This design comes from an exercise in tuning for small area and a short achievable clock period on the open sky130 flow, not from production work. At most, simulation tests tie the RTL to the original design; equivalence was not proved. Not every run is shown, and edits may drop behaviour that the tests do not exercise. No functional check of the RTL was part of runs 2 to 5. Power figures rest on the tool's default switching activity, not on a simulated workload.

===== flow/design.v =====
module Aux_Segmentado #(
    parameter integer tamanyo = 32
) (
    input logic CLK, RSTa, Start,                    
    input logic SignNum, SignDen,                    
    input logic [tamanyo-1:0] Q, M, ACCU,            
    output logic [tamanyo-1:0] Q_out, M_out, ACCU_out,   
    output logic SignNum_out, SignDen_out,               
    output logic Done                                    
);
logic [tamanyo-1:0] ACCU_int, Q_int;         
assign {ACCU_int, Q_int} = {ACCU[tamanyo-2:0],Q,1'b0};
always_ff @(posedge CLK, negedge RSTa) begin
    if (!RSTa)
        {Q_out, M_out, ACCU_out, SignNum_out, SignDen_out, Done} <= '0;     
    else begin       
        M_out <= M;                  
        SignNum_out <= SignNum;      
        SignDen_out <= SignDen;     
        Q_out <= (ACCU_int >= M) ? Q_int + 1 : Q_int;    
        ACCU_out <= (ACCU_int >= M) ? ACCU_int-M : ACCU_int;     
        Done <= Start;       
    end
end
endmodule
module Dividor_Segmentado #(
    parameter integer tamanyo = 32
) (
    input CLK , RSTa , Start ,   
    input logic [tamanyo-1:0] Num , Den ,  
    output logic Done ,   
    output logic [tamanyo-1:0] Coc , Res     
);
localparam etapas=tamanyo;  
logic [etapas-1:0][tamanyo-1:0] ACCU, Q, M;   
logic [etapas-1:0] SignNum, SignDen, Done_mem;   
genvar i ;
generate
   for(i = 0; i<(etapas+1) ; i = i+1)   
      begin :generador
         case(i)   
            0:     
               Aux_Segmentado #(
                  .tamanyo(tamanyo)
               ) Comienzo_Division (      
                  .CLK(CLK),                              
                  .RSTa(RSTa),                            
                  .Start(Start),                          
                  .SignNum(Num[tamanyo-1]),               
                  .SignDen(Den[tamanyo-1]),               
                  .ACCU('0),                              
                  .Q(Num[tamanyo-1] ? (~Num+1) : Num),   
                  .M(Den[tamanyo-1] ? (~Den+1) : Den),   
                  .ACCU_out(ACCU[i]),                     
                  .Q_out(Q[i]),                           
                  .M_out(M[i]),                           
                  .SignNum_out(SignNum[i]),               
                  .SignDen_out(SignDen[i]),
                  .Done(Done_mem[i])                      
               );
            etapas:     
               always_ff @(posedge CLK,negedge RSTa)  
               begin                                  
                  if(!RSTa)             
                     begin
                        Coc <= '0;      
                        Res <= '0;      
                        Done <= 1'b0;   
                     end
                  else                  
                     begin 
                        Coc <= (SignNum[i-1]^SignDen[i-1]) ? (~Q[i-1]+1) : Q[i-1];   
                        Res <= (SignNum[i-1]) ? (~ACCU[i-1]+1) : ACCU[i-1];          
                        Done <= Done_mem[i-1];         
                     end
               end
            default:     
               Aux_Segmentado #(
                  .tamanyo(tamanyo)
               ) Siguiendo_Division (      
                  .CLK(CLK),                     
                  .RSTa(RSTa),                   
                  .Start(Done_mem[i-1]),         
                  .SignNum(SignNum[i-1]),        
                  .SignDen(SignDen[i-1]),        
                  .ACCU(ACCU[i-1]),              
                  .Q(Q[i-1]),                    
                  .M(M[i-1]),                    
                  .ACCU_out(ACCU[i]),            
                  .Q_out(Q[i]),                  
                  .M_out(M[i]),                  
                  .SignNum_out(SignNum[i]),      
                  .SignDen_out(SignDen[i]),      
                  .Done(Done_mem[i])             
               );
         endcase      
      end
endgenerate           
endmodule 

===== flow/run.sh =====
#!/bin/bash
# synth_recipe.tcl (not shown) runs the flow's synth.tcl, then flattens the netlist and writes it again
# the make line also repeats each setting of config.mk as NAME=value (left out here)
make -C /OpenROAD-flow-scripts/flow DESIGN_CONFIG=/design/flow/config.mk WORK_HOME=/design/flow/orfs CLKGATE_MAP_FILE= SYNTH_SCRIPT=/design/flow/synth_recipe.tcl finish

===== flow/config.mk =====
export PLATFORM = sky130hd
export DESIGN_NAME = Dividor_Segmentado
export DESIGN_NICKNAME = Dividor_Segmentado
export VERILOG_FILES = /design/flow/design.v
export SDC_FILE = /design/flow/constraint.sdc
export NUM_CORES = 4
export LEC_CHECK = 0
export CAP_MARGIN = 20
export CORE_MARGIN = 2
export CORE_UTILIZATION = 40
export SLEW_MARGIN = 20

===== flow/constraint.sdc =====
create_clock -name core_clock -period 6.0 [get_ports {CLK}]
set_input_delay 1.2000 -clock core_clock [delete_from_list [all_inputs] [get_ports {CLK}]]
set_output_delay 1.2000 -clock core_clock [all_outputs]
set_load 0.01 [all_outputs]

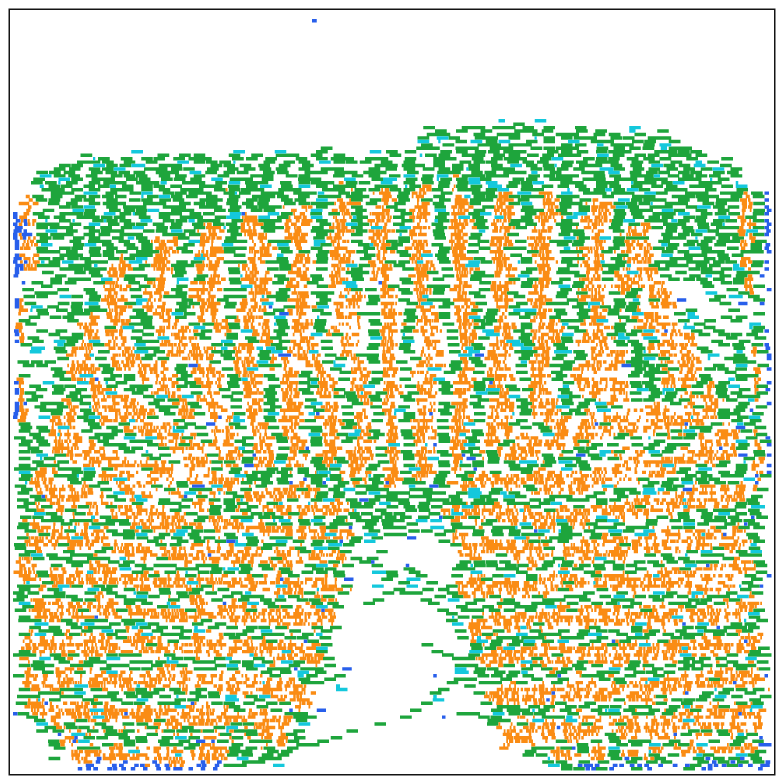
Run 1: placed cells, one colour a class
class	colour	cells	share of their area
clock drivers and dummy loads	cyan	583	7.2%
combinational and other logic	orange	9500	40%
other buffers and delay cells	blue	240	1.6%
flops	green	3170	51%

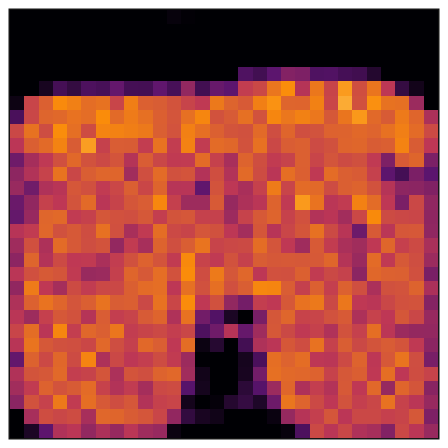
Run 1: placement density heat map
The die is cut into 30 by 30 equal tiles; black is low, pale yellow is high, 0 to 100% covered.
nearly empty tiles	19%
tiles over 75% full	1.1%
mean over tiles	43%
fullest tile	82%
emptiest ninth of the die	top left
final core utilization: 45.5%
initial cell density of the core: 40.2%
floorplan core area: 0.356 mm^2

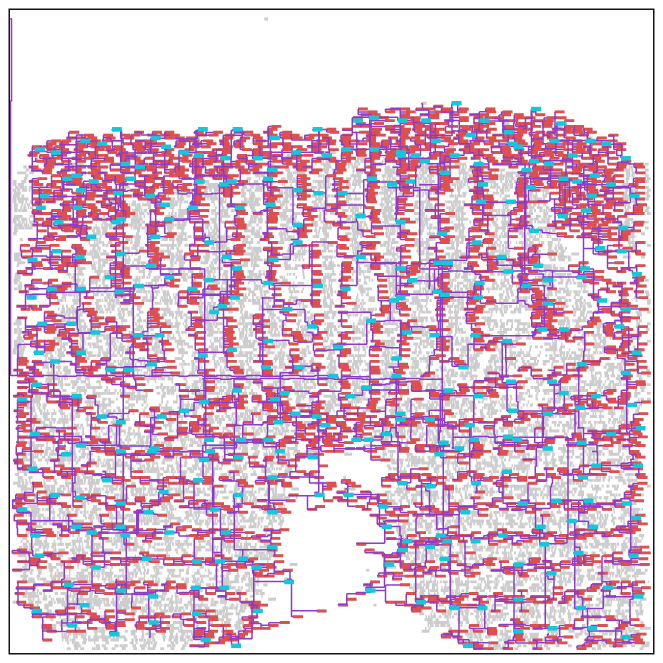
Run 1: clock network drawn from the DEF
[clock drivers] cyan | count: 330
[flip-flops] red | count: 3170
[clock wires] purple | length: 38.0 mm
flops lie	widely spread
routed clock nets	331

==> results_tabular.tex, run 1 <==
\begin{tabular}{lr}
\hline
Metric & Value \\
\hline
\multicolumn{2}{l}{\textbf{Run status}} \\
Status & finished clean \\
\multicolumn{2}{l}{\textbf{Logic synthesis}} \\
Flip-flop and latch count after synthesis & 3170 \\
Most used flip-flop cell after synthesis & dfrtp\_1 \\
Cell types with the largest area share after synthesis & dfrtp\_1 55\%, ha\_1 8.7\%, a21oi\_1 3.9\%, xnor2\_1 3.7\%, inv\_1 3.4\% \\
Post-synth design cell area & 0.143 mm\^{}2 \\
Post-synth top area share & 55.3\% \\
Synthesized instance count & 12933 \\
Count of cell types in the netlist & 93 \\
Post-synthesis async set-or-reset flop share & 100\% \\
Sequential cell area fraction in the yosys report & 55.3\% \\
Total nets after synthesis & 14029 \\
Average size of a mapped cell & 11.1 um\^{}2 \\
Library cell occupying the most area in the post-synthesis netlist & dfrtp\_1 \\
Post-synth EDFFs & 0 \\
Number of warning messages in the yosys log & 2 \\
\multicolumn{2}{l}{\textbf{Die}} \\
Y dimension of the die & 603 um \\
Placement Rows & 219 \\
Number of placed I/O pins & 132 \\
Full die area & 0.363 mm\^{}2 \\
Die X & 603 um \\
\multicolumn{2}{l}{\textbf{Placement}} \\
Half-perimeter wire length after detailed placement & 228000 um \\
Number of input and output port buffers inserted & 131 \\
Post-Place Cell Area & 0.151 mm\^{}2 \\
Post-Place Setup Slack & -0.522 ns \\
Number of cells after detailed placement & 17661 \\
Final estimated routing congestion in global placement & 0.882 \\
\multicolumn{2}{l}{\textbf{STA}} \\
Crit path time final & 5.60 ns \\
Setup slack after layout & 0.401 ns \\
Final-report setup violation count & 0 \\
Worst hold slack & 0.303 ns \\
Setup total negative slack & 0 ns \\
Final Hold Violating Endpoints & 0 \\
Crit share post-route & 93.3\% \\
Pins over their slew limit & 0 \\
Setup skew after layout & 0.0564 ns \\
FMAX & 179 MHz \\
Slew at the pin closest to its max-slew limit & 1.26 ns \\
Worst rel slew slack & 15.1\% \\
RSZ-0062 raised after global routing & false \\
\multicolumn{2}{l}{\textbf{Detailed routing}} \\
Total number of vias & 92211 \\
Routed wire per std cell & 16.7 um \\
Detailed Route Iter0 Violations & 6646 \\
Average via count per standard cell & 5.04 \\
First-pass detailed-route iteration total & 6 \\
Antenna Violating Nets Remaining & 0 \\
Final routed DRC violation total & 0 \\
Detailed Route WL & 305000 um \\
\multicolumn{2}{l}{\textbf{Critical path}} \\
Worst path arrival time & 6.33 ns \\
Critical path start-end classification & in2reg \\
Critical path endpoint category & flip-flop \\
CP Data Required Time & 6.73 ns \\
Type of element launching the critical path & primary input \\
Worst-path fanout max & 21 \\
\multicolumn{2}{l}{\textbf{Layout}} \\
Fraction of layout cells with a size suffix above 1 & 8.46\% \\
Final standard cell count with taps included and fillers excluded & 18278 \\
\# fillers & 32862 \\
Final nets & 14338 \\
Post-route cell area & 0.162 mm\^{}2 \\
Layout overhead on the synthesized area & 13.2\% \\
\multicolumn{2}{l}{\textbf{Power and ir drop}} \\
Comb pwr share & 25.4\% \\
Switching Power & 19000 uW \\
Total leakage power & 0.0802 uW \\
Net switching fraction of the power & 30.5\% \\
Part of the power in registers & 40.8\% \\
Clk network pwr share & 33.8\% \\
Worst vdd ir & 247 uV \\
Power density over cell area & 383 mW/mm\^{}2 \\
Internal & 43200 uW \\
Power Total & 62200 uW \\
\multicolumn{2}{l}{\textbf{Clocking}} \\
Clock latency at the later pin of the worst-skew pair & 0.87 ns \\
Count of H-tree levels built during CTS & 5 \\
\# clock sinks & 3170 \\
Buffer depth of the longest clock path & 4 \\
Master cell of the clock root buffer & clkbuf\_16 \\
Gates resized, CTS repair & 0 \\
Post-CTS Hold Buffers & 0 \\
Total setup buffers inserted after CTS & 0 \\
CTS tree & done \\
Clock slew at reported path FFs & 0.06 ns \\
Number of buffers created by CTS & 330 \\
\multicolumn{2}{l}{\textbf{Global route}} \\
Pin count of the biggest net entering global routing & 178 \\
Number of antenna violations at the first check in global routing & 18 \\
First-pass GRT wire length & 491000 um \\
Global routing usage summed across all routing layers & 16.7\% \\
Number of global-route vias before repair & 90040 \\
Overflow left after global routing & 0 \\
\multicolumn{2}{l}{\textbf{Min path}} \\
Hold Crit Class & in2async \\
\multicolumn{2}{l}{\textbf{Flow run}} \\
Reported max-cap violation count & 0 \\
\hline
\end{tabular}
run 1: power by group through the flow:
stage          combinational, uW  sequential (uW)  clock [uW]
2_1_floorplan              11800            25100           0
3_3_place_gp               15500            25900           0
3_5_place_dp               15600            25900           0
4_1_cts                    15700            25500       21600
5_1_grt                    17700            25700       22600
6_report                   15800            25400       21000
run 1: state kept, by name (all words and copies together), names as in the netlist, 32 cells and up:
name and count:
generador.genblk1.Comienzo_Division.M_out 32, generador.genblk1.Siguiendo_Division.Q_out 992, Res 32, generador.genblk1.Siguiendo_Division.M_out 960
generador.genblk1.Siguiendo_Division.ACCU_out 962, generador.genblk1.Comienzo_Division.Q_out 32, Coc 32
run 1: cell families (layout without fill, tap and decap cells):
kind of cell / count (synthesis) / after routing / share of synthesized area (%)
AO/OA/AOI/OAI: 3306 / 3306 / 14.3
multiplexers: 379 / 379 / 2.96
XOR/XNOR: 942 / 942 / 5.75
buffers and inverters: 1544 / 2104 / 4.11
other: 0 / 34 / 0
flip-flops: 3170 / 3170 / 55.3
AND/OR/NAND/NOR: 2563 / 2563 / 8.44
adder cells (fa/ha/maj): 1029 / 1029 / 9.14
run 1: synthesized netlist by cell type (all sizes together) (140+ instances only):
| library cell | n |
|---|---|
| a21o | 458 |
| a21oi | 1109 |
| clkbuf | 201 |
| dfrtp | 3170 |
| ha | 998 |
| inv | 1281 |
| mux2 | 360 |
| nand2 | 785 |
| nand3 | 181 |
| nand4 | 140 |
| nor2 | 722 |
| o21ai | 803 |
| o21bai | 147 |
| xnor2 | 607 |
| xor2 | 335 |
run 1: per-layer routing:
layer  share of wire [%]  GRT usage (%)  vias to the layer above
li1                    -              -                    45250
met1                  47           23.6                    44760
met2                  45           26.1                     1690
met3                 4.4           2.23                      511
met4                 3.7           6.38                        0
met5                   0              0                        -
run 1: path summary, 6_finish.rpt:
kind,from,to,slack (ns),depth (start not counted)
max,Num[5],generador[0].genblk1.Comienzo_Division.ACCU_out[0]$_DFF_PN0_,0.40,20
min,RSTa,generador[28].genblk1.Siguiendo_Division.Q_out[1]$_DFF_PN0_,0.30,1
max reg2reg,generador[27].genblk1.Siguiendo_Division.Q_out[31]$_DFF_PN0_,flip-flop,1.31,14
min reg2reg,generador[11].genblk1.Siguiendo_Division.Q_out[3]$_DFF_PN0_,generador[12].genblk1.Siguiendo_Division.Q_out[4]$_DFF_PN0_,0.33,0
max in group asynchronous,RSTa,generador[25].genblk1.Siguiendo_Division.M_out[16]$_DFF_PN0_,4.21,3
min in group core_clock,generador[11].genblk1.Siguiendo_Division.Q_out[3]$_DFF_PN0_,generador[12].genblk1.Siguiendo_Division.Q_out[4]$_DFF_PN0_,0.33,0
run 1: placed cells by master, fill, tap and decap left out, drive strengths merged, types with 23 or more instances in the layout:
cell type      netlist  layout
dfrtp             3170    3170
inv               1281    1292
a21oi             1109    1109
ha                 998     998
o21ai              803     803
nand2              785     785
nor2               722     722
xnor2              607     607
a21o               458     458
clkbuf             201     451
mux2               360     360
xor2               335     335
nand3              181     181
o21bai             147     147
nand4              140     140
o21a               137     137
clkdlybuf4s50        0     130
nor3               121     121
nand2b             118     118
buf                 62     110
nor2b              109     109
o31ai              101     101
and3                92      92
a31oi               87      87
a211oi              72      72
clkinv               0      72
or3                 61      61
o211ai              53      53
nor4                48      48
or2                 47      47
and2                45      45
diode                0      34
bufinv               0      34
fa                  31      31
a31o                29      29
o41ai               26      26
or4                 25      25
a211o               24      24
a221oi              23      23
run 1: critical path: stages:
cell and delay, ns:
clkdlybuf4s50_1 0.43, nor4_1 0.40, nand2_1 0.14, or3_1 0.37
nand2b_1 0.16, or4_1 0.53, or3_1 0.45, nand4bb_1 0.29
buf_4 0.24, ha_1 0.18, inv_1 0.07, ha_1 0.16
a21oi_1 0.05, or4_1 0.46, nor4_1 0.22, nand3b_1 0.21
a2111oi_4 0.29, nand4_4 0.15, buf_12 0.20, mux2i_1 0.12
run 1: area by class of cell:
| type | instances | area [um^2] | share of cell area, % |
|---|---|---|---|
| diodes | 34 | 85.1 | 0.0524 |
| clock buffers | 451 | 9510 | 5.86 |
| clock inverters | 132 | 1800 | 1.11 |
| inverters | 1281 | 4810 | 2.96 |
| multi-input cells | 8219 | 58500 | 36.0 |
| flip-flops and latches | 3170 | 79300 | 48.9 |
| well taps | 4751 | 5940 | 3.66 |
| repair buffers | 240 | 2440 | 1.50 |
Run 1, the metal 2 layer:
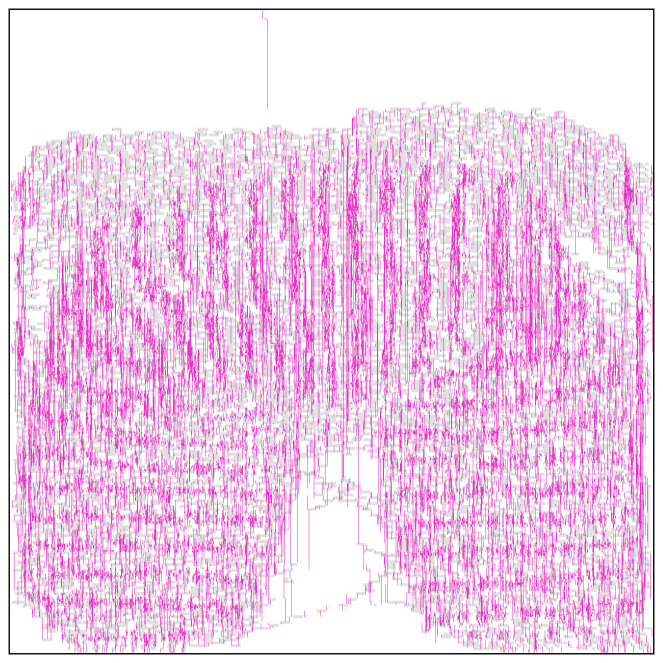

## Run 2: files that changed since run 1, shown whole
==> flow/design.v <==
module Aux_Segmentado #(
    parameter integer W = 1
) (
    input  logic [W-1:0]  R,
    input  logic          b,
    input  logic [31:0]   Dx,
    input  logic          sd,
    output logic [W:0]    R_out,
    output logic          qbit
);
    logic [W:0] T;
    logic [W+2:0] s;
    logic hz;
    assign T = {R, b};
    assign s = {1'b0, T, 1'b1} + {1'b0, ~Dx[W:0], ~sd};
    generate
        if (W + 1 < 32) begin : g_hi
            assign hz = ~|Dx[31:W+1];
        end else begin : g_nohi
            assign hz = 1'b1;
        end
    endgenerate
    assign qbit = s[W+2] & hz;
    assign R_out = qbit ? s[W+1:1] : T;
endmodule
module Dividor_Segmentado #(
    parameter integer tamanyo = 32
) (
    input CLK, RSTa, Start,
    input logic [tamanyo-1:0] Num, Den,
    output logic Done,
    output logic [tamanyo-1:0] Coc, Res
);
    logic v0, sn0, sq0, sd0;
    logic [31:0] dx0, qr0;
    logic [0:0] r0;
    logic v1, sn1, sq1, sd1;
    logic [31:0] dx1, qr1;
    logic [1:0] r1;
    logic v2, sn2, sq2, sd2;
    logic [31:0] dx2, qr2;
    logic [2:0] r2;
    logic v3, sn3, sq3, sd3;
    logic [31:0] dx3, qr3;
    logic [3:0] r3;
    logic v4, sn4, sq4, sd4;
    logic [31:0] dx4, qr4;
    logic [4:0] r4;
    logic v5, sn5, sq5, sd5;
    logic [31:0] dx5, qr5;
    logic [5:0] r5;
    logic v6, sn6, sq6, sd6;
    logic [31:0] dx6, qr6;
    logic [6:0] r6;
    logic v7, sn7, sq7, sd7;
    logic [31:0] dx7, qr7;
    logic [7:0] r7;
    logic v8, sn8, sq8, sd8;
    logic [31:0] dx8, qr8;
    logic [8:0] r8;
    logic v9, sn9, sq9, sd9;
    logic [31:0] dx9, qr9;
    logic [9:0] r9;
    logic v10, sn10, sq10, sd10;
    logic [31:0] dx10, qr10;
    logic [10:0] r10;
    logic v11, sn11, sq11, sd11;
    logic [31:0] dx11, qr11;
    logic [11:0] r11;
    logic v12, sn12, sq12, sd12;
    logic [31:0] dx12, qr12;
    logic [12:0] r12;
    logic v13, sn13, sq13, sd13;
    logic [31:0] dx13, qr13;
    logic [13:0] r13;
    logic v14, sn14, sq14, sd14;
    logic [31:0] dx14, qr14;
    logic [14:0] r14;
    logic v15, sn15, sq15, sd15;
    logic [31:0] dx15, qr15;
    logic [15:0] r15;
    logic v16, sn16, sq16, sd16;
    logic [31:0] dx16, qr16;
    logic [16:0] r16;
    logic v17, sn17, sq17, sd17;
    logic [31:0] dx17, qr17;
    logic [17:0] r17;
    logic v18, sn18, sq18, sd18;
    logic [31:0] dx18, qr18;
    logic [18:0] r18;
    logic v19, sn19, sq19, sd19;
    logic [31:0] dx19, qr19;
    logic [19:0] r19;
    logic v20, sn20, sq20, sd20;
    logic [31:0] dx20, qr20;
    logic [20:0] r20;
    logic v21, sn21, sq21, sd21;
    logic [31:0] dx21, qr21;
    logic [21:0] r21;
    logic v22, sn22, sq22, sd22;
    logic [31:0] dx22, qr22;
    logic [22:0] r22;
    logic v23, sn23, sq23, sd23;
    logic [31:0] dx23, qr23;
    logic [23:0] r23;
    logic v24, sn24, sq24, sd24;
    logic [31:0] dx24, qr24;
    logic [24:0] r24;
    logic v25, sn25, sq25, sd25;
    logic [31:0] dx25, qr25;
    logic [25:0] r25;
    logic v26, sn26, sq26, sd26;
    logic [31:0] dx26, qr26;
    logic [26:0] r26;
    logic v27, sn27, sq27, sd27;
    logic [31:0] dx27, qr27;
    logic [27:0] r27;
    logic v28, sn28, sq28, sd28;
    logic [31:0] dx28, qr28;
    logic [28:0] r28;
    logic v29, sn29, sq29, sd29;
    logic [31:0] dx29, qr29;
    logic [29:0] r29;
    logic v30, sn30, sq30, sd30;
    logic [31:0] dx30, qr30;
    logic [30:0] r30;
    logic v31, sn31, sq31, sd31;
    logic [31:0] dx31, qr31;
    logic [31:0] r31;
    logic [31:0] nabs, dxin;
    assign nabs = Num[31] ? (~Num + 32'd1) : Num;
    assign dxin = Den ^ {32{Den[31]}};
    logic [0:0] rr0_0; logic qb0_0;
    logic m0_0_0, m1_0_0;
    assign m0_0_0 = (dxin == 32'd0) & ~Den[31];
    assign m1_0_0 = (dxin == 32'd0) ? Den[31] : ((dxin == 32'd1) & ~Den[31]);
    assign qb0_0 = m0_0_0 | (m1_0_0 & nabs[31]);
    assign rr0_0 = nabs[31] & ~m1_0_0;
    logic [31:0] qq0_0;
    assign qq0_0 = {nabs[30:0], qb0_0};
    always_ff @(posedge CLK, negedge RSTa)
        if (!RSTa) v0 <= 1'b0;
        else v0 <= Start;
    always_ff @(posedge CLK) begin
        sn0 <= Num[31];
        sq0 <= Num[31] ^ Den[31];
        sd0 <= Den[31];
        dx0 <= dxin;
        qr0 <= qq0_0;
        r0 <= rr0_0;
    end
    logic [1:0] rr1_0; logic qb1_0;
    Aux_Segmentado #(.W(1)) u_step1_0 (.R(r0), .b(qr0[31]), .Dx(dx0), .sd(sd0), .R_out(rr1_0), .qbit(qb1_0));
    logic [31:0] qq1_0;
    assign qq1_0 = {qr0[30:0], qb1_0};
    always_ff @(posedge CLK, negedge RSTa)
        if (!RSTa) v1 <= 1'b0;
        else v1 <= v0;
    always_ff @(posedge CLK) begin
        sn1 <= sn0;
        sq1 <= sq0;
        sd1 <= sd0;
        dx1 <= dx0;
        qr1 <= qq1_0;
        r1 <= rr1_0;
    end
    logic [2:0] rr2_0; logic qb2_0;
    Aux_Segmentado #(.W(2)) u_step2_0 (.R(r1), .b(qr1[31]), .Dx(dx1), .sd(sd1), .R_out(rr2_0), .qbit(qb2_0));
    logic [31:0] qq2_0;
    assign qq2_0 = {qr1[30:0], qb2_0};
    always_ff @(posedge CLK, negedge RSTa)
        if (!RSTa) v2 <= 1'b0;
        else v2 <= v1;
    always_ff @(posedge CLK) begin
        sn2 <= sn1;
        sq2 <= sq1;
        sd2 <= sd1;
        dx2 <= dx1;
        qr2 <= qq2_0;
        r2 <= rr2_0;
    end
    logic [3:0] rr3_0; logic qb3_0;
    Aux_Segmentado #(.W(3)) u_step3_0 (.R(r2), .b(qr2[31]), .Dx(dx2), .sd(sd2), .R_out(rr3_0), .qbit(qb3_0));
    logic [31:0] qq3_0;
    assign qq3_0 = {qr2[30:0], qb3_0};
    always_ff @(posedge CLK, negedge RSTa)
        if (!RSTa) v3 <= 1'b0;
        else v3 <= v2;
    always_ff @(posedge CLK) begin
        sn3 <= sn2;
        sq3 <= sq2;
        sd3 <= sd2;
        dx3 <= dx2;
        qr3 <= qq3_0;
        r3 <= rr3_0;
    end
    logic [4:0] rr4_0; logic qb4_0;
    Aux_Segmentado #(.W(4)) u_step4_0 (.R(r3), .b(qr3[31]), .Dx(dx3), .sd(sd3), .R_out(rr4_0), .qbit(qb4_0));
    logic [31:0] qq4_0;
    assign qq4_0 = {qr3[30:0], qb4_0};
    always_ff @(posedge CLK, negedge RSTa)
        if (!RSTa) v4 <= 1'b0;
        else v4 <= v3;
    always_ff @(posedge CLK) begin
        sn4 <= sn3;
        sq4 <= sq3;
        sd4 <= sd3;
        dx4 <= dx3;
        qr4 <= qq4_0;
        r4 <= rr4_0;
    end
    logic [5:0] rr5_0; logic qb5_0;
    Aux_Segmentado #(.W(5)) u_step5_0 (.R(r4), .b(qr4[31]), .Dx(dx4), .sd(sd4), .R_out(rr5_0), .qbit(qb5_0));
    logic [31:0] qq5_0;
    assign qq5_0 = {qr4[30:0], qb5_0};
    always_ff @(posedge CLK, negedge RSTa)
        if (!RSTa) v5 <= 1'b0;
        else v5 <= v4;
    always_ff @(posedge CLK) begin
        sn5 <= sn4;
        sq5 <= sq4;
        sd5 <= sd4;
        dx5 <= dx4;
        qr5 <= qq5_0;
        r5 <= rr5_0;
    end
    logic [6:0] rr6_0; logic qb6_0;
    Aux_Segmentado #(.W(6)) u_step6_0 (.R(r5), .b(qr5[31]), .Dx(dx5), .sd(sd5), .R_out(rr6_0), .qbit(qb6_0));
    logic [31:0] qq6_0;
    assign qq6_0 = {qr5[30:0], qb6_0};
    always_ff @(posedge CLK, negedge RSTa)
        if (!RSTa) v6 <= 1'b0;
        else v6 <= v5;
    always_ff @(posedge CLK) begin
        sn6 <= sn5;
        sq6 <= sq5;
        sd6 <= sd5;
        dx6 <= dx5;
        qr6 <= qq6_0;
        r6 <= rr6_0;
    end
    logic [7:0] rr7_0; logic qb7_0;
    Aux_Segmentado #(.W(7)) u_step7_0 (.R(r6), .b(qr6[31]), .Dx(dx6), .sd(sd6), .R_out(rr7_0), .qbit(qb7_0));
    logic [31:0] qq7_0;
    assign qq7_0 = {qr6[30:0], qb7_0};
    always_ff @(posedge CLK, negedge RSTa)
        if (!RSTa) v7 <= 1'b0;
        else v7 <= v6;
    always_ff @(posedge CLK) begin
        sn7 <= sn6;
        sq7 <= sq6;
        sd7 <= sd6;
        dx7 <= dx6;
        qr7 <= qq7_0;
        r7 <= rr7_0;
    end
    logic [8:0] rr8_0; logic qb8_0;
    Aux_Segmentado #(.W(8)) u_step8_0 (.R(r7), .b(qr7[31]), .Dx(dx7), .sd(sd7), .R_out(rr8_0), .qbit(qb8_0));
    logic [31:0] qq8_0;
    assign qq8_0 = {qr7[30:0], qb8_0};
    always_ff @(posedge CLK, negedge RSTa)
        if (!RSTa) v8 <= 1'b0;
        else v8 <= v7;
    always_ff @(posedge CLK) begin
        sn8 <= sn7;
        sq8 <= sq7;
        sd8 <= sd7;
        dx8 <= dx7;
        qr8 <= qq8_0;
        r8 <= rr8_0;
    end
    logic [9:0] rr9_0; logic qb9_0;
    Aux_Segmentado #(.W(9)) u_step9_0 (.R(r8), .b(qr8[31]), .Dx(dx8), .sd(sd8), .R_out(rr9_0), .qbit(qb9_0));
    logic [31:0] qq9_0;
    assign qq9_0 = {qr8[30:0], qb9_0};
    always_ff @(posedge CLK, negedge RSTa)
        if (!RSTa) v9 <= 1'b0;
        else v9 <= v8;
    always_ff @(posedge CLK) begin
        sn9 <= sn8;
        sq9 <= sq8;
        sd9 <= sd8;
        dx9 <= dx8;
        qr9 <= qq9_0;
        r9 <= rr9_0;
    end
    logic [10:0] rr10_0; logic qb10_0;
    Aux_Segmentado #(.W(10)) u_step10_0 (.R(r9), .b(qr9[31]), .Dx(dx9), .sd(sd9), .R_out(rr10_0), .qbit(qb10_0));
    logic [31:0] qq10_0;
    assign qq10_0 = {qr9[30:0], qb10_0};
    always_ff @(posedge CLK, negedge RSTa)
        if (!RSTa) v10 <= 1'b0;
        else v10 <= v9;
    always_ff @(posedge CLK) begin
        sn10 <= sn9;
        sq10 <= sq9;
        sd10 <= sd9;
        dx10 <= dx9;
        qr10 <= qq10_0;
        r10 <= rr10_0;
    end
    logic [11:0] rr11_0; logic qb11_0;
    Aux_Segmentado #(.W(11)) u_step11_0 (.R(r10), .b(qr10[31]), .Dx(dx10), .sd(sd10), .R_out(rr11_0), .qbit(qb11_0));
    logic [31:0] qq11_0;
    assign qq11_0 = {qr10[30:0], qb11_0};
    always_ff @(posedge CLK, negedge RSTa)
        if (!RSTa) v11 <= 1'b0;
        else v11 <= v10;
    always_ff @(posedge CLK) begin
        sn11 <= sn10;
        sq11 <= sq10;
        sd11 <= sd10;
        dx11 <= dx10;
        qr11 <= qq11_0;
        r11 <= rr11_0;
    end
    logic [12:0] rr12_0; logic qb12_0;
    Aux_Segmentado #(.W(12)) u_step12_0 (.R(r11), .b(qr11[31]), .Dx(dx11), .sd(sd11), .R_out(rr12_0), .qbit(qb12_0));
    logic [31:0] qq12_0;
    assign qq12_0 = {qr11[30:0], qb12_0};
    always_ff @(posedge CLK, negedge RSTa)
        if (!RSTa) v12 <= 1'b0;
        else v12 <= v11;
    always_ff @(posedge CLK) begin
        sn12 <= sn11;
        sq12 <= sq11;
        sd12 <= sd11;
        dx12 <= dx11;
        qr12 <= qq12_0;
        r12 <= rr12_0;
    end
    logic [13:0] rr13_0; logic qb13_0;
    Aux_Segmentado #(.W(13)) u_step13_0 (.R(r12), .b(qr12[31]), .Dx(dx12), .sd(sd12), .R_out(rr13_0), .qbit(qb13_0));
    logic [31:0] qq13_0;
    assign qq13_0 = {qr12[30:0], qb13_0};
    always_ff @(posedge CLK, negedge RSTa)
        if (!RSTa) v13 <= 1'b0;
        else v13 <= v12;
    always_ff @(posedge CLK) begin
        sn13 <= sn12;
        sq13 <= sq12;
        sd13 <= sd12;
        dx13 <= dx12;
        qr13 <= qq13_0;
        r13 <= rr13_0;
    end
    logic [14:0] rr14_0; logic qb14_0;
    Aux_Segmentado #(.W(14)) u_step14_0 (.R(r13), .b(qr13[31]), .Dx(dx13), .sd(sd13), .R_out(rr14_0), .qbit(qb14_0));
    logic [31:0] qq14_0;
    assign qq14_0 = {qr13[30:0], qb14_0};
    always_ff @(posedge CLK, negedge RSTa)
        if (!RSTa) v14 <= 1'b0;
        else v14 <= v13;
    always_ff @(posedge CLK) begin
        sn14 <= sn13;
        sq14 <= sq13;
        sd14 <= sd13;
        dx14 <= dx13;
        qr14 <= qq14_0;
        r14 <= rr14_0;
    end
    logic [15:0] rr15_0; logic qb15_0;
    Aux_Segmentado #(.W(15)) u_step15_0 (.R(r14), .b(qr14[31]), .Dx(dx14), .sd(sd14), .R_out(rr15_0), .qbit(qb15_0));
    logic [31:0] qq15_0;
    assign qq15_0 = {qr14[30:0], qb15_0};
    always_ff @(posedge CLK, negedge RSTa)
        if (!RSTa) v15 <= 1'b0;
        else v15 <= v14;
    always_ff @(posedge CLK) begin
        sn15 <= sn14;
        sq15 <= sq14;
        sd15 <= sd14;
        dx15 <= dx14;
        qr15 <= qq15_0;
        r15 <= rr15_0;
    end
    logic [16:0] rr16_0; logic qb16_0;
    Aux_Segmentado #(.W(16)) u_step16_0 (.R(r15), .b(qr15[31]), .Dx(dx15), .sd(sd15), .R_out(rr16_0), .qbit(qb16_0));
    logic [31:0] qq16_0;
    assign qq16_0 = {qr15[30:0], qb16_0};
    always_ff @(posedge CLK, negedge RSTa)
        if (!RSTa) v16 <= 1'b0;
        else v16 <= v15;
    always_ff @(posedge CLK) begin
        sn16 <= sn15;
        sq16 <= sq15;
        sd16 <= sd15;
        dx16 <= dx15;
        qr16 <= qq16_0;
        r16 <= rr16_0;
    end
    logic [17:0] rr17_0; logic qb17_0;
    Aux_Segmentado #(.W(17)) u_step17_0 (.R(r16), .b(qr16[31]), .Dx(dx16), .sd(sd16), .R_out(rr17_0), .qbit(qb17_0));
    logic [31:0] qq17_0;
    assign qq17_0 = {qr16[30:0], qb17_0};
    always_ff @(posedge CLK, negedge RSTa)
        if (!RSTa) v17 <= 1'b0;
        else v17 <= v16;
    always_ff @(posedge CLK) begin
        sn17 <= sn16;
        sq17 <= sq16;
        sd17 <= sd16;
        dx17 <= dx16;
        qr17 <= qq17_0;
        r17 <= rr17_0;
    end
    logic [18:0] rr18_0; logic qb18_0;
    Aux_Segmentado #(.W(18)) u_step18_0 (.R(r17), .b(qr17[31]), .Dx(dx17), .sd(sd17), .R_out(rr18_0), .qbit(qb18_0));
    logic [31:0] qq18_0;
    assign qq18_0 = {qr17[30:0], qb18_0};
    always_ff @(posedge CLK, negedge RSTa)
        if (!RSTa) v18 <= 1'b0;
        else v18 <= v17;
    always_ff @(posedge CLK) begin
        sn18 <= sn17;
        sq18 <= sq17;
        sd18 <= sd17;
        dx18 <= dx17;
        qr18 <= qq18_0;
        r18 <= rr18_0;
    end
    logic [19:0] rr19_0; logic qb19_0;
    Aux_Segmentado #(.W(19)) u_step19_0 (.R(r18), .b(qr18[31]), .Dx(dx18), .sd(sd18), .R_out(rr19_0), .qbit(qb19_0));
    logic [31:0] qq19_0;
    assign qq19_0 = {qr18[30:0], qb19_0};
    always_ff @(posedge CLK, negedge RSTa)
        if (!RSTa) v19 <= 1'b0;
        else v19 <= v18;
    always_ff @(posedge CLK) begin
        sn19 <= sn18;
        sq19 <= sq18;
        sd19 <= sd18;
        dx19 <= dx18;
        qr19 <= qq19_0;
        r19 <= rr19_0;
    end
    logic [20:0] rr20_0; logic qb20_0;
    Aux_Segmentado #(.W(20)) u_step20_0 (.R(r19), .b(qr19[31]), .Dx(dx19), .sd(sd19), .R_out(rr20_0), .qbit(qb20_0));
    logic [31:0] qq20_0;
    assign qq20_0 = {qr19[30:0], qb20_0};
    always_ff @(posedge CLK, negedge RSTa)
        if (!RSTa) v20 <= 1'b0;
        else v20 <= v19;
    always_ff @(posedge CLK) begin
        sn20 <= sn19;
        sq20 <= sq19;
        sd20 <= sd19;
        dx20 <= dx19;
        qr20 <= qq20_0;
        r20 <= rr20_0;
    end
    logic [21:0] rr21_0; logic qb21_0;
    Aux_Segmentado #(.W(21)) u_step21_0 (.R(r20), .b(qr20[31]), .Dx(dx20), .sd(sd20), .R_out(rr21_0), .qbit(qb21_0));
    logic [31:0] qq21_0;
    assign qq21_0 = {qr20[30:0], qb21_0};
    always_ff @(posedge CLK, negedge RSTa)
        if (!RSTa) v21 <= 1'b0;
        else v21 <= v20;
    always_ff @(posedge CLK) begin
        sn21 <= sn20;
        sq21 <= sq20;
        sd21 <= sd20;
        dx21 <= dx20;
        qr21 <= qq21_0;
        r21 <= rr21_0;
    end
    logic [22:0] rr22_0; logic qb22_0;
    Aux_Segmentado #(.W(22)) u_step22_0 (.R(r21), .b(qr21[31]), .Dx(dx21), .sd(sd21), .R_out(rr22_0), .qbit(qb22_0));
    logic [31:0] qq22_0;
    assign qq22_0 = {qr21[30:0], qb22_0};
    always_ff @(posedge CLK, negedge RSTa)
        if (!RSTa) v22 <= 1'b0;
        else v22 <= v21;
    always_ff @(posedge CLK) begin
        sn22 <= sn21;
        sq22 <= sq21;
        sd22 <= sd21;
        dx22 <= dx21;
        qr22 <= qq22_0;
        r22 <= rr22_0;
    end
    logic [23:0] rr23_0; logic qb23_0;
    Aux_Segmentado #(.W(23)) u_step23_0 (.R(r22), .b(qr22[31]), .Dx(dx22), .sd(sd22), .R_out(rr23_0), .qbit(qb23_0));
    logic [31:0] qq23_0;
    assign qq23_0 = {qr22[30:0], qb23_0};
    always_ff @(posedge CLK, negedge RSTa)
        if (!RSTa) v23 <= 1'b0;
        else v23 <= v22;
    always_ff @(posedge CLK) begin
        sn23 <= sn22;
        sq23 <= sq22;
        sd23 <= sd22;
        dx23 <= dx22;
        qr23 <= qq23_0;
        r23 <= rr23_0;
    end
    logic [24:0] rr24_0; logic qb24_0;
    Aux_Segmentado #(.W(24)) u_step24_0 (.R(r23), .b(qr23[31]), .Dx(dx23), .sd(sd23), .R_out(rr24_0), .qbit(qb24_0));
    logic [31:0] qq24_0;
    assign qq24_0 = {qr23[30:0], qb24_0};
    always_ff @(posedge CLK, negedge RSTa)
        if (!RSTa) v24 <= 1'b0;
        else v24 <= v23;
    always_ff @(posedge CLK) begin
        sn24 <= sn23;
        sq24 <= sq23;
        sd24 <= sd23;
        dx24 <= dx23;
        qr24 <= qq24_0;
        r24 <= rr24_0;
    end
    logic [25:0] rr25_0; logic qb25_0;
    Aux_Segmentado #(.W(25)) u_step25_0 (.R(r24), .b(qr24[31]), .Dx(dx24), .sd(sd24), .R_out(rr25_0), .qbit(qb25_0));
    logic [31:0] qq25_0;
    assign qq25_0 = {qr24[30:0], qb25_0};
    always_ff @(posedge CLK, negedge RSTa)
        if (!RSTa) v25 <= 1'b0;
        else v25 <= v24;
    always_ff @(posedge CLK) begin
        sn25 <= sn24;
        sq25 <= sq24;
        sd25 <= sd24;
        dx25 <= dx24;
        qr25 <= qq25_0;
        r25 <= rr25_0;
    end
    logic [26:0] rr26_0; logic qb26_0;
    Aux_Segmentado #(.W(26)) u_step26_0 (.R(r25), .b(qr25[31]), .Dx(dx25), .sd(sd25), .R_out(rr26_0), .qbit(qb26_0));
    logic [31:0] qq26_0;
    assign qq26_0 = {qr25[30:0], qb26_0};
    always_ff @(posedge CLK, negedge RSTa)
        if (!RSTa) v26 <= 1'b0;
        else v26 <= v25;
    always_ff @(posedge CLK) begin
        sn26 <= sn25;
        sq26 <= sq25;
        sd26 <= sd25;
        dx26 <= dx25;
        qr26 <= qq26_0;
        r26 <= rr26_0;
    end
    logic [27:0] rr27_0; logic qb27_0;
    Aux_Segmentado #(.W(27)) u_step27_0 (.R(r26), .b(qr26[31]), .Dx(dx26), .sd(sd26), .R_out(rr27_0), .qbit(qb27_0));
    logic [31:0] qq27_0;
    assign qq27_0 = {qr26[30:0], qb27_0};
    always_ff @(posedge CLK, negedge RSTa)
        if (!RSTa) v27 <= 1'b0;
        else v27 <= v26;
    always_ff @(posedge CLK) begin
        sn27 <= sn26;
        sq27 <= sq26;
        sd27 <= sd26;
        dx27 <= dx26;
        qr27 <= qq27_0;
        r27 <= rr27_0;
    end
    logic [28:0] rr28_0; logic qb28_0;
    Aux_Segmentado #(.W(28)) u_step28_0 (.R(r27), .b(qr27[31]), .Dx(dx27), .sd(sd27), .R_out(rr28_0), .qbit(qb28_0));
    logic [31:0] qq28_0;
    assign qq28_0 = {qr27[30:0], qb28_0};
    always_ff @(posedge CLK, negedge RSTa)
        if (!RSTa) v28 <= 1'b0;
        else v28 <= v27;
    always_ff @(posedge CLK) begin
        sn28 <= sn27;
        sq28 <= sq27;
        sd28 <= sd27;
        dx28 <= dx27;
        qr28 <= qq28_0;
        r28 <= rr28_0;
    end
    logic [29:0] rr29_0; logic qb29_0;
    Aux_Segmentado #(.W(29)) u_step29_0 (.R(r28), .b(qr28[31]), .Dx(dx28), .sd(sd28), .R_out(rr29_0), .qbit(qb29_0));
    logic [31:0] qq29_0;
    assign qq29_0 = {qr28[30:0], qb29_0};
    always_ff @(posedge CLK, negedge RSTa)
        if (!RSTa) v29 <= 1'b0;
        else v29 <= v28;
    always_ff @(posedge CLK) begin
        sn29 <= sn28;
        sq29 <= sq28;
        sd29 <= sd28;
        dx29 <= dx28;
        qr29 <= qq29_0;
        r29 <= rr29_0;
    end
    logic [30:0] rr30_0; logic qb30_0;
    Aux_Segmentado #(.W(30)) u_step30_0 (.R(r29), .b(qr29[31]), .Dx(dx29), .sd(sd29), .R_out(rr30_0), .qbit(qb30_0));
    logic [31:0] qq30_0;
    assign qq30_0 = {qr29[30:0], qb30_0};
    always_ff @(posedge CLK, negedge RSTa)
        if (!RSTa) v30 <= 1'b0;
        else v30 <= v29;
    always_ff @(posedge CLK) begin
        sn30 <= sn29;
        sq30 <= sq29;
        sd30 <= sd29;
        dx30 <= dx29;
        qr30 <= qq30_0;
        r30 <= rr30_0;
    end
    logic [31:0] rr31_0; logic qb31_0;
    Aux_Segmentado #(.W(31)) u_step31_0 (.R(r30), .b(qr30[31]), .Dx(dx30), .sd(sd30), .R_out(rr31_0), .qbit(qb31_0));
    logic [31:0] qq31_0;
    assign qq31_0 = {qr30[30:0], qb31_0};
    always_ff @(posedge CLK, negedge RSTa)
        if (!RSTa) v31 <= 1'b0;
        else v31 <= v30;
    always_ff @(posedge CLK) begin
        sn31 <= sn30;
        sq31 <= sq30;
        sd31 <= sd30;
        dx31 <= dx30;
        qr31 <= qq31_0;
        r31 <= rr31_0;
    end
    always_ff @(posedge CLK, negedge RSTa)
        if (!RSTa) Done <= 1'b0;
        else Done <= v31;
    always_ff @(posedge CLK) begin
        Coc <= sq31 ? (~qr31 + 32'd1) : qr31;
        Res <= sn31 ? (~r31 + 32'd1) : r31;
    end
endmodule
==> flow/config.mk <==
export PLATFORM = sky130hd
export DESIGN_NAME = Dividor_Segmentado
export DESIGN_NICKNAME = Dividor_Segmentado
export VERILOG_FILES = /design/flow/design.v
export SDC_FILE = /design/flow/constraint.sdc
export NUM_CORES = 4
export LEC_CHECK = 0
export CAP_MARGIN = 20
export CORE_MARGIN = 2
export CORE_UTILIZATION = 40
export SETUP_SLACK_MARGIN = 2.5
export SLEW_MARGIN = 20
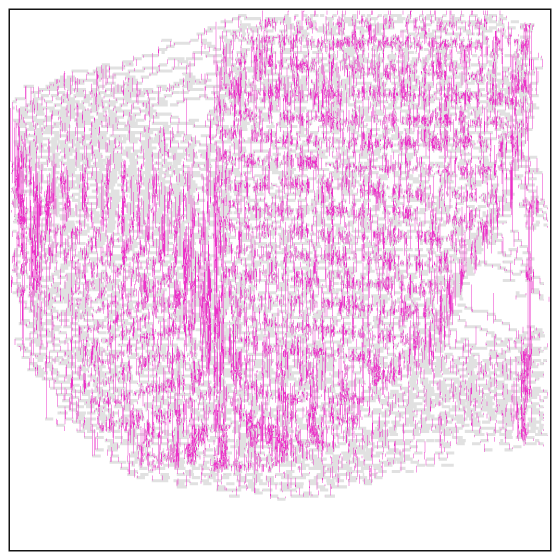
Run 2: the metal 2 layer
main direction	vertical
share of all routed wire	45%
nets with wire on the layer	7600
wire length on this layer	75.0 mm
longest straight run	140 um
met2 Track Usage GR: 23.1%
Detailed Route WL: 169000 um
total number of vias: 54204

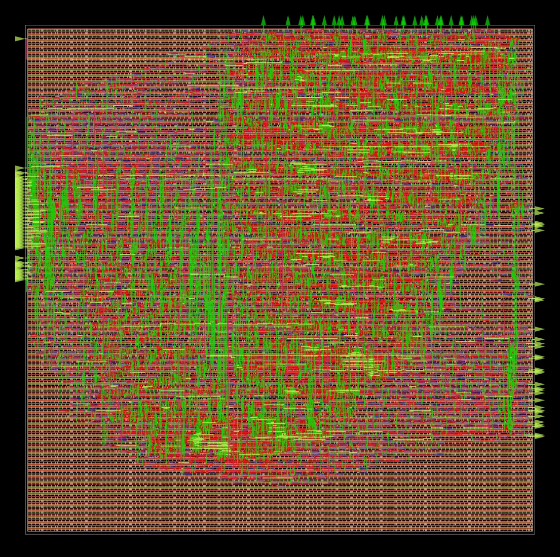
Run 2: wires after detailed routing
routed wl met3: 8380 um
Routed wire per std cell: 14.7 um
routed wl met2: 75000 um

==> results_tabular.tex, run 2 <==
\begin{tabular}{lr}
\hline
Metric & Value \\
\hline
\multicolumn{2}{l}{\textbf{Die}} \\
Placement Rows & 173 \\
Die X & 477 um \\
Initial cell density of the core & 40.2\% \\
Full die area & 0.227 mm\^{}2 \\
Number of placed I/O pins & 132 \\
Y dimension of the die & 477 um \\
Floorplan core area & 0.222 mm\^{}2 \\
\multicolumn{2}{l}{\textbf{Critical path}} \\
Critical path buffers and inverters & 6 \\
CP Data Required Time & 6.76 ns \\
R2r startpoint & dx28[2]\$\_DFF\_P\_ \\
Stages on the worst setup path & 17 \\
Cell chain of the critical path & inv\_1 > ha\_4 > o211ai\_1 > a21oi\_2 > o21ai\_2 > a21oi\_2 > o2111ai\_2 > a311oi\_2 > buf\_4 > a2111oi\_4 > buf\_4 > o41ai\_4 > a21oi\_4 > buf\_6 > buf\_12 > buf\_16 > mux2\_4 \\
Critical path endpoint category & flip-flop \\
Worst setup path start & dx28[2]\$\_DFF\_P\_ \\
Worst path arrival time & 4.35 ns \\
Delay of the slowest critical-path stage & 0.42 ns \\
Worst-path fanout max & 5 \\
Worst path top cell family by delay & compound AO/OA/AOI/OAI gates \\
Destination of the worst register-to-register timing path & r29[11]\$\_DFF\_P\_ \\
CP endpoint & r29[11]\$\_DFF\_P\_ \\
Depth of the most critical reg-to-reg path & 17 \\
Type of element launching the critical path & flip-flop \\
Flop-to-flop setup slack & 2.41 ns \\
Critical path start-end classification & reg2reg \\
Max stage delay cell, worst path & o41ai\_4 \\
\multicolumn{2}{l}{\textbf{Layout}} \\
Register area & 0.0543 mm\^{}2 \\
Layout overhead on the synthesized area & 18.4\% \\
\# fillers & 19904 \\
Antenna fix cells & 0 \\
Multi-input gate area & 0.0332 mm\^{}2 \\
Fraction of layout cells with a size suffix above 1 & 12.1\% \\
Highest-count cells in the layout ignoring fill and taps & 2661 x dfxtp\_1, 722 x inv\_1, 513 x ha\_1 \\
Final nets & 8923 \\
Most common cell after layout, fill and taps aside & dfxtp\_1 \\
\multicolumn{2}{l}{\textbf{Global route}} \\
Number of global-route vias before repair & 53257 \\
Overflow left after global routing & 0 \\
Global routing usage summed across all routing layers & 14.4\% \\
Number of antenna violations at the first check in global routing & 1 \\
First-pass GRT wire length & 272000 um \\
Pin count of the biggest net entering global routing & 47 \\
\multicolumn{2}{l}{\textbf{STA}} \\
FMAX & 278 MHz \\
Pins over their slew limit & 0 \\
Crit path time final & 3.59 ns \\
Slew at the pin closest to its max-slew limit & 1.29 ns \\
Worst rel slew slack & 12.9\% \\
Crit share post-route & 59.8\% \\
Final-report setup violation count & 0 \\
Final Hold Violating Endpoints & 0 \\
RSZ-0062 raised after global routing & true \\
Setup total negative slack & 0 ns \\
\multicolumn{2}{l}{\textbf{Placement}} \\
Number of input and output port buffers inserted & 131 \\
Final estimated routing congestion in global placement & 0.835 \\
Half-perimeter wire length after detailed placement & 120000 um \\
\multicolumn{2}{l}{\textbf{Logic synthesis}} \\
Count of cell types in the netlist & 82 \\
Post-synth EDFFs & 0 \\
Most instantiated library cell after synthesis & dfxtp\_1 \\
Total nets after synthesis & 8513 \\
Top post-synthesis cells by count & 2672 x dfxtp\_1, 730 x inv\_1, 529 x ha\_1 \\
Post-synthesis async set-or-reset flop share & 1.22\% \\
Number of warning messages in the yosys log & 1 \\
Sequential cell area fraction in the yosys report & 60.7\% \\
Post-synth design cell area & 0.0894 mm\^{}2 \\
Most used flip-flop cell after synthesis & dfxtp\_1 \\
Flip-flop and latch count after synthesis & 2705 \\
Average size of a mapped cell & 11.3 um\^{}2 \\
Post-synth top area share & 59.8\% \\
Library cell occupying the most area in the post-synthesis netlist & dfxtp\_1 \\
Synthesized instance count & 7886 \\
Cell types with the largest area share after synthesis & dfxtp\_1 60\%, ha\_1 7.4\%, xnor2\_1 3.4\%, inv\_1 3.1\%, mux2\_2 3.1\% \\
\multicolumn{2}{l}{\textbf{Clocking}} \\
Post-CTS Hold Buffers & 0 \\
Count of H-tree levels built during CTS & 5 \\
CTS tree & done \\
Master cell of the clock root buffer & clkbuf\_16 \\
Buffer depth of the longest clock path & 4 \\
Number of buffers created by CTS & 288 \\
Clock slew at reported path FFs & 0.06 ns \\
\# clock sinks & 2705 \\
\multicolumn{2}{l}{\textbf{Detailed routing}} \\
Average via count per standard cell & 4.73 \\
First-pass detailed-route iteration total & 6 \\
Detailed Route Iter0 Violations & 2913 \\
Antenna Violating Nets Remaining & 0 \\
Final routed DRC violation total & 0 \\
\multicolumn{2}{l}{\textbf{Run status}} \\
Status & finished clean \\
\multicolumn{2}{l}{\textbf{Power and ir drop}} \\
Power Total & 48800 uW \\
Worst vdd ir & 300 uV \\
Total leakage power & 0.0468 uW \\
Power density over cell area & 461 mW/mm\^{}2 \\
\multicolumn{2}{l}{\textbf{Min path}} \\
Hold Crit Class & reg2reg \\
Hold\_sp & qr11[20]\$\_DFF\_P\_ \\
\multicolumn{2}{l}{\textbf{Flow run}} \\
Reported max-cap violation count & 0 \\
\hline
\end{tabular}
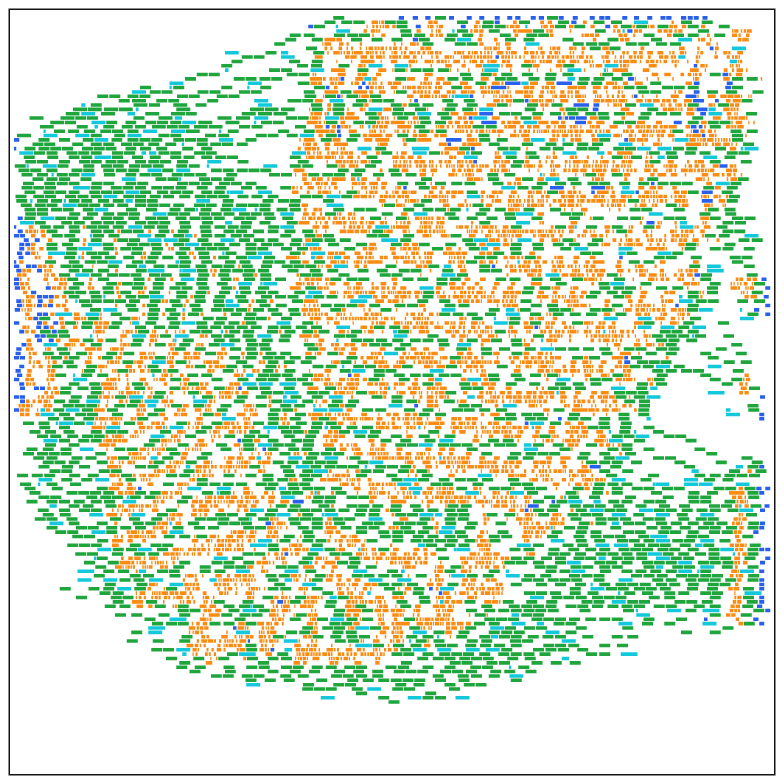
Run 2: placed cells, one colour a class
class	colour	cells	share of their area
flops	green	2705	53%
combinational and other logic	orange	5079	35%
clock drivers and dummy loads	cyan	487	9.3%
other buffers and delay cells	blue	222	2.3%

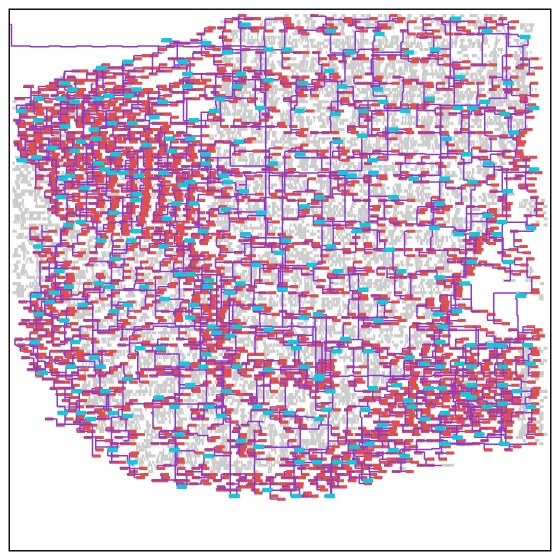
Run 2: clock network drawn from the DEF
[clock drivers] cyan | count: 288
[clock wires] purple | length: 29.8 mm
[flip-flops] red | count: 2705
flops lie	widely spread
routed clock nets	289
clock latency at the later pin of the worst-skew pair: 0.90 ns
power dissipated in the clock network: 17500 uW
Clk network pwr share: 35.8%
setup skew after layout: 0.0401 ns

==> run 2: changes by cell type in the layout (fill, tap and decap cells not counted), moves of 258 or more <==
cell	delta
dfrtp_1	-3137
dfxtp_1	+2661
a21oi_1	-731
inv_1	-559
ha_1	-485
o21ai_0	-433
nor2_1	-373
nand2_1	-365
a21o_1	-269
xnor2_1	-258
==> run 2: through the flow <==
stage / cells / setup slack [ns] / utilization (%) / instance area [um^2] / hold slack, ns
global route: 11468 / 2.28 / 47.6 / 106000 / 0.296
global placement: 10901 / 1.27 / 42.4 / 94200 / 0.310
finish: 11468 / 2.41 / 47.6 / 106000 / 0.303
floorplan: 7886 / 2.51 / - / 89400 / 0.310
CTS: 11427 / 2.43 / 47.2 / 105000 / 0.297
detailed placement: 10902 / 1.51 / 42.4 / 94300 / 0.312
==> run 2: timing repair <==
action	CTS	global route
pin swaps	32	41
gates resized for setup	129	148
gates cloned	7	8
endpoints found under the setup margin	380	354
buffers inserted	31	33
==> run 2: cell type report <==
cell class | count | share of cell area, %
clock inverters | 94 | 1.10
repair buffers | 222 | 2.23
well taps | 2975 | 3.52
multi-input cells | 4348 | 31.4
clock buffers | 393 | 7.86
flip-flops and latches | 2705 | 51.3
inverters | 731 | 2.60
==> run 2: kinds of logic after synthesis <==
| logic type | after synthesis | share of synthesized area [%] |
|---|---|---|
| flip-flops | 2705 | 60.7 |
| AO/OA/AOI/OAI | 1475 | 10.5 |
| AND/OR/NAND/NOR | 1445 | 7.83 |
| buffers and inverters | 838 | 3.54 |
| adder cells (fa/ha/maj) | 560 | 8.10 |
| XOR/XNOR | 542 | 5.31 |
| multiplexers | 321 | 4.01 |
==> run 2: how the worst min path moves through the flow <==
stage | slack [ns] | end | cells after the start
CTS | 0.30 | v0$_DFF_PN0_ | 1
global placement | 0.31 | qr18[21]$_DFF_P_ | 0
finish | 0.30 | qr12[21]$_DFF_P_ | 0
detailed placement | 0.31 | qr10[20]$_DFF_P_ | 0
floorplan | 0.31 | qr10[10]$_DFF_P_ | 0
global route | 0.30 | qr12[21]$_DFF_P_ | 0
==> run 2: routing by layer <==
layer / wire length [um] / track usage [%]
met3: 8380 / 2.67
met2: 75000 / 23.1
met4: 4600 / 4.81
met5: 0 / 0
met1: 80500 / 19.4
==> run 2: power by group <==
| group | switching [uW] | internal [uW] |
|---|---|---|
| clock network | 6770 | 10700 |
| logic | 5280 | 4970 |
| registers | 1090 | 20000 |
Run 2, placement density heat map:
The die is cut into 24 by 24 equal tiles; black is low, pale yellow is high, 0 to 100% covered.
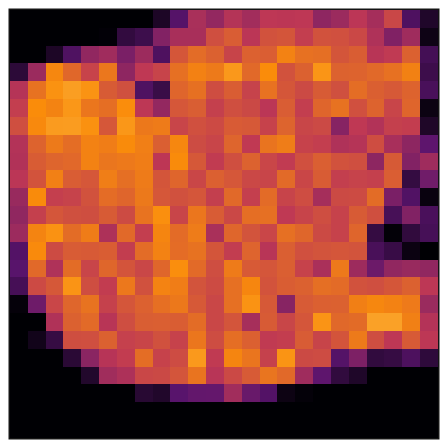

--- run 3 (changed files replaced; the others as in run 2) ---
==> flow/design.v <==
module Aux_Segmentado #(
    parameter integer W = 1
) (
    input  logic [W:0]    Pn,
    input  logic [W:0]    Dn,
    input  logic          ci,
    input  logic          hz,
    input  logic          bn,
    input  logic [W+1:0]  Dnn,
    output logic [W:0]    R_out,
    output logic [W+1:0]  Pn_out,
    output logic          qbit
);
    localparam integer N = W + 1;
    localparam integer LV = (N > 16) ? 5 : (N > 8) ? 4 : (N > 4) ? 3 : (N > 2) ? 2 : 1;
    logic [W:0] P, T, g, sum;
    logic [N:0] c;
    assign P = ~Pn;
    assign T = P ^ Dn;
    assign g = Dn & ~P;
    logic [N-1:0] G [0:LV];
    logic [N-1:0] Q [0:LV];
    assign G[0] = {g[N-1:1], g[0] | (P[0] & ci)};
    assign Q[0] = {P[N-1:1], 1'b0};
    genvar l, i;
    generate
        for (l = 0; l < LV; l = l + 1) begin : g_l
            for (i = 0; i < N; i = i + 1) begin : g_i
                if (((i >> l) & 1) == 1) begin : g_c
                    assign G[l+1][i] = G[l][i] | (Q[l][i] & G[l][((i >> l) << l) - 1]);
                    assign Q[l+1][i] = Q[l][i] & Q[l][((i >> l) << l) - 1];
                end else begin : g_p
                    assign G[l+1][i] = G[l][i];
                    assign Q[l+1][i] = Q[l][i];
                end
            end
        end
    endgenerate
    assign c[0] = ci;
    assign c[N:1] = G[LV];
    assign sum = P ^ c[W:0];
    assign qbit = c[N] & hz;
    assign R_out = qbit ? sum : T;
    assign Pn_out = ~({R_out, bn} ^ Dnn);
endmodule
module Dividor_Segmentado #(
    parameter integer tamanyo = 32
) (
    input CLK, RSTa, Start,
    input logic [tamanyo-1:0] Num, Den,
    output logic Done,
    output logic [tamanyo-1:0] Coc, Res
);
    logic s0_v, s0_sn, s0_ci;
    logic [31:0] s0_dn, s0_qr;    
    logic [2:0] s0_p;    
    logic [1:0] s0_hz;    
    logic s1_v, s1_sn, s1_ci;
    logic [31:0] s1_dn, s1_qr;    
    logic [4:0] s1_p;    
    logic s2_v, s2_sn, s2_ci;
    logic [31:0] s2_dn, s2_qr;    
    logic [6:0] s2_p;    
    logic s3_v, s3_sn, s3_ci;
    logic [31:0] s3_dn, s3_qr;    
    logic [8:0] s3_p;    
    logic s4_v, s4_sn, s4_ci;
    logic [31:0] s4_dn, s4_qr;    
    logic [10:0] s4_p;    
    logic s5_v, s5_sn, s5_ci;
    logic [31:0] s5_dn, s5_qr;    
    logic [12:0] s5_p;    
    logic s6_v, s6_sn, s6_ci;
    logic [31:0] s6_dn, s6_qr;    
    logic [14:0] s6_p;    
    logic s7_v, s7_sn, s7_ci;
    logic [31:0] s7_dn, s7_qr;    
    logic [16:0] s7_p;    
    logic s8_v, s8_sn, s8_ci;
    logic [31:0] s8_dn, s8_qr;    
    logic [18:0] s8_p;    
    logic s9_v, s9_sn, s9_ci;
    logic [31:0] s9_dn, s9_qr;    
    logic [20:0] s9_p;    
    logic s10_v, s10_sn, s10_ci;
    logic [31:0] s10_dn, s10_qr;    
    logic [22:0] s10_p;    
    logic s11_v, s11_sn, s11_ci;
    logic [31:0] s11_dn, s11_qr;    
    logic [24:0] s11_p;    
    logic s12_v, s12_sn, s12_ci;
    logic [31:0] s12_dn, s12_qr;    
    logic [26:0] s12_p;    
    logic s13_v, s13_sn, s13_ci;
    logic [31:0] s13_dn, s13_qr;    
    logic [28:0] s13_p;    
    logic s14_v, s14_sn, s14_ci;
    logic [31:0] s14_dn, s14_qr;    
    logic [30:0] s14_p;    
    logic s15_v, s15_sn, s15_ci;
    logic [31:0] s15_dn, s15_qr;    
    logic [31:0] s15_r;
    logic [31:0] xin, dnin;
    assign xin = Num ^ {32{Num[31]}};
    assign dnin = ~(Den ^ {32{Den[31]}});
    logic rr0_0, qb0_0, m0_0_0, m1_0_0;
    logic [1:0] pp0_0;
    assign m0_0_0 = (&dnin) & ~Den[31];
    assign m1_0_0 = (&dnin) ? ~~Den[31] : ((dnin == 32'hFFFFFFFE) & ~Den[31]);
    assign qb0_0 = m0_0_0 | (m1_0_0 & xin[31]);
    assign rr0_0 = xin[31] & ~m1_0_0;
    assign pp0_0 = ~({rr0_0, xin[30]} ^ dnin[1:0]);
    logic [31:0] qq0_0;
    assign qq0_0 = {xin[30:0], qb0_0};
    logic [1:0] rr0_1; logic [2:0] pp0_1; logic qb0_1;
    Aux_Segmentado #(.W(1)) u_step0_1 (.Pn(pp0_0), .Dn(dnin[1:0]), .ci(~Den[31]), .hz(&dnin[31:2]), .bn(qq0_0[30]), .Dnn(dnin[2:0]), .R_out(rr0_1), .Pn_out(pp0_1), .qbit(qb0_1));
    logic [31:0] qq0_1;
    assign qq0_1 = {qq0_0[30:0], qb0_1};
    always_ff @(posedge CLK, negedge RSTa)
        if (!RSTa) s0_v <= 1'b0;
        else s0_v <= Start;
    always_ff @(posedge CLK) begin
        s0_sn <= Num[31];
        s0_ci <= ~Den[31];
        s0_dn <= dnin;
        s0_qr <= qq0_1;
        s0_p <= pp0_1;
        s0_hz[0] <= &dnin[31:3];
        s0_hz[1] <= &dnin[31:4];
    end
    logic [2:0] rr1_0; logic [3:0] pp1_0; logic qb1_0;
    Aux_Segmentado #(.W(2)) u_step1_0 (.Pn(s0_p), .Dn(s0_dn[2:0]), .ci(s0_ci), .hz(s0_hz[0]), .bn(s0_qr[30]), .Dnn(s0_dn[3:0]), .R_out(rr1_0), .Pn_out(pp1_0), .qbit(qb1_0));
    logic [31:0] qq1_0;
    assign qq1_0 = {s0_qr[30:0], qb1_0};
    logic [3:0] rr1_1; logic [4:0] pp1_1; logic qb1_1;
    Aux_Segmentado #(.W(3)) u_step1_1 (.Pn(pp1_0), .Dn(s0_dn[3:0]), .ci(s0_ci), .hz(s0_hz[1]), .bn(qq1_0[30]), .Dnn(s0_dn[4:0]), .R_out(rr1_1), .Pn_out(pp1_1), .qbit(qb1_1));
    logic [31:0] qq1_1;
    assign qq1_1 = {qq1_0[30:0], qb1_1};
    always_ff @(posedge CLK, negedge RSTa)
        if (!RSTa) s1_v <= 1'b0;
        else s1_v <= s0_v;
    always_ff @(posedge CLK) begin
        s1_sn <= s0_sn;
        s1_ci <= s0_ci;
        s1_dn <= s0_dn;
        s1_qr <= qq1_1;
        s1_p <= pp1_1;
    end
    logic [4:0] rr2_0; logic [5:0] pp2_0; logic qb2_0;
    Aux_Segmentado #(.W(4)) u_step2_0 (.Pn(s1_p), .Dn(s1_dn[4:0]), .ci(s1_ci), .hz(&s1_dn[31:5]), .bn(s1_qr[30]), .Dnn(s1_dn[5:0]), .R_out(rr2_0), .Pn_out(pp2_0), .qbit(qb2_0));
    logic [31:0] qq2_0;
    assign qq2_0 = {s1_qr[30:0], qb2_0};
    logic [5:0] rr2_1; logic [6:0] pp2_1; logic qb2_1;
    Aux_Segmentado #(.W(5)) u_step2_1 (.Pn(pp2_0), .Dn(s1_dn[5:0]), .ci(s1_ci), .hz(&s1_dn[31:6]), .bn(qq2_0[30]), .Dnn(s1_dn[6:0]), .R_out(rr2_1), .Pn_out(pp2_1), .qbit(qb2_1));
    logic [31:0] qq2_1;
    assign qq2_1 = {qq2_0[30:0], qb2_1};
    always_ff @(posedge CLK, negedge RSTa)
        if (!RSTa) s2_v <= 1'b0;
        else s2_v <= s1_v;
    always_ff @(posedge CLK) begin
        s2_sn <= s1_sn;
        s2_ci <= s1_ci;
        s2_dn <= s1_dn;
        s2_qr <= qq2_1;
        s2_p <= pp2_1;
    end
    logic [6:0] rr3_0; logic [7:0] pp3_0; logic qb3_0;
    Aux_Segmentado #(.W(6)) u_step3_0 (.Pn(s2_p), .Dn(s2_dn[6:0]), .ci(s2_ci), .hz(&s2_dn[31:7]), .bn(s2_qr[30]), .Dnn(s2_dn[7:0]), .R_out(rr3_0), .Pn_out(pp3_0), .qbit(qb3_0));
    logic [31:0] qq3_0;
    assign qq3_0 = {s2_qr[30:0], qb3_0};
    logic [7:0] rr3_1; logic [8:0] pp3_1; logic qb3_1;
    Aux_Segmentado #(.W(7)) u_step3_1 (.Pn(pp3_0), .Dn(s2_dn[7:0]), .ci(s2_ci), .hz(&s2_dn[31:8]), .bn(qq3_0[30]), .Dnn(s2_dn[8:0]), .R_out(rr3_1), .Pn_out(pp3_1), .qbit(qb3_1));
    logic [31:0] qq3_1;
    assign qq3_1 = {qq3_0[30:0], qb3_1};
    always_ff @(posedge CLK, negedge RSTa)
        if (!RSTa) s3_v <= 1'b0;
        else s3_v <= s2_v;
    always_ff @(posedge CLK) begin
        s3_sn <= s2_sn;
        s3_ci <= s2_ci;
        s3_dn <= s2_dn;
        s3_qr <= qq3_1;
        s3_p <= pp3_1;
    end
    logic [8:0] rr4_0; logic [9:0] pp4_0; logic qb4_0;
    Aux_Segmentado #(.W(8)) u_step4_0 (.Pn(s3_p), .Dn(s3_dn[8:0]), .ci(s3_ci), .hz(&s3_dn[31:9]), .bn(s3_qr[30]), .Dnn(s3_dn[9:0]), .R_out(rr4_0), .Pn_out(pp4_0), .qbit(qb4_0));
    logic [31:0] qq4_0;
    assign qq4_0 = {s3_qr[30:0], qb4_0};
    logic [9:0] rr4_1; logic [10:0] pp4_1; logic qb4_1;
    Aux_Segmentado #(.W(9)) u_step4_1 (.Pn(pp4_0), .Dn(s3_dn[9:0]), .ci(s3_ci), .hz(&s3_dn[31:10]), .bn(qq4_0[30]), .Dnn(s3_dn[10:0]), .R_out(rr4_1), .Pn_out(pp4_1), .qbit(qb4_1));
    logic [31:0] qq4_1;
    assign qq4_1 = {qq4_0[30:0], qb4_1};
    always_ff @(posedge CLK, negedge RSTa)
        if (!RSTa) s4_v <= 1'b0;
        else s4_v <= s3_v;
    always_ff @(posedge CLK) begin
        s4_sn <= s3_sn;
        s4_ci <= s3_ci;
        s4_dn <= s3_dn;
        s4_qr <= qq4_1;
        s4_p <= pp4_1;
    end
    logic [10:0] rr5_0; logic [11:0] pp5_0; logic qb5_0;
    Aux_Segmentado #(.W(10)) u_step5_0 (.Pn(s4_p), .Dn(s4_dn[10:0]), .ci(s4_ci), .hz(&s4_dn[31:11]), .bn(s4_qr[30]), .Dnn(s4_dn[11:0]), .R_out(rr5_0), .Pn_out(pp5_0), .qbit(qb5_0));
    logic [31:0] qq5_0;
    assign qq5_0 = {s4_qr[30:0], qb5_0};
    logic [11:0] rr5_1; logic [12:0] pp5_1; logic qb5_1;
    Aux_Segmentado #(.W(11)) u_step5_1 (.Pn(pp5_0), .Dn(s4_dn[11:0]), .ci(s4_ci), .hz(&s4_dn[31:12]), .bn(qq5_0[30]), .Dnn(s4_dn[12:0]), .R_out(rr5_1), .Pn_out(pp5_1), .qbit(qb5_1));
    logic [31:0] qq5_1;
    assign qq5_1 = {qq5_0[30:0], qb5_1};
    always_ff @(posedge CLK, negedge RSTa)
        if (!RSTa) s5_v <= 1'b0;
        else s5_v <= s4_v;
    always_ff @(posedge CLK) begin
        s5_sn <= s4_sn;
        s5_ci <= s4_ci;
        s5_dn <= s4_dn;
        s5_qr <= qq5_1;
        s5_p <= pp5_1;
    end
    logic [12:0] rr6_0; logic [13:0] pp6_0; logic qb6_0;
    Aux_Segmentado #(.W(12)) u_step6_0 (.Pn(s5_p), .Dn(s5_dn[12:0]), .ci(s5_ci), .hz(&s5_dn[31:13]), .bn(s5_qr[30]), .Dnn(s5_dn[13:0]), .R_out(rr6_0), .Pn_out(pp6_0), .qbit(qb6_0));
    logic [31:0] qq6_0;
    assign qq6_0 = {s5_qr[30:0], qb6_0};
    logic [13:0] rr6_1; logic [14:0] pp6_1; logic qb6_1;
    Aux_Segmentado #(.W(13)) u_step6_1 (.Pn(pp6_0), .Dn(s5_dn[13:0]), .ci(s5_ci), .hz(&s5_dn[31:14]), .bn(qq6_0[30]), .Dnn(s5_dn[14:0]), .R_out(rr6_1), .Pn_out(pp6_1), .qbit(qb6_1));
    logic [31:0] qq6_1;
    assign qq6_1 = {qq6_0[30:0], qb6_1};
    always_ff @(posedge CLK, negedge RSTa)
        if (!RSTa) s6_v <= 1'b0;
        else s6_v <= s5_v;
    always_ff @(posedge CLK) begin
        s6_sn <= s5_sn;
        s6_ci <= s5_ci;
        s6_dn <= s5_dn;
        s6_qr <= qq6_1;
        s6_p <= pp6_1;
    end
    logic [14:0] rr7_0; logic [15:0] pp7_0; logic qb7_0;
    Aux_Segmentado #(.W(14)) u_step7_0 (.Pn(s6_p), .Dn(s6_dn[14:0]), .ci(s6_ci), .hz(&s6_dn[31:15]), .bn(s6_qr[30]), .Dnn(s6_dn[15:0]), .R_out(rr7_0), .Pn_out(pp7_0), .qbit(qb7_0));
    logic [31:0] qq7_0;
    assign qq7_0 = {s6_qr[30:0], qb7_0};
    logic [15:0] rr7_1; logic [16:0] pp7_1; logic qb7_1;
    Aux_Segmentado #(.W(15)) u_step7_1 (.Pn(pp7_0), .Dn(s6_dn[15:0]), .ci(s6_ci), .hz(&s6_dn[31:16]), .bn(qq7_0[30]), .Dnn(s6_dn[16:0]), .R_out(rr7_1), .Pn_out(pp7_1), .qbit(qb7_1));
    logic [31:0] qq7_1;
    assign qq7_1 = {qq7_0[30:0], qb7_1};
    always_ff @(posedge CLK, negedge RSTa)
        if (!RSTa) s7_v <= 1'b0;
        else s7_v <= s6_v;
    always_ff @(posedge CLK) begin
        s7_sn <= s6_sn;
        s7_ci <= s6_ci;
        s7_dn <= s6_dn;
        s7_qr <= qq7_1;
        s7_p <= pp7_1;
    end
    logic [16:0] rr8_0; logic [17:0] pp8_0; logic qb8_0;
    Aux_Segmentado #(.W(16)) u_step8_0 (.Pn(s7_p), .Dn(s7_dn[16:0]), .ci(s7_ci), .hz(&s7_dn[31:17]), .bn(s7_qr[30]), .Dnn(s7_dn[17:0]), .R_out(rr8_0), .Pn_out(pp8_0), .qbit(qb8_0));
    logic [31:0] qq8_0;
    assign qq8_0 = {s7_qr[30:0], qb8_0};
    logic [17:0] rr8_1; logic [18:0] pp8_1; logic qb8_1;
    Aux_Segmentado #(.W(17)) u_step8_1 (.Pn(pp8_0), .Dn(s7_dn[17:0]), .ci(s7_ci), .hz(&s7_dn[31:18]), .bn(qq8_0[30]), .Dnn(s7_dn[18:0]), .R_out(rr8_1), .Pn_out(pp8_1), .qbit(qb8_1));
    logic [31:0] qq8_1;
    assign qq8_1 = {qq8_0[30:0], qb8_1};
    always_ff @(posedge CLK, negedge RSTa)
        if (!RSTa) s8_v <= 1'b0;
        else s8_v <= s7_v;
    always_ff @(posedge CLK) begin
        s8_sn <= s7_sn;
        s8_ci <= s7_ci;
        s8_dn <= s7_dn;
        s8_qr <= qq8_1;
        s8_p <= pp8_1;
    end
    logic [18:0] rr9_0; logic [19:0] pp9_0; logic qb9_0;
    Aux_Segmentado #(.W(18)) u_step9_0 (.Pn(s8_p), .Dn(s8_dn[18:0]), .ci(s8_ci), .hz(&s8_dn[31:19]), .bn(s8_qr[30]), .Dnn(s8_dn[19:0]), .R_out(rr9_0), .Pn_out(pp9_0), .qbit(qb9_0));
    logic [31:0] qq9_0;
    assign qq9_0 = {s8_qr[30:0], qb9_0};
    logic [19:0] rr9_1; logic [20:0] pp9_1; logic qb9_1;
    Aux_Segmentado #(.W(19)) u_step9_1 (.Pn(pp9_0), .Dn(s8_dn[19:0]), .ci(s8_ci), .hz(&s8_dn[31:20]), .bn(qq9_0[30]), .Dnn(s8_dn[20:0]), .R_out(rr9_1), .Pn_out(pp9_1), .qbit(qb9_1));
    logic [31:0] qq9_1;
    assign qq9_1 = {qq9_0[30:0], qb9_1};
    always_ff @(posedge CLK, negedge RSTa)
        if (!RSTa) s9_v <= 1'b0;
        else s9_v <= s8_v;
    always_ff @(posedge CLK) begin
        s9_sn <= s8_sn;
        s9_ci <= s8_ci;
        s9_dn <= s8_dn;
        s9_qr <= qq9_1;
        s9_p <= pp9_1;
    end
    logic [20:0] rr10_0; logic [21:0] pp10_0; logic qb10_0;
    Aux_Segmentado #(.W(20)) u_step10_0 (.Pn(s9_p), .Dn(s9_dn[20:0]), .ci(s9_ci), .hz(&s9_dn[31:21]), .bn(s9_qr[30]), .Dnn(s9_dn[21:0]), .R_out(rr10_0), .Pn_out(pp10_0), .qbit(qb10_0));
    logic [31:0] qq10_0;
    assign qq10_0 = {s9_qr[30:0], qb10_0};
    logic [21:0] rr10_1; logic [22:0] pp10_1; logic qb10_1;
    Aux_Segmentado #(.W(21)) u_step10_1 (.Pn(pp10_0), .Dn(s9_dn[21:0]), .ci(s9_ci), .hz(&s9_dn[31:22]), .bn(qq10_0[30]), .Dnn(s9_dn[22:0]), .R_out(rr10_1), .Pn_out(pp10_1), .qbit(qb10_1));
    logic [31:0] qq10_1;
    assign qq10_1 = {qq10_0[30:0], qb10_1};
    always_ff @(posedge CLK, negedge RSTa)
        if (!RSTa) s10_v <= 1'b0;
        else s10_v <= s9_v;
    always_ff @(posedge CLK) begin
        s10_sn <= s9_sn;
        s10_ci <= s9_ci;
        s10_dn <= s9_dn;
        s10_qr <= qq10_1;
        s10_p <= pp10_1;
    end
    logic [22:0] rr11_0; logic [23:0] pp11_0; logic qb11_0;
    Aux_Segmentado #(.W(22)) u_step11_0 (.Pn(s10_p), .Dn(s10_dn[22:0]), .ci(s10_ci), .hz(&s10_dn[31:23]), .bn(s10_qr[30]), .Dnn(s10_dn[23:0]), .R_out(rr11_0), .Pn_out(pp11_0), .qbit(qb11_0));
    logic [31:0] qq11_0;
    assign qq11_0 = {s10_qr[30:0], qb11_0};
    logic [23:0] rr11_1; logic [24:0] pp11_1; logic qb11_1;
    Aux_Segmentado #(.W(23)) u_step11_1 (.Pn(pp11_0), .Dn(s10_dn[23:0]), .ci(s10_ci), .hz(&s10_dn[31:24]), .bn(qq11_0[30]), .Dnn(s10_dn[24:0]), .R_out(rr11_1), .Pn_out(pp11_1), .qbit(qb11_1));
    logic [31:0] qq11_1;
    assign qq11_1 = {qq11_0[30:0], qb11_1};
    always_ff @(posedge CLK, negedge RSTa)
        if (!RSTa) s11_v <= 1'b0;
        else s11_v <= s10_v;
    always_ff @(posedge CLK) begin
        s11_sn <= s10_sn;
        s11_ci <= s10_ci;
        s11_dn <= s10_dn;
        s11_qr <= qq11_1;
        s11_p <= pp11_1;
    end
    logic [24:0] rr12_0; logic [25:0] pp12_0; logic qb12_0;
    Aux_Segmentado #(.W(24)) u_step12_0 (.Pn(s11_p), .Dn(s11_dn[24:0]), .ci(s11_ci), .hz(&s11_dn[31:25]), .bn(s11_qr[30]), .Dnn(s11_dn[25:0]), .R_out(rr12_0), .Pn_out(pp12_0), .qbit(qb12_0));
    logic [31:0] qq12_0;
    assign qq12_0 = {s11_qr[30:0], qb12_0};
    logic [25:0] rr12_1; logic [26:0] pp12_1; logic qb12_1;
    Aux_Segmentado #(.W(25)) u_step12_1 (.Pn(pp12_0), .Dn(s11_dn[25:0]), .ci(s11_ci), .hz(&s11_dn[31:26]), .bn(qq12_0[30]), .Dnn(s11_dn[26:0]), .R_out(rr12_1), .Pn_out(pp12_1), .qbit(qb12_1));
    logic [31:0] qq12_1;
    assign qq12_1 = {qq12_0[30:0], qb12_1};
    always_ff @(posedge CLK, negedge RSTa)
        if (!RSTa) s12_v <= 1'b0;
        else s12_v <= s11_v;
    always_ff @(posedge CLK) begin
        s12_sn <= s11_sn;
        s12_ci <= s11_ci;
        s12_dn <= s11_dn;
        s12_qr <= qq12_1;
        s12_p <= pp12_1;
    end
    logic [26:0] rr13_0; logic [27:0] pp13_0; logic qb13_0;
    Aux_Segmentado #(.W(26)) u_step13_0 (.Pn(s12_p), .Dn(s12_dn[26:0]), .ci(s12_ci), .hz(&s12_dn[31:27]), .bn(s12_qr[30]), .Dnn(s12_dn[27:0]), .R_out(rr13_0), .Pn_out(pp13_0), .qbit(qb13_0));
    logic [31:0] qq13_0;
    assign qq13_0 = {s12_qr[30:0], qb13_0};
    logic [27:0] rr13_1; logic [28:0] pp13_1; logic qb13_1;
    Aux_Segmentado #(.W(27)) u_step13_1 (.Pn(pp13_0), .Dn(s12_dn[27:0]), .ci(s12_ci), .hz(&s12_dn[31:28]), .bn(qq13_0[30]), .Dnn(s12_dn[28:0]), .R_out(rr13_1), .Pn_out(pp13_1), .qbit(qb13_1));
    logic [31:0] qq13_1;
    assign qq13_1 = {qq13_0[30:0], qb13_1};
    always_ff @(posedge CLK, negedge RSTa)
        if (!RSTa) s13_v <= 1'b0;
        else s13_v <= s12_v;
    always_ff @(posedge CLK) begin
        s13_sn <= s12_sn;
        s13_ci <= s12_ci;
        s13_dn <= s12_dn;
        s13_qr <= qq13_1;
        s13_p <= pp13_1;
    end
    logic [28:0] rr14_0; logic [29:0] pp14_0; logic qb14_0;
    Aux_Segmentado #(.W(28)) u_step14_0 (.Pn(s13_p), .Dn(s13_dn[28:0]), .ci(s13_ci), .hz(&s13_dn[31:29]), .bn(s13_qr[30]), .Dnn(s13_dn[29:0]), .R_out(rr14_0), .Pn_out(pp14_0), .qbit(qb14_0));
    logic [31:0] qq14_0;
    assign qq14_0 = {s13_qr[30:0], qb14_0};
    logic [29:0] rr14_1; logic [30:0] pp14_1; logic qb14_1;
    Aux_Segmentado #(.W(29)) u_step14_1 (.Pn(pp14_0), .Dn(s13_dn[29:0]), .ci(s13_ci), .hz(&s13_dn[31:30]), .bn(qq14_0[30]), .Dnn(s13_dn[30:0]), .R_out(rr14_1), .Pn_out(pp14_1), .qbit(qb14_1));
    logic [31:0] qq14_1;
    assign qq14_1 = {qq14_0[30:0], qb14_1};
    always_ff @(posedge CLK, negedge RSTa)
        if (!RSTa) s14_v <= 1'b0;
        else s14_v <= s13_v;
    always_ff @(posedge CLK) begin
        s14_sn <= s13_sn;
        s14_ci <= s13_ci;
        s14_dn <= s13_dn;
        s14_qr <= qq14_1;
        s14_p <= pp14_1;
    end
    logic [30:0] rr15_0; logic [31:0] pp15_0; logic qb15_0;
    Aux_Segmentado #(.W(30)) u_step15_0 (.Pn(s14_p), .Dn(s14_dn[30:0]), .ci(s14_ci), .hz(&s14_dn[31:31]), .bn(s14_qr[30]), .Dnn(s14_dn[31:0]), .R_out(rr15_0), .Pn_out(pp15_0), .qbit(qb15_0));
    logic [31:0] qq15_0;
    assign qq15_0 = {s14_qr[30:0], qb15_0};
    logic [31:0] rr15_1; logic [32:0] pp15_1; logic qb15_1;
    Aux_Segmentado #(.W(31)) u_step15_1 (.Pn(pp15_0), .Dn(s14_dn[31:0]), .ci(s14_ci), .hz(1'b1), .bn(1'b0), .Dnn({1'b0, s14_dn}), .R_out(rr15_1), .Pn_out(pp15_1), .qbit(qb15_1));
    logic [31:0] qq15_1;
    assign qq15_1 = {qq15_0[30:0], qb15_1};
    always_ff @(posedge CLK, negedge RSTa)
        if (!RSTa) s15_v <= 1'b0;
        else s15_v <= s14_v;
    always_ff @(posedge CLK) begin
        s15_sn <= s14_sn;
        s15_ci <= s14_ci;
        s15_dn <= s14_dn;
        s15_qr <= qq15_1;
        s15_r <= rr15_1;
    end
    logic [31:0] fx;
    logic eq, wrap, sq;
    assign sq = s15_sn ^ ~s15_ci;    
    assign fx = ~(s15_r ^ s15_dn);
    assign eq = (fx == {s15_r[30:0] & s15_dn[30:0], s15_ci});
    assign wrap = s15_sn & eq;
    logic [31:0] cy, cpre;
    assign cy = s15_qr ^ {32{sq}};
    assign cpre[0] = 1'b1;
    genvar gi;
    generate
        for (gi = 1; gi < 32; gi = gi + 1) begin : g_cpre
            assign cpre[gi] = &cy[gi-1:0];
        end
    endgenerate
    always_ff @(posedge CLK, negedge RSTa)
        if (!RSTa) Done <= 1'b0;
        else Done <= s15_v;
    always_ff @(posedge CLK) begin
        Coc <= cy ^ (cpre & {32{sq ^ wrap}});
        Res <= s15_sn ? (wrap ? 32'd0 : ~s15_r) : s15_r;
    end
endmodule
==> flow/config.mk <==
export PLATFORM = sky130hd
export DESIGN_NAME = Dividor_Segmentado
export DESIGN_NICKNAME = Dividor_Segmentado
export VERILOG_FILES = /design/flow/design.v
export SDC_FILE = /design/flow/constraint.sdc
export NUM_CORES = 4
export LEC_CHECK = 0
export ABC_AREA = 1
export CAP_MARGIN = 30
export CORE_MARGIN = 2
export CORE_UTILIZATION = 40
export CTS_CLUSTER_DIAMETER = 100
export CTS_CLUSTER_SIZE = 30
export SETUP_SLACK_MARGIN = 2.7
export SLEW_MARGIN = 30
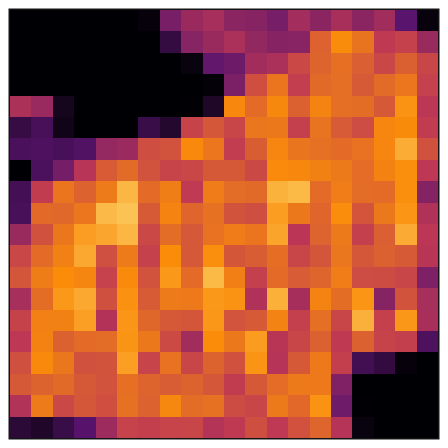
Run 3: placement density heat map
The die is cut into 20 by 20 equal tiles; black is low, pale yellow is high, 0 to 100% covered.
mean over tiles	50%
nearly empty tiles	14%
fullest tile	87%
final core utilization: 52.8%
initial cell density of the core: 40.4%
floorplan core area: 0.163 mm^2

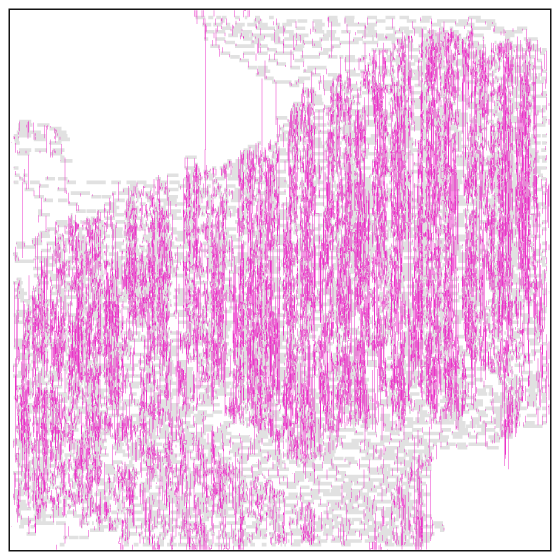
Run 3: the metal 2 layer
share of all routed wire	51%
main direction	vertical
wire length on this layer	93.8 mm
nets with wire on the layer	8154

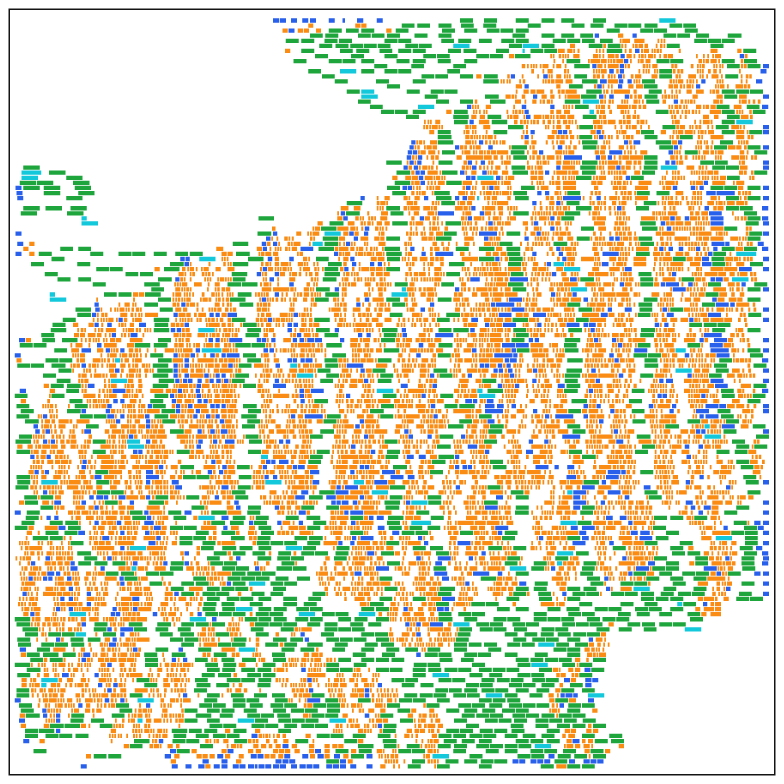
Run 3: placed cells, one colour a class
class	colour	cells	share of their area
flops	green	1395	34%
other buffers and delay cells	blue	873	10%
combinational and other logic	orange	7496	53%
clock drivers and dummy loads	cyan	87	2.2%

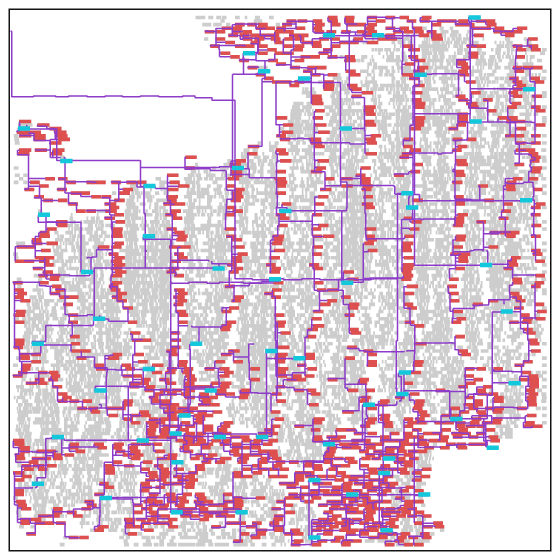
Run 3: clock network drawn from the DEF
[flip-flops] red | count: 1395
[clock wires] purple | length: 14900 um
[clock drivers] cyan | count: 59
flops lie	widely spread
routed clock nets	60

==> results_tabular.tex, run 3 <==
\begin{tabular}{lr}
\hline
Metric & Value \\
\hline
\multicolumn{2}{l}{\textbf{Logic synthesis}} \\
Total nets after synthesis & 9184 \\
Post-synth top area share & 41.9\% \\
Sequential cell area fraction in the yosys report & 42.6\% \\
Post-synth design cell area & 0.0658 mm\^{}2 \\
Most used flip-flop cell after synthesis & dfxtp\_1 \\
Post-synth EDFFs & 0 \\
Cell types with the largest area share after synthesis & dfxtp\_1 42\%, nand2\_1 16\%, inv\_1 7.0\%, nand3\_1 7.0\%, xor2\_1 4.3\% \\
Most instantiated library cell after synthesis & nand2\_1 \\
Flip-flop and latch count after synthesis & 1395 \\
Average size of a mapped cell & 7.34 um\^{}2 \\
Number of warning messages in the yosys log & 94 \\
Post-synthesis async set-or-reset flop share & 1.22\% \\
Top post-synthesis cells by count & 2849 x nand2\_1, 1378 x dfxtp\_1, 1235 x inv\_1 \\
Synthesized instance count & 8966 \\
Library cell occupying the most area in the post-synthesis netlist & dfxtp\_1 \\
Count of cell types in the netlist & 74 \\
\multicolumn{2}{l}{\textbf{STA}} \\
Setup total negative slack & 0 ns \\
Final-report setup violation count & 0 \\
Slew at the pin closest to its max-slew limit & 1.23 ns \\
Crit path time final & 3.90 ns \\
Final Hold Violating Endpoints & 0 \\
Crit share post-route & 65.1\% \\
Pins over their slew limit & 0 \\
FMAX & 256 MHz \\
Setup skew after layout & 0.0717 ns \\
RSZ-0062 raised after global routing & true \\
Worst hold slack & 0.285 ns \\
Worst rel slew slack & 17.5\% \\
\multicolumn{2}{l}{\textbf{Detailed routing}} \\
Detailed Route Iter0 Violations & 3022 \\
First-pass detailed-route iteration total & 8 \\
Final routed DRC violation total & 0 \\
Uppermost layer routed & met4 \\
Routed wl met3 & 5990 um \\
Total number of vias & 59014 \\
Routed metal-1 wire length & 68800 um \\
Routed wl met2 & 93800 um \\
Routed wire per std cell & 15.1 um \\
Antenna Violating Nets Remaining & 0 \\
Average via count per standard cell & 4.91 \\
Detailed Route WL & 182000 um \\
\multicolumn{2}{l}{\textbf{Die}} \\
Y dimension of the die & 410 um \\
Number of placed I/O pins & 132 \\
Full die area & 0.168 mm\^{}2 \\
Placement Rows & 148 \\
Die X & 410 um \\
\multicolumn{2}{l}{\textbf{Layout}} \\
Highest-count cells in the layout ignoring fill and taps & 2340 x nand2\_1, 1147 x inv\_1, 1094 x dfxtp\_1 \\
Final nets & 10043 \\
Register area & 0.0286 mm\^{}2 \\
Multi-input gate area & 0.0393 mm\^{}2 \\
Fraction of layout cells with a size suffix above 1 & 25.7\% \\
Layout overhead on the synthesized area & 30.7\% \\
Most common cell after layout, fill and taps aside & nand2\_1 \\
Final standard cell count with taps included and fillers excluded & 12028 \\
\# fillers & 14781 \\
\multicolumn{2}{l}{\textbf{Critical path}} \\
Depth of the most critical reg-to-reg path & 26 \\
CP Data Required Time & 6.63 ns \\
Flop-to-flop setup slack & 2.10 ns \\
Type of element launching the critical path & flip-flop \\
R2r startpoint & s13\_dn[11]\$\_DFF\_P\_ \\
Worst path arrival time & 4.54 ns \\
Destination of the worst register-to-register timing path & s14\_p[23]\$\_DFF\_P\_ \\
CP endpoint & s14\_p[23]\$\_DFF\_P\_ \\
Critical path endpoint category & flip-flop \\
Most used cell, CP & nand2\_8 \\
Worst setup path start & s13\_dn[11]\$\_DFF\_P\_ \\
Delay of the slowest critical-path stage & 0.40 ns \\
Max stage delay cell, worst path & dfxtp\_1 \\
Critical path start-end classification & reg2reg \\
Worst-path fanout max & 7 \\
\multicolumn{2}{l}{\textbf{Global route}} \\
Overflow left after global routing & 0 \\
Global routing usage summed across all routing layers & 20.6\% \\
First-pass GRT wire length & 284000 um \\
Pin count of the biggest net entering global routing & 66 \\
Number of antenna violations at the first check in global routing & 4 \\
Number of global-route vias before repair & 56819 \\
\multicolumn{2}{l}{\textbf{Flow run}} \\
Reported max-cap violation count & 0 \\
\multicolumn{2}{l}{\textbf{Clocking}} \\
CTS tree & done \\
Clock slew at reported path FFs & 0.12 ns \\
Number of buffers created by CTS & 59 \\
Master cell of the clock root buffer & clkbuf\_16 \\
Count of H-tree levels built during CTS & 2 \\
Clock latency at the later pin of the worst-skew pair & 0.78 ns \\
Post-CTS Hold Buffers & 0 \\
Buffer depth of the longest clock path & 3 \\
\# clock sinks & 1395 \\
\multicolumn{2}{l}{\textbf{Placement}} \\
Number of cells after detailed placement & 11186 \\
Number of input and output port buffers inserted & 131 \\
Half-perimeter wire length after detailed placement & 120000 um \\
Final estimated routing congestion in global placement & 0.876 \\
\multicolumn{2}{l}{\textbf{Power and ir drop}} \\
Clk network pwr share & 11.3\% \\
Power density over cell area & 520 mW/mm\^{}2 \\
Total leakage power & 0.0416 uW \\
Comb pwr share & 60.5\% \\
Internal & 24600 uW \\
Worst vdd ir & 353 uV \\
Switching Power & 20200 uW \\
Net switching fraction of the power & 45.1\% \\
Part of the power in registers & 28.2\% \\
\multicolumn{2}{l}{\textbf{Min path}} \\
Hold Crit Class & reg2reg \\
\multicolumn{2}{l}{\textbf{Run status}} \\
Status & finished clean \\
\hline
\end{tabular}
## run 3: cell types whose count changed in the layout (fill, tap and decap cells not counted), moves of 201 or more
cell | previous run | this run
nand3_1 | 83 | 720
ha_1 | 513 | 136
mux2_2 | 241 | 1
buf_4 | 51 | 558
dfxtp_1 | 2661 | 1094
nand2_2 | 3 | 377
clkbuf_16 | 300 | 63
inv_1 | 722 | 1147
nand2_4 | 1 | 202
a21oi_1 | 372 | 105
nand2_1 | 418 | 2340
## run 3: cell families (layout without fill, tap and decap cells)
kind of cell	count (synthesis)	count (layout)	share of synthesized area [%]
and+or+nand+nor	4750	4798	32.0
xor gates and xnor gates	554	554	7.40
other	0	2	0
DFF	1395	1395	42.6
adders and majority gates	151	151	2.87
muxes	7	7	0.108
AOI/OAI and AO/OA	721	722	6.50
buffers and inverters	1388	2224	8.53
## run 3: power groups by stage
stage	Clock, uW	Sequential (uW)	Combinational (uW)
6_report	5040	12600	27100
4_1_cts	5250	12500	24500
5_1_grt	5570	12800	29800
2_1_floorplan	0	12200	14400
3_3_place_gp	0	12700	17400
3_5_place_dp	0	12700	17600
## run 3: worst max-delay path, delay by kind of cell, from the launching register on
kind / cells / cell delay [ns]
AO/OA/AOI/OAI: 3 / 0.54
XOR/XNOR: 1 / 0.18
adder cells (fa/ha/maj): 1 / 0.29
buffers and inverters: 5 / 0.40
flip-flops: 1 / 0.40
AND/OR/NAND/NOR: 16 / 1.90
## run 3: layout make-up
| class | instances | area share, % |
|---|---|---|
| inverter | 1258 | 5.70 |
| clock buffer | 61 | 1.73 |
| clock inverter | 26 | 0.437 |
| tap | 2175 | 3.16 |
| antenna | 2 | 0.00582 |
| multi-input combinational | 6232 | 45.7 |
| sequential | 1395 | 33.3 |
| timing repair inverter | 6 | 0.0742 |
| timing repair buffer | 873 | 9.86 |
## run 3: repair_timing
action,in CTS,in global routing
pin swaps,548,512
setup endpoints to repair,292,292
gates cloned,64,10
setup buffers,494,184
resized for setup,1276,803
## run 3: how the worst min path moves through the flow
| stage | cells past startpoint | slack (ns) | endpoint | startpoint |
|---|---|---|---|---|
| after CTS | 0 | 0.29 | s7_qr[22]$_DFF_P_ | s6_qr[20]$_DFF_P_ |
| final | 0 | 0.29 | s7_qr[22]$_DFF_P_ | s6_qr[20]$_DFF_P_ |
| after detailed placement | 0 | 0.31 | s5_qr[24]$_DFF_P_ | s4_qr[22]$_DFF_P_ |
| after global placement | 0 | 0.31 | s8_qr[17]$_DFF_P_ | s7_qr[15]$_DFF_P_ |
| after global routing | 0 | 0.29 | s7_qr[23]$_DFF_P_ | s6_qr[21]$_DFF_P_ |
| after floorplan | 0 | 0.31 | s10_qr[10]$_DFF_P_ | s9_qr[8]$_DFF_P_ |
## run 3: per-stage QoR
step | instance area (um^2) | util [%] | worst slack (ns) | power, uW
after detailed placement | 69800 | 42.9 | 1.28 | 30300
final | 86000 | 52.8 | 2.10 | 44700
after global placement | 69800 | 42.9 | 1.28 | 30000
after global routing | 86000 | 52.8 | 1.86 | 48200
after CTS | 81500 | 50.0 | 2.21 | 42200
after floorplan | 66500 | - | 2.56 | 26600
## run 3: metal layers
| layer | up-vias | GRT usage, % |
|---|---|---|
| met5 | - | 0 |
| met1 | 27048 | 21.6 |
| met4 | 0 | 13.0 |
| met3 | 552 | 2.25 |
| li1 | 30185 | - |
| met2 | 1229 | 38.7 |
Run 3, wires after detailed routing:
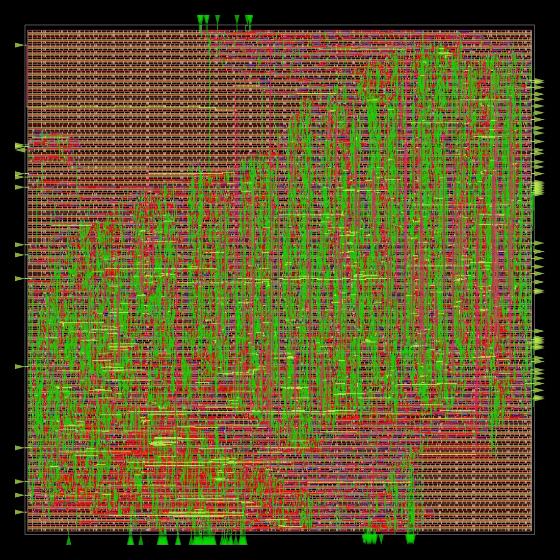

## Run 4: large edit since run 3, in outline
flow/design.v: 423 -> 631 lines; modules unchanged: 0
  Aux_Segmentado: edited, 45 -> 25 lines
  Dividor_Segmentado: edited, 378 -> 606 lines
==> module Aux_Segmentado as of run 4 <==
module Aux_Segmentado #(
    parameter integer W = 1
) (
    input  logic [W-1:0]  R,
    input  logic          b,
    input  logic [31:0]   Dn,
    input  logic          ci,
    output logic [W:0]    R_out,
    output logic          qbit
);
    logic [W:0] T;
    logic [W+2:0] s;
    logic hz;
    assign T = {R, b};
    assign s = {1'b0, T, 1'b1} + {1'b0, Dn[W:0], ci};
    generate
        if (W + 1 < 32) begin : g_hi
            assign hz = &Dn[31:W+1];
        end else begin : g_nohi
            assign hz = 1'b1;
        end
    endgenerate
    assign qbit = s[W+2] & hz;
    assign R_out = qbit ? s[W+1:1] : T;
endmodule
==> flow/config.mk (replaced) <==
export PLATFORM = sky130hd
export DESIGN_NAME = Dividor_Segmentado
export DESIGN_NICKNAME = Dividor_Segmentado
export VERILOG_FILES = /design/flow/design.v
export SDC_FILE = /design/flow/constraint.sdc
export NUM_CORES = 4
export LEC_CHECK = 0
export CAP_MARGIN = 20
export CORE_MARGIN = 2
export CORE_UTILIZATION = 40
export CTS_BUF_LIST = sky130_fd_sc_hd__clkbuf_4 sky130_fd_sc_hd__clkbuf_8
export SETUP_SLACK_MARGIN = 2.5
export SLEW_MARGIN = 20
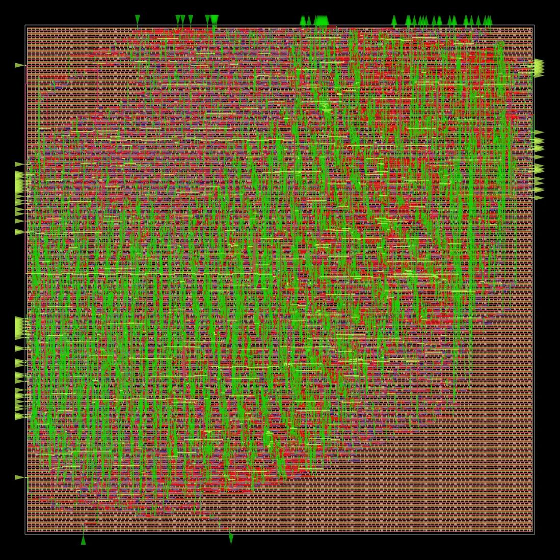
Run 4: wires after detailed routing
routed metal-1 wire length: 67900 um
routed wl met3: 6260 um
Routed wire per std cell: 15.5 um

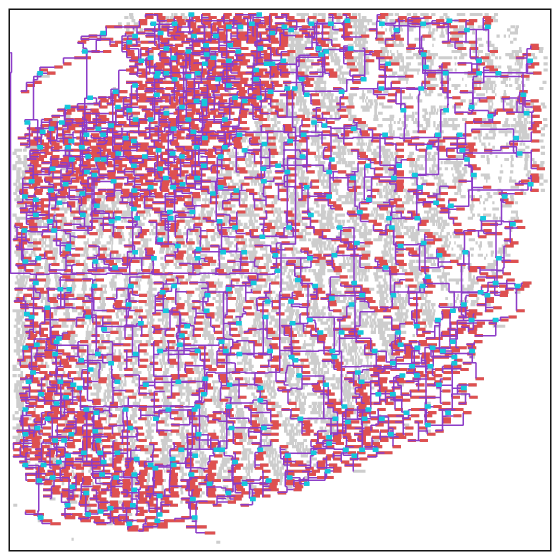
Run 4: clock network drawn from the DEF
[clock drivers] cyan | count: 436
[clock wires] purple | length: 31.4 mm
[flip-flops] red | count: 2736
routed clock nets	437

==> results_tabular.tex, run 4 <==
\begin{tabular}{lr}
\hline
Metric & Value \\
\hline
\multicolumn{2}{l}{\textbf{Power and ir drop}} \\
Internal & 34600 uW \\
Net switching fraction of the power & 27.5\% \\
Comb pwr share & 20.9\% \\
Worst vdd ir & 248 uV \\
Switching Power & 13100 uW \\
Total leakage power & 0.0455 uW \\
Power density over cell area & 451 mW/mm\^{}2 \\
Clk network pwr share & 34.5\% \\
Part of the power in registers & 44.6\% \\
\multicolumn{2}{l}{\textbf{Placement}} \\
Number of cells after detailed placement & 10541 \\
Post-Place Cell Area & 0.0939 mm\^{}2 \\
Half-perimeter wire length after detailed placement & 128000 um \\
Post-Place Setup Slack & 1.57 ns \\
Final estimated routing congestion in global placement & 0.840 \\
Number of input and output port buffers inserted & 131 \\
\multicolumn{2}{l}{\textbf{Global route}} \\
Global routing usage summed across all routing layers & 15.3\% \\
Pin count of the biggest net entering global routing & 65 \\
Overflow left after global routing & 0 \\
Number of global-route vias before repair & 57112 \\
First-pass GRT wire length & 282000 um \\
Number of antenna violations at the first check in global routing & 9 \\
\multicolumn{2}{l}{\textbf{Critical path}} \\
Stages on the worst setup path & 14 \\
Cell chain of the critical path & ha\_4 > a211o\_1 > a2111oi\_4 > buf\_4 > o32ai\_4 > a32oi\_2 > a31oi\_4 > a221o\_1 > a21o\_1 > a21oi\_4 > o21ai\_4 > buf\_12 > buf\_16 > mux2\_4 \\
Delay of the slowest critical-path stage & 0.34 ns \\
Worst path top cell family by delay & compound AO/OA/AOI/OAI gates \\
Max stage delay cell, worst path & a211o\_1 \\
CP Data Required Time & 6.91 ns \\
Worst-path fanout max & 7 \\
Worst path arrival time & 4.56 ns \\
Critical path buffers and inverters & 3 \\
Critical path start-end classification & reg2reg \\
Type of element launching the critical path & flip-flop \\
Depth of the most critical reg-to-reg path & 14 \\
Critical path endpoint category & flip-flop \\
\multicolumn{2}{l}{\textbf{Die}} \\
Initial cell density of the core & 40.1\% \\
Number of placed I/O pins & 132 \\
Full die area & 0.226 mm\^{}2 \\
Placement Rows & 173 \\
Y dimension of the die & 476 um \\
Die X & 476 um \\
Floorplan core area & 0.222 mm\^{}2 \\
\multicolumn{2}{l}{\textbf{Layout}} \\
Final standard cell count with taps included and fillers excluded & 11390 \\
Most common cell after layout, fill and taps aside & dfxtp\_1 \\
Post-route cell area & 0.106 mm\^{}2 \\
Fraction of layout cells with a size suffix above 1 & 16.2\% \\
Layout overhead on the synthesized area & 18.7\% \\
Highest-count cells in the layout ignoring fill and taps & 2669 x dfxtp\_1, 567 x clkbuf\_8, 531 x ha\_1 \\
Final nets & 8749 \\
\# fillers & 19904 \\
\multicolumn{2}{l}{\textbf{Clocking}} \\
Buffer depth of the longest clock path & 4 \\
Master cell of the clock root buffer & clkbuf\_8 \\
CTS tree & done \\
Clock slew at reported path FFs & 0.06 ns \\
\# clock sinks & 2736 \\
Clock latency at the later pin of the worst-skew pair & 1.07 ns \\
Count of H-tree levels built during CTS & 5 \\
Number of buffers created by CTS & 436 \\
Post-CTS Hold Buffers & 0 \\
\multicolumn{2}{l}{\textbf{Run status}} \\
Status & finished clean \\
\multicolumn{2}{l}{\textbf{Logic synthesis}} \\
Total nets after synthesis & 8189 \\
Count of cell types in the netlist & 92 \\
Post-synthesis async set-or-reset flop share & 1.21\% \\
Most used flip-flop cell after synthesis & dfxtp\_1 \\
Sequential cell area fraction in the yosys report & 61.7\% \\
Synthesized instance count & 7532 \\
Library cell occupying the most area in the post-synthesis netlist & dfxtp\_1 \\
Post-synth design cell area & 0.0891 mm\^{}2 \\
Average size of a mapped cell & 11.8 um\^{}2 \\
Number of warning messages in the yosys log & 1 \\
Cell types with the largest area share after synthesis & dfxtp\_1 61\%, ha\_1 7.9\%, xnor2\_1 3.4\%, mux2\_2 3.0\%, o21ai\_0 2.7\% \\
Most instantiated library cell after synthesis & dfxtp\_1 \\
Top post-synthesis cells by count & 2703 x dfxtp\_1, 559 x ha\_1, 472 x o21ai\_0 \\
Post-synth top area share & 60.8\% \\
Flip-flop and latch count after synthesis & 2736 \\
Post-synth EDFFs & 0 \\
\multicolumn{2}{l}{\textbf{STA}} \\
Setup slack after layout & 2.35 ns \\
FMAX & 274 MHz \\
Worst rel slew slack & 33.8\% \\
Crit path time final & 3.65 ns \\
Slew at the pin closest to its max-slew limit & 0.993 ns \\
Worst hold slack & 0.168 ns \\
Pins over their slew limit & 0 \\
Setup skew after layout & 0.129 ns \\
RSZ-0062 raised after global routing & true \\
Crit share post-route & 60.9\% \\
Final Hold Violating Endpoints & 0 \\
Final-report setup violation count & 0 \\
Setup total negative slack & 0 ns \\
\multicolumn{2}{l}{\textbf{Detailed routing}} \\
Total number of vias & 54717 \\
Antenna Violating Nets Remaining & 0 \\
Detailed Route WL & 177000 um \\
Final routed DRC violation total & 0 \\
Detailed Route Iter0 Violations & 2067 \\
Average via count per standard cell & 4.80 \\
First-pass detailed-route iteration total & 5 \\
\multicolumn{2}{l}{\textbf{Min path}} \\
Hold Crit Class & in2async \\
\multicolumn{2}{l}{\textbf{Flow run}} \\
Reported max-cap violation count & 0 \\
\hline
\end{tabular}
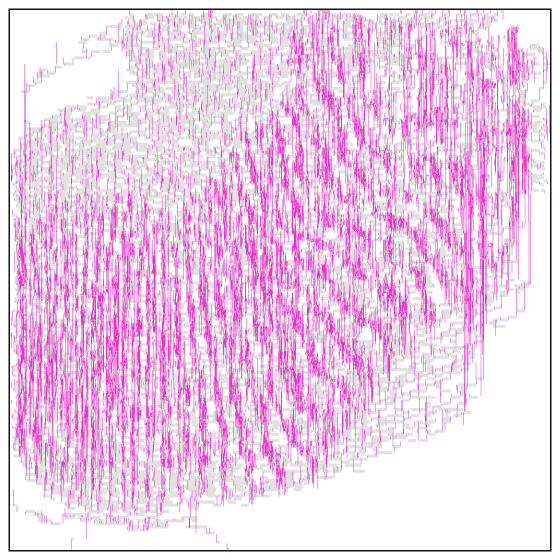
Run 4: the metal 2 layer
share of all routed wire	55%
nets with wire on the layer	7589
longest straight run	124 um
main direction	vertical

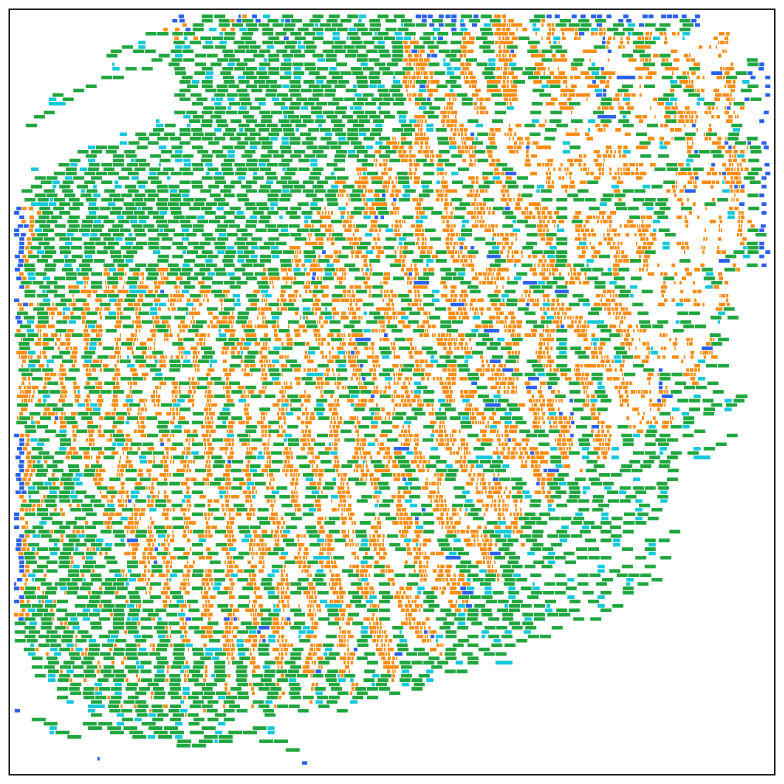
Run 4: placed cells, one colour a class
class	colour	cells	share of their area
other buffers and delay cells	blue	243	2.6%
flops	green	2736	54%
clock drivers and dummy loads	cyan	753	9.2%
combinational and other logic	orange	4675	34%

[run 4: final timing paths]
path,slack (ns),endpoint,from
worst max-delay path,2.35,s25_r[10]$_DFF_P_,s24_qr[31]$_DFF_P_
worst min-delay path,0.17,s6_v$_DFF_PN0_,RSTa
worst max register to register,2.35,s25_r[10]$_DFF_P_,s24_qr[31]$_DFF_P_
worst min register to register,0.25,s25_qr[4]$_DFF_P_,s24_qr[3]$_DFF_P_
max in group asynchronous,5.33,s27_v$_DFF_PN0_,RSTa
min in group core_clock,0.25,s25_qr[4]$_DFF_P_,s24_qr[3]$_DFF_P_
[run 4: cell type report]
| class | instances | area (um^2) | share of cell area [%] |
|---|---|---|---|
| tap | 2975 | 3720 | 3.52 |
| multi-input combinational | 4409 | 34000 | 32.1 |
| inverter | 266 | 998 | 0.945 |
| timing repair buffer | 243 | 2620 | 2.48 |
| antenna | 8 | 20.0 | 0.0189 |
| clock buffer | 678 | 8630 | 8.17 |
| sequential | 2736 | 55000 | 52.0 |
| clock inverter | 75 | 749 | 0.709 |
[run 4: power groups by stage]
stage	combinational [uW]	clock, uW	sequential [uW]
6_report	9970	16500	21300
5_1_grt	11100	17900	21500
4_1_cts	9690	17000	21300
3_5_place_dp	9210	0	21600
3_3_place_gp	9080	0	21600
2_1_floorplan	7030	0	21200
[run 4: metal layers]
| metal | vias to the layer above | share of wire [%] | routed length, um | global-route usage (%) |
|---|---|---|---|---|
| li1 | 27531 | - | - | - |
| met1 | 25827 | 38 | 67900 | 15.4 |
| met2 | 925 | 55 | 96900 | 30.2 |
| met3 | 434 | 3.5 | 6260 | 2.81 |
| met4 | 0 | 3.3 | 5870 | 6.29 |
| met5 | - | 0 | 0 | 0 |
[run 4: cell families (layout without fill, tap and decap cells)]
kind of cell	Yosys count	after routing	share of synthesized area, %
muxes	278	278	3.55
other	0	8	0
xor gates and xnor gates	565	565	5.56
AOI/OAI and AO/OA	1568	1568	11.2
DFF	2736	2736	61.7
adders and majority gates	590	590	8.55
buffers and inverters	389	1262	1.68
and+or+nand+nor	1406	1408	7.78
[run 4: timing repair]
action | 4_1_cts | 5_1_grt
endpoints found under the setup margin | 358 | 359
gates resized for setup | 171 | 119
cloned | 10 | 5
setup buffers | 43 | 30
pin swaps | 57 | 69
[run 4: through the flow]
| stage | util (%) | power [uW] |
|---|---|---|
| 4_1_cts | 47.2 | 48000 |
| 2_1_floorplan | - | 28200 |
| 6_report | 47.6 | 47700 |
| 5_1_grt | 47.6 | 50400 |
| 3_3_place_gp | 42.3 | 30700 |
| 3_5_place_dp | 42.3 | 30900 |
Run 4, placement density heat map:
The die is cut into 24 by 24 equal tiles; black is low, pale yellow is high, 0 to 100% covered.
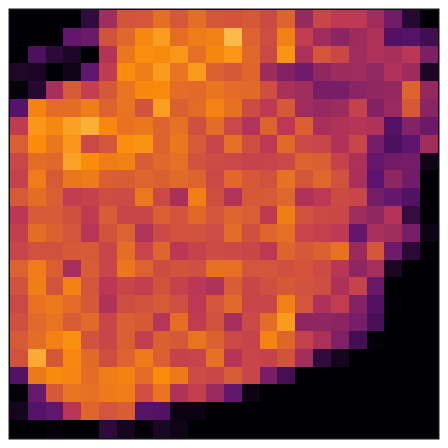

==> inputs of run 5 (changes only) <==
--- a/flow/config.mk
+++ b/flow/config.mk
@@ -10,3 +10,3 @@
 export CORE_UTILIZATION = 40
-export CTS_BUF_LIST = sky130_fd_sc_hd__clkbuf_4 sky130_fd_sc_hd__clkbuf_8
+export CTS_BUF_LIST = sky130_fd_sc_hd__clkbuf_8
 export SETUP_SLACK_MARGIN = 2.5
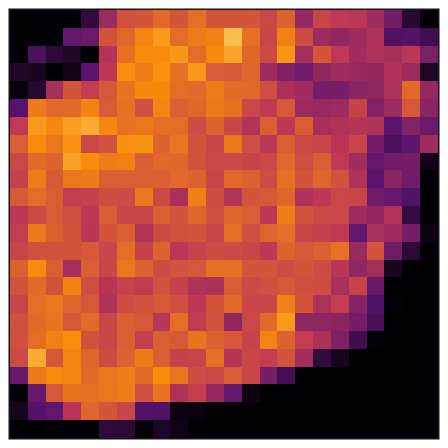
Run 5: placement density heat map
The die is cut into 24 by 24 equal tiles; black is low, pale yellow is high, 0 to 100% covered.
fullest tile	86%
tiles over 75% full	3.5%
emptiest ninth of the die	bottom right

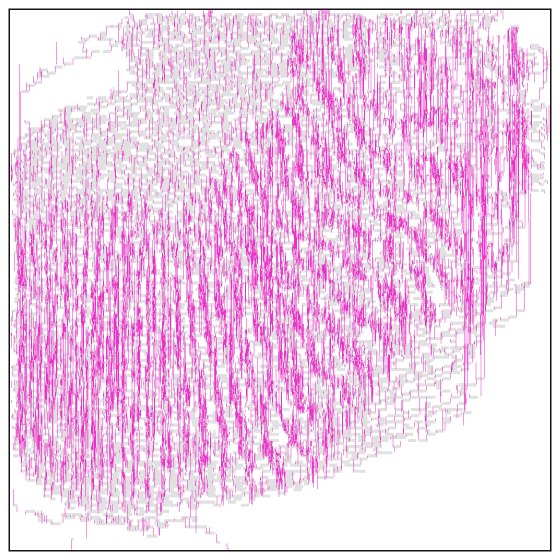
Run 5: the metal 2 layer
nets with wire on the layer	7584
wire length on this layer	97.1 mm
share of all routed wire	55%

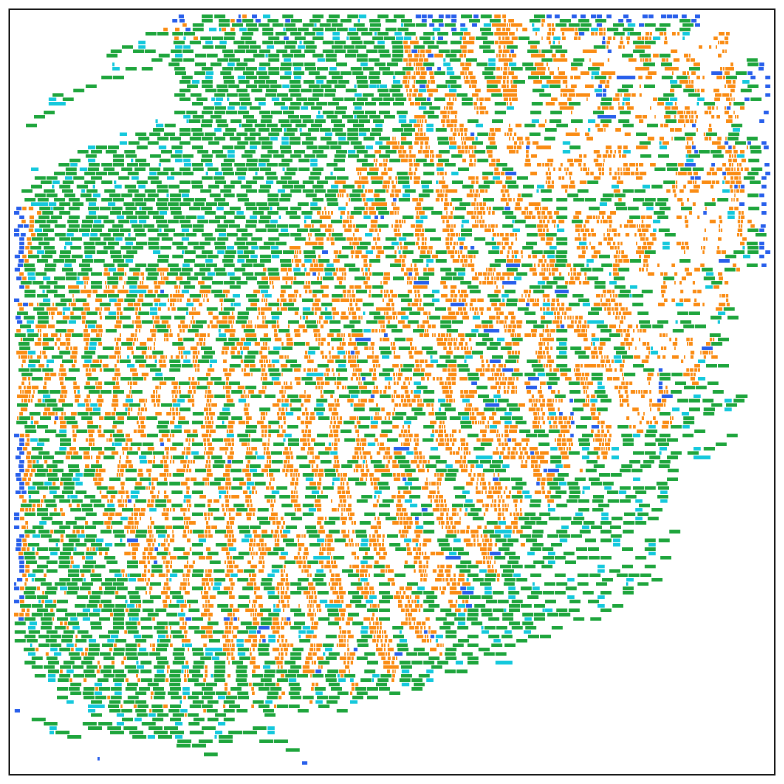
Run 5: placed cells, one colour a class
class	colour	cells	share of their area
flops	green	2736	54%
clock drivers and dummy loads	cyan	753	8.8%
other buffers and delay cells	blue	243	2.6%
combinational and other logic	orange	4675	34%

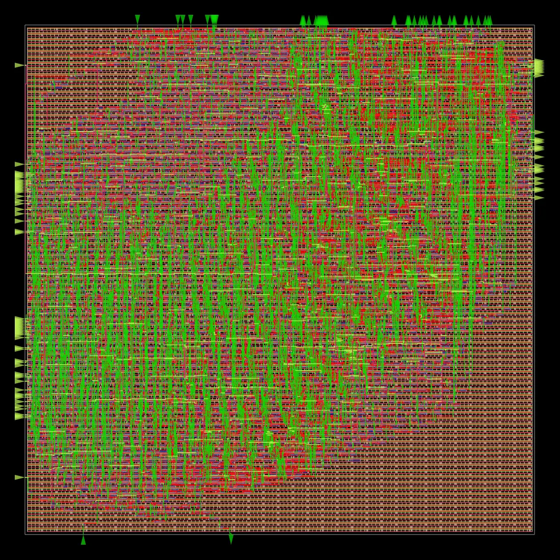
Run 5: wires after detailed routing
Detailed Route WL: 177000 um
uppermost layer routed: met4
routed wl met2: 97100 um
routed metal-1 wire length: 67700 um

==> results_tabular.tex, run 5 <==
\begin{tabular}{lr}
\hline
Metric & Value \\
\hline
\multicolumn{2}{l}{\textbf{STA}} \\
Setup skew after layout & 0.136 ns \\
Pins over their slew limit & 0 \\
Final Hold Violating Endpoints & 0 \\
Slew at the pin closest to its max-slew limit & 0.985 ns \\
Worst rel slew slack & 34.3\% \\
Final-report setup violation count & 0 \\
Crit share post-route & 60.9\% \\
Setup total negative slack & 0 ns \\
RSZ-0062 raised after global routing & true \\
FMAX & 274 MHz \\
Crit path time final & 3.65 ns \\
\multicolumn{2}{l}{\textbf{Logic synthesis}} \\
Compound-gate portion of the synthesized area & 11.2\% \\
Average size of a mapped cell & 11.8 um\^{}2 \\
Cell types with the largest area share after synthesis & dfxtp\_1 61\%, ha\_1 7.9\%, xnor2\_1 3.4\%, mux2\_2 3.0\%, o21ai\_0 2.7\% \\
Count of cell types in the netlist & 92 \\
Most used flip-flop cell after synthesis & dfxtp\_1 \\
Sequential cell area fraction in the yosys report & 61.7\% \\
Library cell occupying the most area in the post-synthesis netlist & dfxtp\_1 \\
Synthesized instance count & 7532 \\
XOR/XNOR share of the synthesized area & 5.56\% \\
Adder-cell share of the synthesized area & 8.55\% \\
Post-synth design cell area & 0.0891 mm\^{}2 \\
Top post-synthesis cells by count & 2703 x dfxtp\_1, 559 x ha\_1, 472 x o21ai\_0 \\
Combinational family with the most area after synthesis & compound AO/OA/AOI/OAI gates \\
Most instantiated library cell after synthesis & dfxtp\_1 \\
Post-synth top area share & 60.8\% \\
Flip-flop and latch count after synthesis & 2736 \\
Simple-gate share of the synthesized area & 7.78\% \\
Post-synth EDFFs & 0 \\
Post-synthesis async set-or-reset flop share & 1.21\% \\
Total nets after synthesis & 8189 \\
Number of warning messages in the yosys log & 1 \\
Portion of netlist area occupied by mux cells & 3.55\% \\
\multicolumn{2}{l}{\textbf{Global route}} \\
First-pass GRT wire length & 282000 um \\
Pin count of the biggest net entering global routing & 65 \\
Most utilized layer in the global route result & met2 \\
GR Layer Usage met3 & 2.83\% \\
Number of global-route vias before repair & 57088 \\
Met2 Track Usage GR & 30.3\% \\
Overflow left after global routing & 0 \\
Number of antenna violations at the first check in global routing & 9 \\
Met1 Use GR & 15.4\% \\
Global routing usage summed across all routing layers & 15.2\% \\
\multicolumn{2}{l}{\textbf{Layout}} \\
Most common cell after layout, fill and taps aside & dfxtp\_1 \\
Final nets & 8749 \\
Post-route cell area & 0.105 mm\^{}2 \\
Layout overhead on the synthesized area & 18.2\% \\
Highest-count cells in the layout ignoring fill and taps & 2672 x dfxtp\_1, 567 x clkbuf\_8, 530 x ha\_1 \\
Fraction of layout cells with a size suffix above 1 & 14.9\% \\
\multicolumn{2}{l}{\textbf{Detailed routing}} \\
First-pass detailed-route iteration total & 5 \\
Average via count per standard cell & 4.80 \\
Total number of vias & 54621 \\
Detailed Route Iter0 Violations & 1974 \\
Antenna Violating Nets Remaining & 0 \\
Routed wire per std cell & 15.5 um \\
Final routed DRC violation total & 0 \\
\multicolumn{2}{l}{\textbf{Die}} \\
Floorplan core area & 0.222 mm\^{}2 \\
Initial cell density of the core & 40.1\% \\
Number of placed I/O pins & 132 \\
Placement Rows & 173 \\
Full die area & 0.226 mm\^{}2 \\
Y dimension of the die & 476 um \\
Die X & 476 um \\
\multicolumn{2}{l}{\textbf{Placement}} \\
Final estimated routing congestion in global placement & 0.840 \\
Post-Place Cell Area & 0.0939 mm\^{}2 \\
Number of input and output port buffers inserted & 131 \\
Half-perimeter wire length after detailed placement & 128000 um \\
\multicolumn{2}{l}{\textbf{Min path}} \\
Hold Crit Class & in2async \\
\multicolumn{2}{l}{\textbf{Power and ir drop}} \\
Worst vdd ir & 248 uV \\
Power density over cell area & 447 mW/mm\^{}2 \\
Total leakage power & 0.0456 uW \\
\multicolumn{2}{l}{\textbf{Clocking}} \\
CTS tree & done \\
Number of buffers created by CTS & 436 \\
Clock slew at reported path FFs & 0.06 ns \\
Count of H-tree levels built during CTS & 5 \\
\# clock sinks & 2736 \\
Master cell of the clock root buffer & clkbuf\_8 \\
Buffer depth of the longest clock path & 4 \\
Clock latency at the later pin of the worst-skew pair & 1.07 ns \\
Post-CTS Hold Buffers & 0 \\
\multicolumn{2}{l}{\textbf{Critical path}} \\
Critical path endpoint category & flip-flop \\
Worst path arrival time & 4.55 ns \\
Critical path start-end classification & reg2reg \\
Worst-path fanout max & 7 \\
CP Data Required Time & 6.90 ns \\
Type of element launching the critical path & flip-flop \\
\multicolumn{2}{l}{\textbf{Run status}} \\
Status & finished clean \\
\multicolumn{2}{l}{\textbf{Flow run}} \\
Reported max-cap violation count & 0 \\
\hline
\end{tabular}
run 5: cell counts after synthesis:
No cell type changed its count.
run 5: where the power goes:
| part | switching [uW] | internal, uW |
|---|---|---|
| clock | 6810 | 8950 |
| combinational | 5230 | 4760 |
| sequential | 1090 | 20200 |
| total | 13100 | 33900 |
run 5: area by class of cell:
type | count | area, um^2
Fill cell | 19975 | 117000
Sequential cell | 2736 | 55000
Tap cell | 2975 | 3720
Inverter | 266 | 998
Clock inverter | 187 | 1170
Antenna cell | 7 | 17.5
Timing Repair Buffer | 243 | 2630
Clock buffer | 566 | 7790
Multi-Input combinational cell | 4409 | 34000
run 5: kinds of logic (layout without fill, tap and decap cells):
kind of cell	count (synthesis)	after routing
simple gates	1406	1408
xor+xnor	565	565
fa+ha+maj	590	590
buf+inv	389	1262
mux	278	278
flops	2736	2736
compound gates	1568	1568
other cells	0	7
run 5: what timing repair did:
action | in CTS | in global routing
gates resized for setup | 163 | 140
setup buffers | 41 | 32
setup endpoints to repair | 358 | 359
pin swaps | 59 | 79
gates cloned | 10 | 5
run 5: metal layers:
| layer | wire length (um) | vias up | share of wire, % |
|---|---|---|---|
| li1 | - | 27522 | - |
| met1 | 67700 | 25756 | 38 |
| met2 | 97100 | 929 | 55 |
| met3 | 6380 | 414 | 3.6 |
| met4 | 5730 | 0 | 3.2 |
| met5 | 0 | - | 0 |
run 5: metrics by stage:
step	hold WS [ns]	worst slack, ns	cells	power [uW]	utilization (%)
2_1_floorplan	0.310	2.41	7532	28200	-
3_3_place_gp	0.310	1.53	10541	30700	42.3
3_5_place_dp	0.312	1.57	10541	30900	42.3
4_1_cts	0.0717	2.21	11345	47300	47.0
5_1_grt	0.166	2.22	11383	49700	47.5
6_report	0.177	2.35	11389	47000	47.5
run 5: worst paths after layout:
kind,endpoint,slack [ns],start,depth (start not counted)
setup / recovery,s25_r[10]$_DFF_P_,2.35,s24_qr[31]$_DFF_P_,14
hold / removal,s6_v$_DFF_PN0_,0.18,RSTa,1
setup reg to reg,s25_r[10]$_DFF_P_,2.35,s24_qr[31]$_DFF_P_,14
hold reg to reg,s25_qr[4]$_DFF_P_,0.25,s24_qr[3]$_DFF_P_,0
max in group asynchronous,s27_v$_DFF_PN0_,5.31,RSTa,1
min in group core_clock,s25_qr[4]$_DFF_P_,0.25,s24_qr[3]$_DFF_P_,0
run 5: worst max-delay path, stage by stage, from the launching register on:
cell and delay, ns:
dfxtp_2 0.33, ha_4 0.24, a211o_4 0.34, a2111oi_4 0.28, buf_4 0.19, o32ai_4 0.14
a32oi_2 0.29, a31oi_4 0.13, a221o_1 0.33, a21o_1 0.22, a21oi_4 0.20, o21ai_4 0.15
buf_12 0.18, buf_16 0.14, mux2_4 0.29

## separate check: timing with driven ports
How much do the figures lean on ideal ports? The routed layouts below were timed once more, with nothing changed but the port constraints. Step 1 sets driving cells, clkbuf_16 on the clock port and buf_2 on the other inputs (assumed; they add their load-dependent delay and slew). Step 2 moves the port delays by t, midway between the first and last clock arrival at a register: inputs arrive t later, outputs are due t later. That takes back most of the time a late clock gives input paths. a / b / c = no drivers / after step 1 / after step 2; a / b = the first two.
| run | t, ns | setup WS [ns] | worst setup path after step 2 | pins driven straight from the clock port |
|---|---|---|---|---|
| run 1 | 0.954 | 0.401 / 0.485 / -0.469 | input to register | 1 |
| run 2 | 0.964 | 2.409 / 2.409 / 1.792 | input to register | 1 |
| run 3 | 0.812 | 2.095 / 2.095 / 2.095 | register to register | 1 |
| run 4 | 1.103 | 2.349 / 2.349 / 2.349 | register to register | 1 |
| run 5 | 1.093 | 2.348 / 2.348 / 2.348 | register to register | 1 |
With both steps, setup timing fails in run 1, where it was met with ideal ports. The setup slack of run 1, which loses most, moves by +0.084 ns with the drivers and by -0.870 ns with both steps.
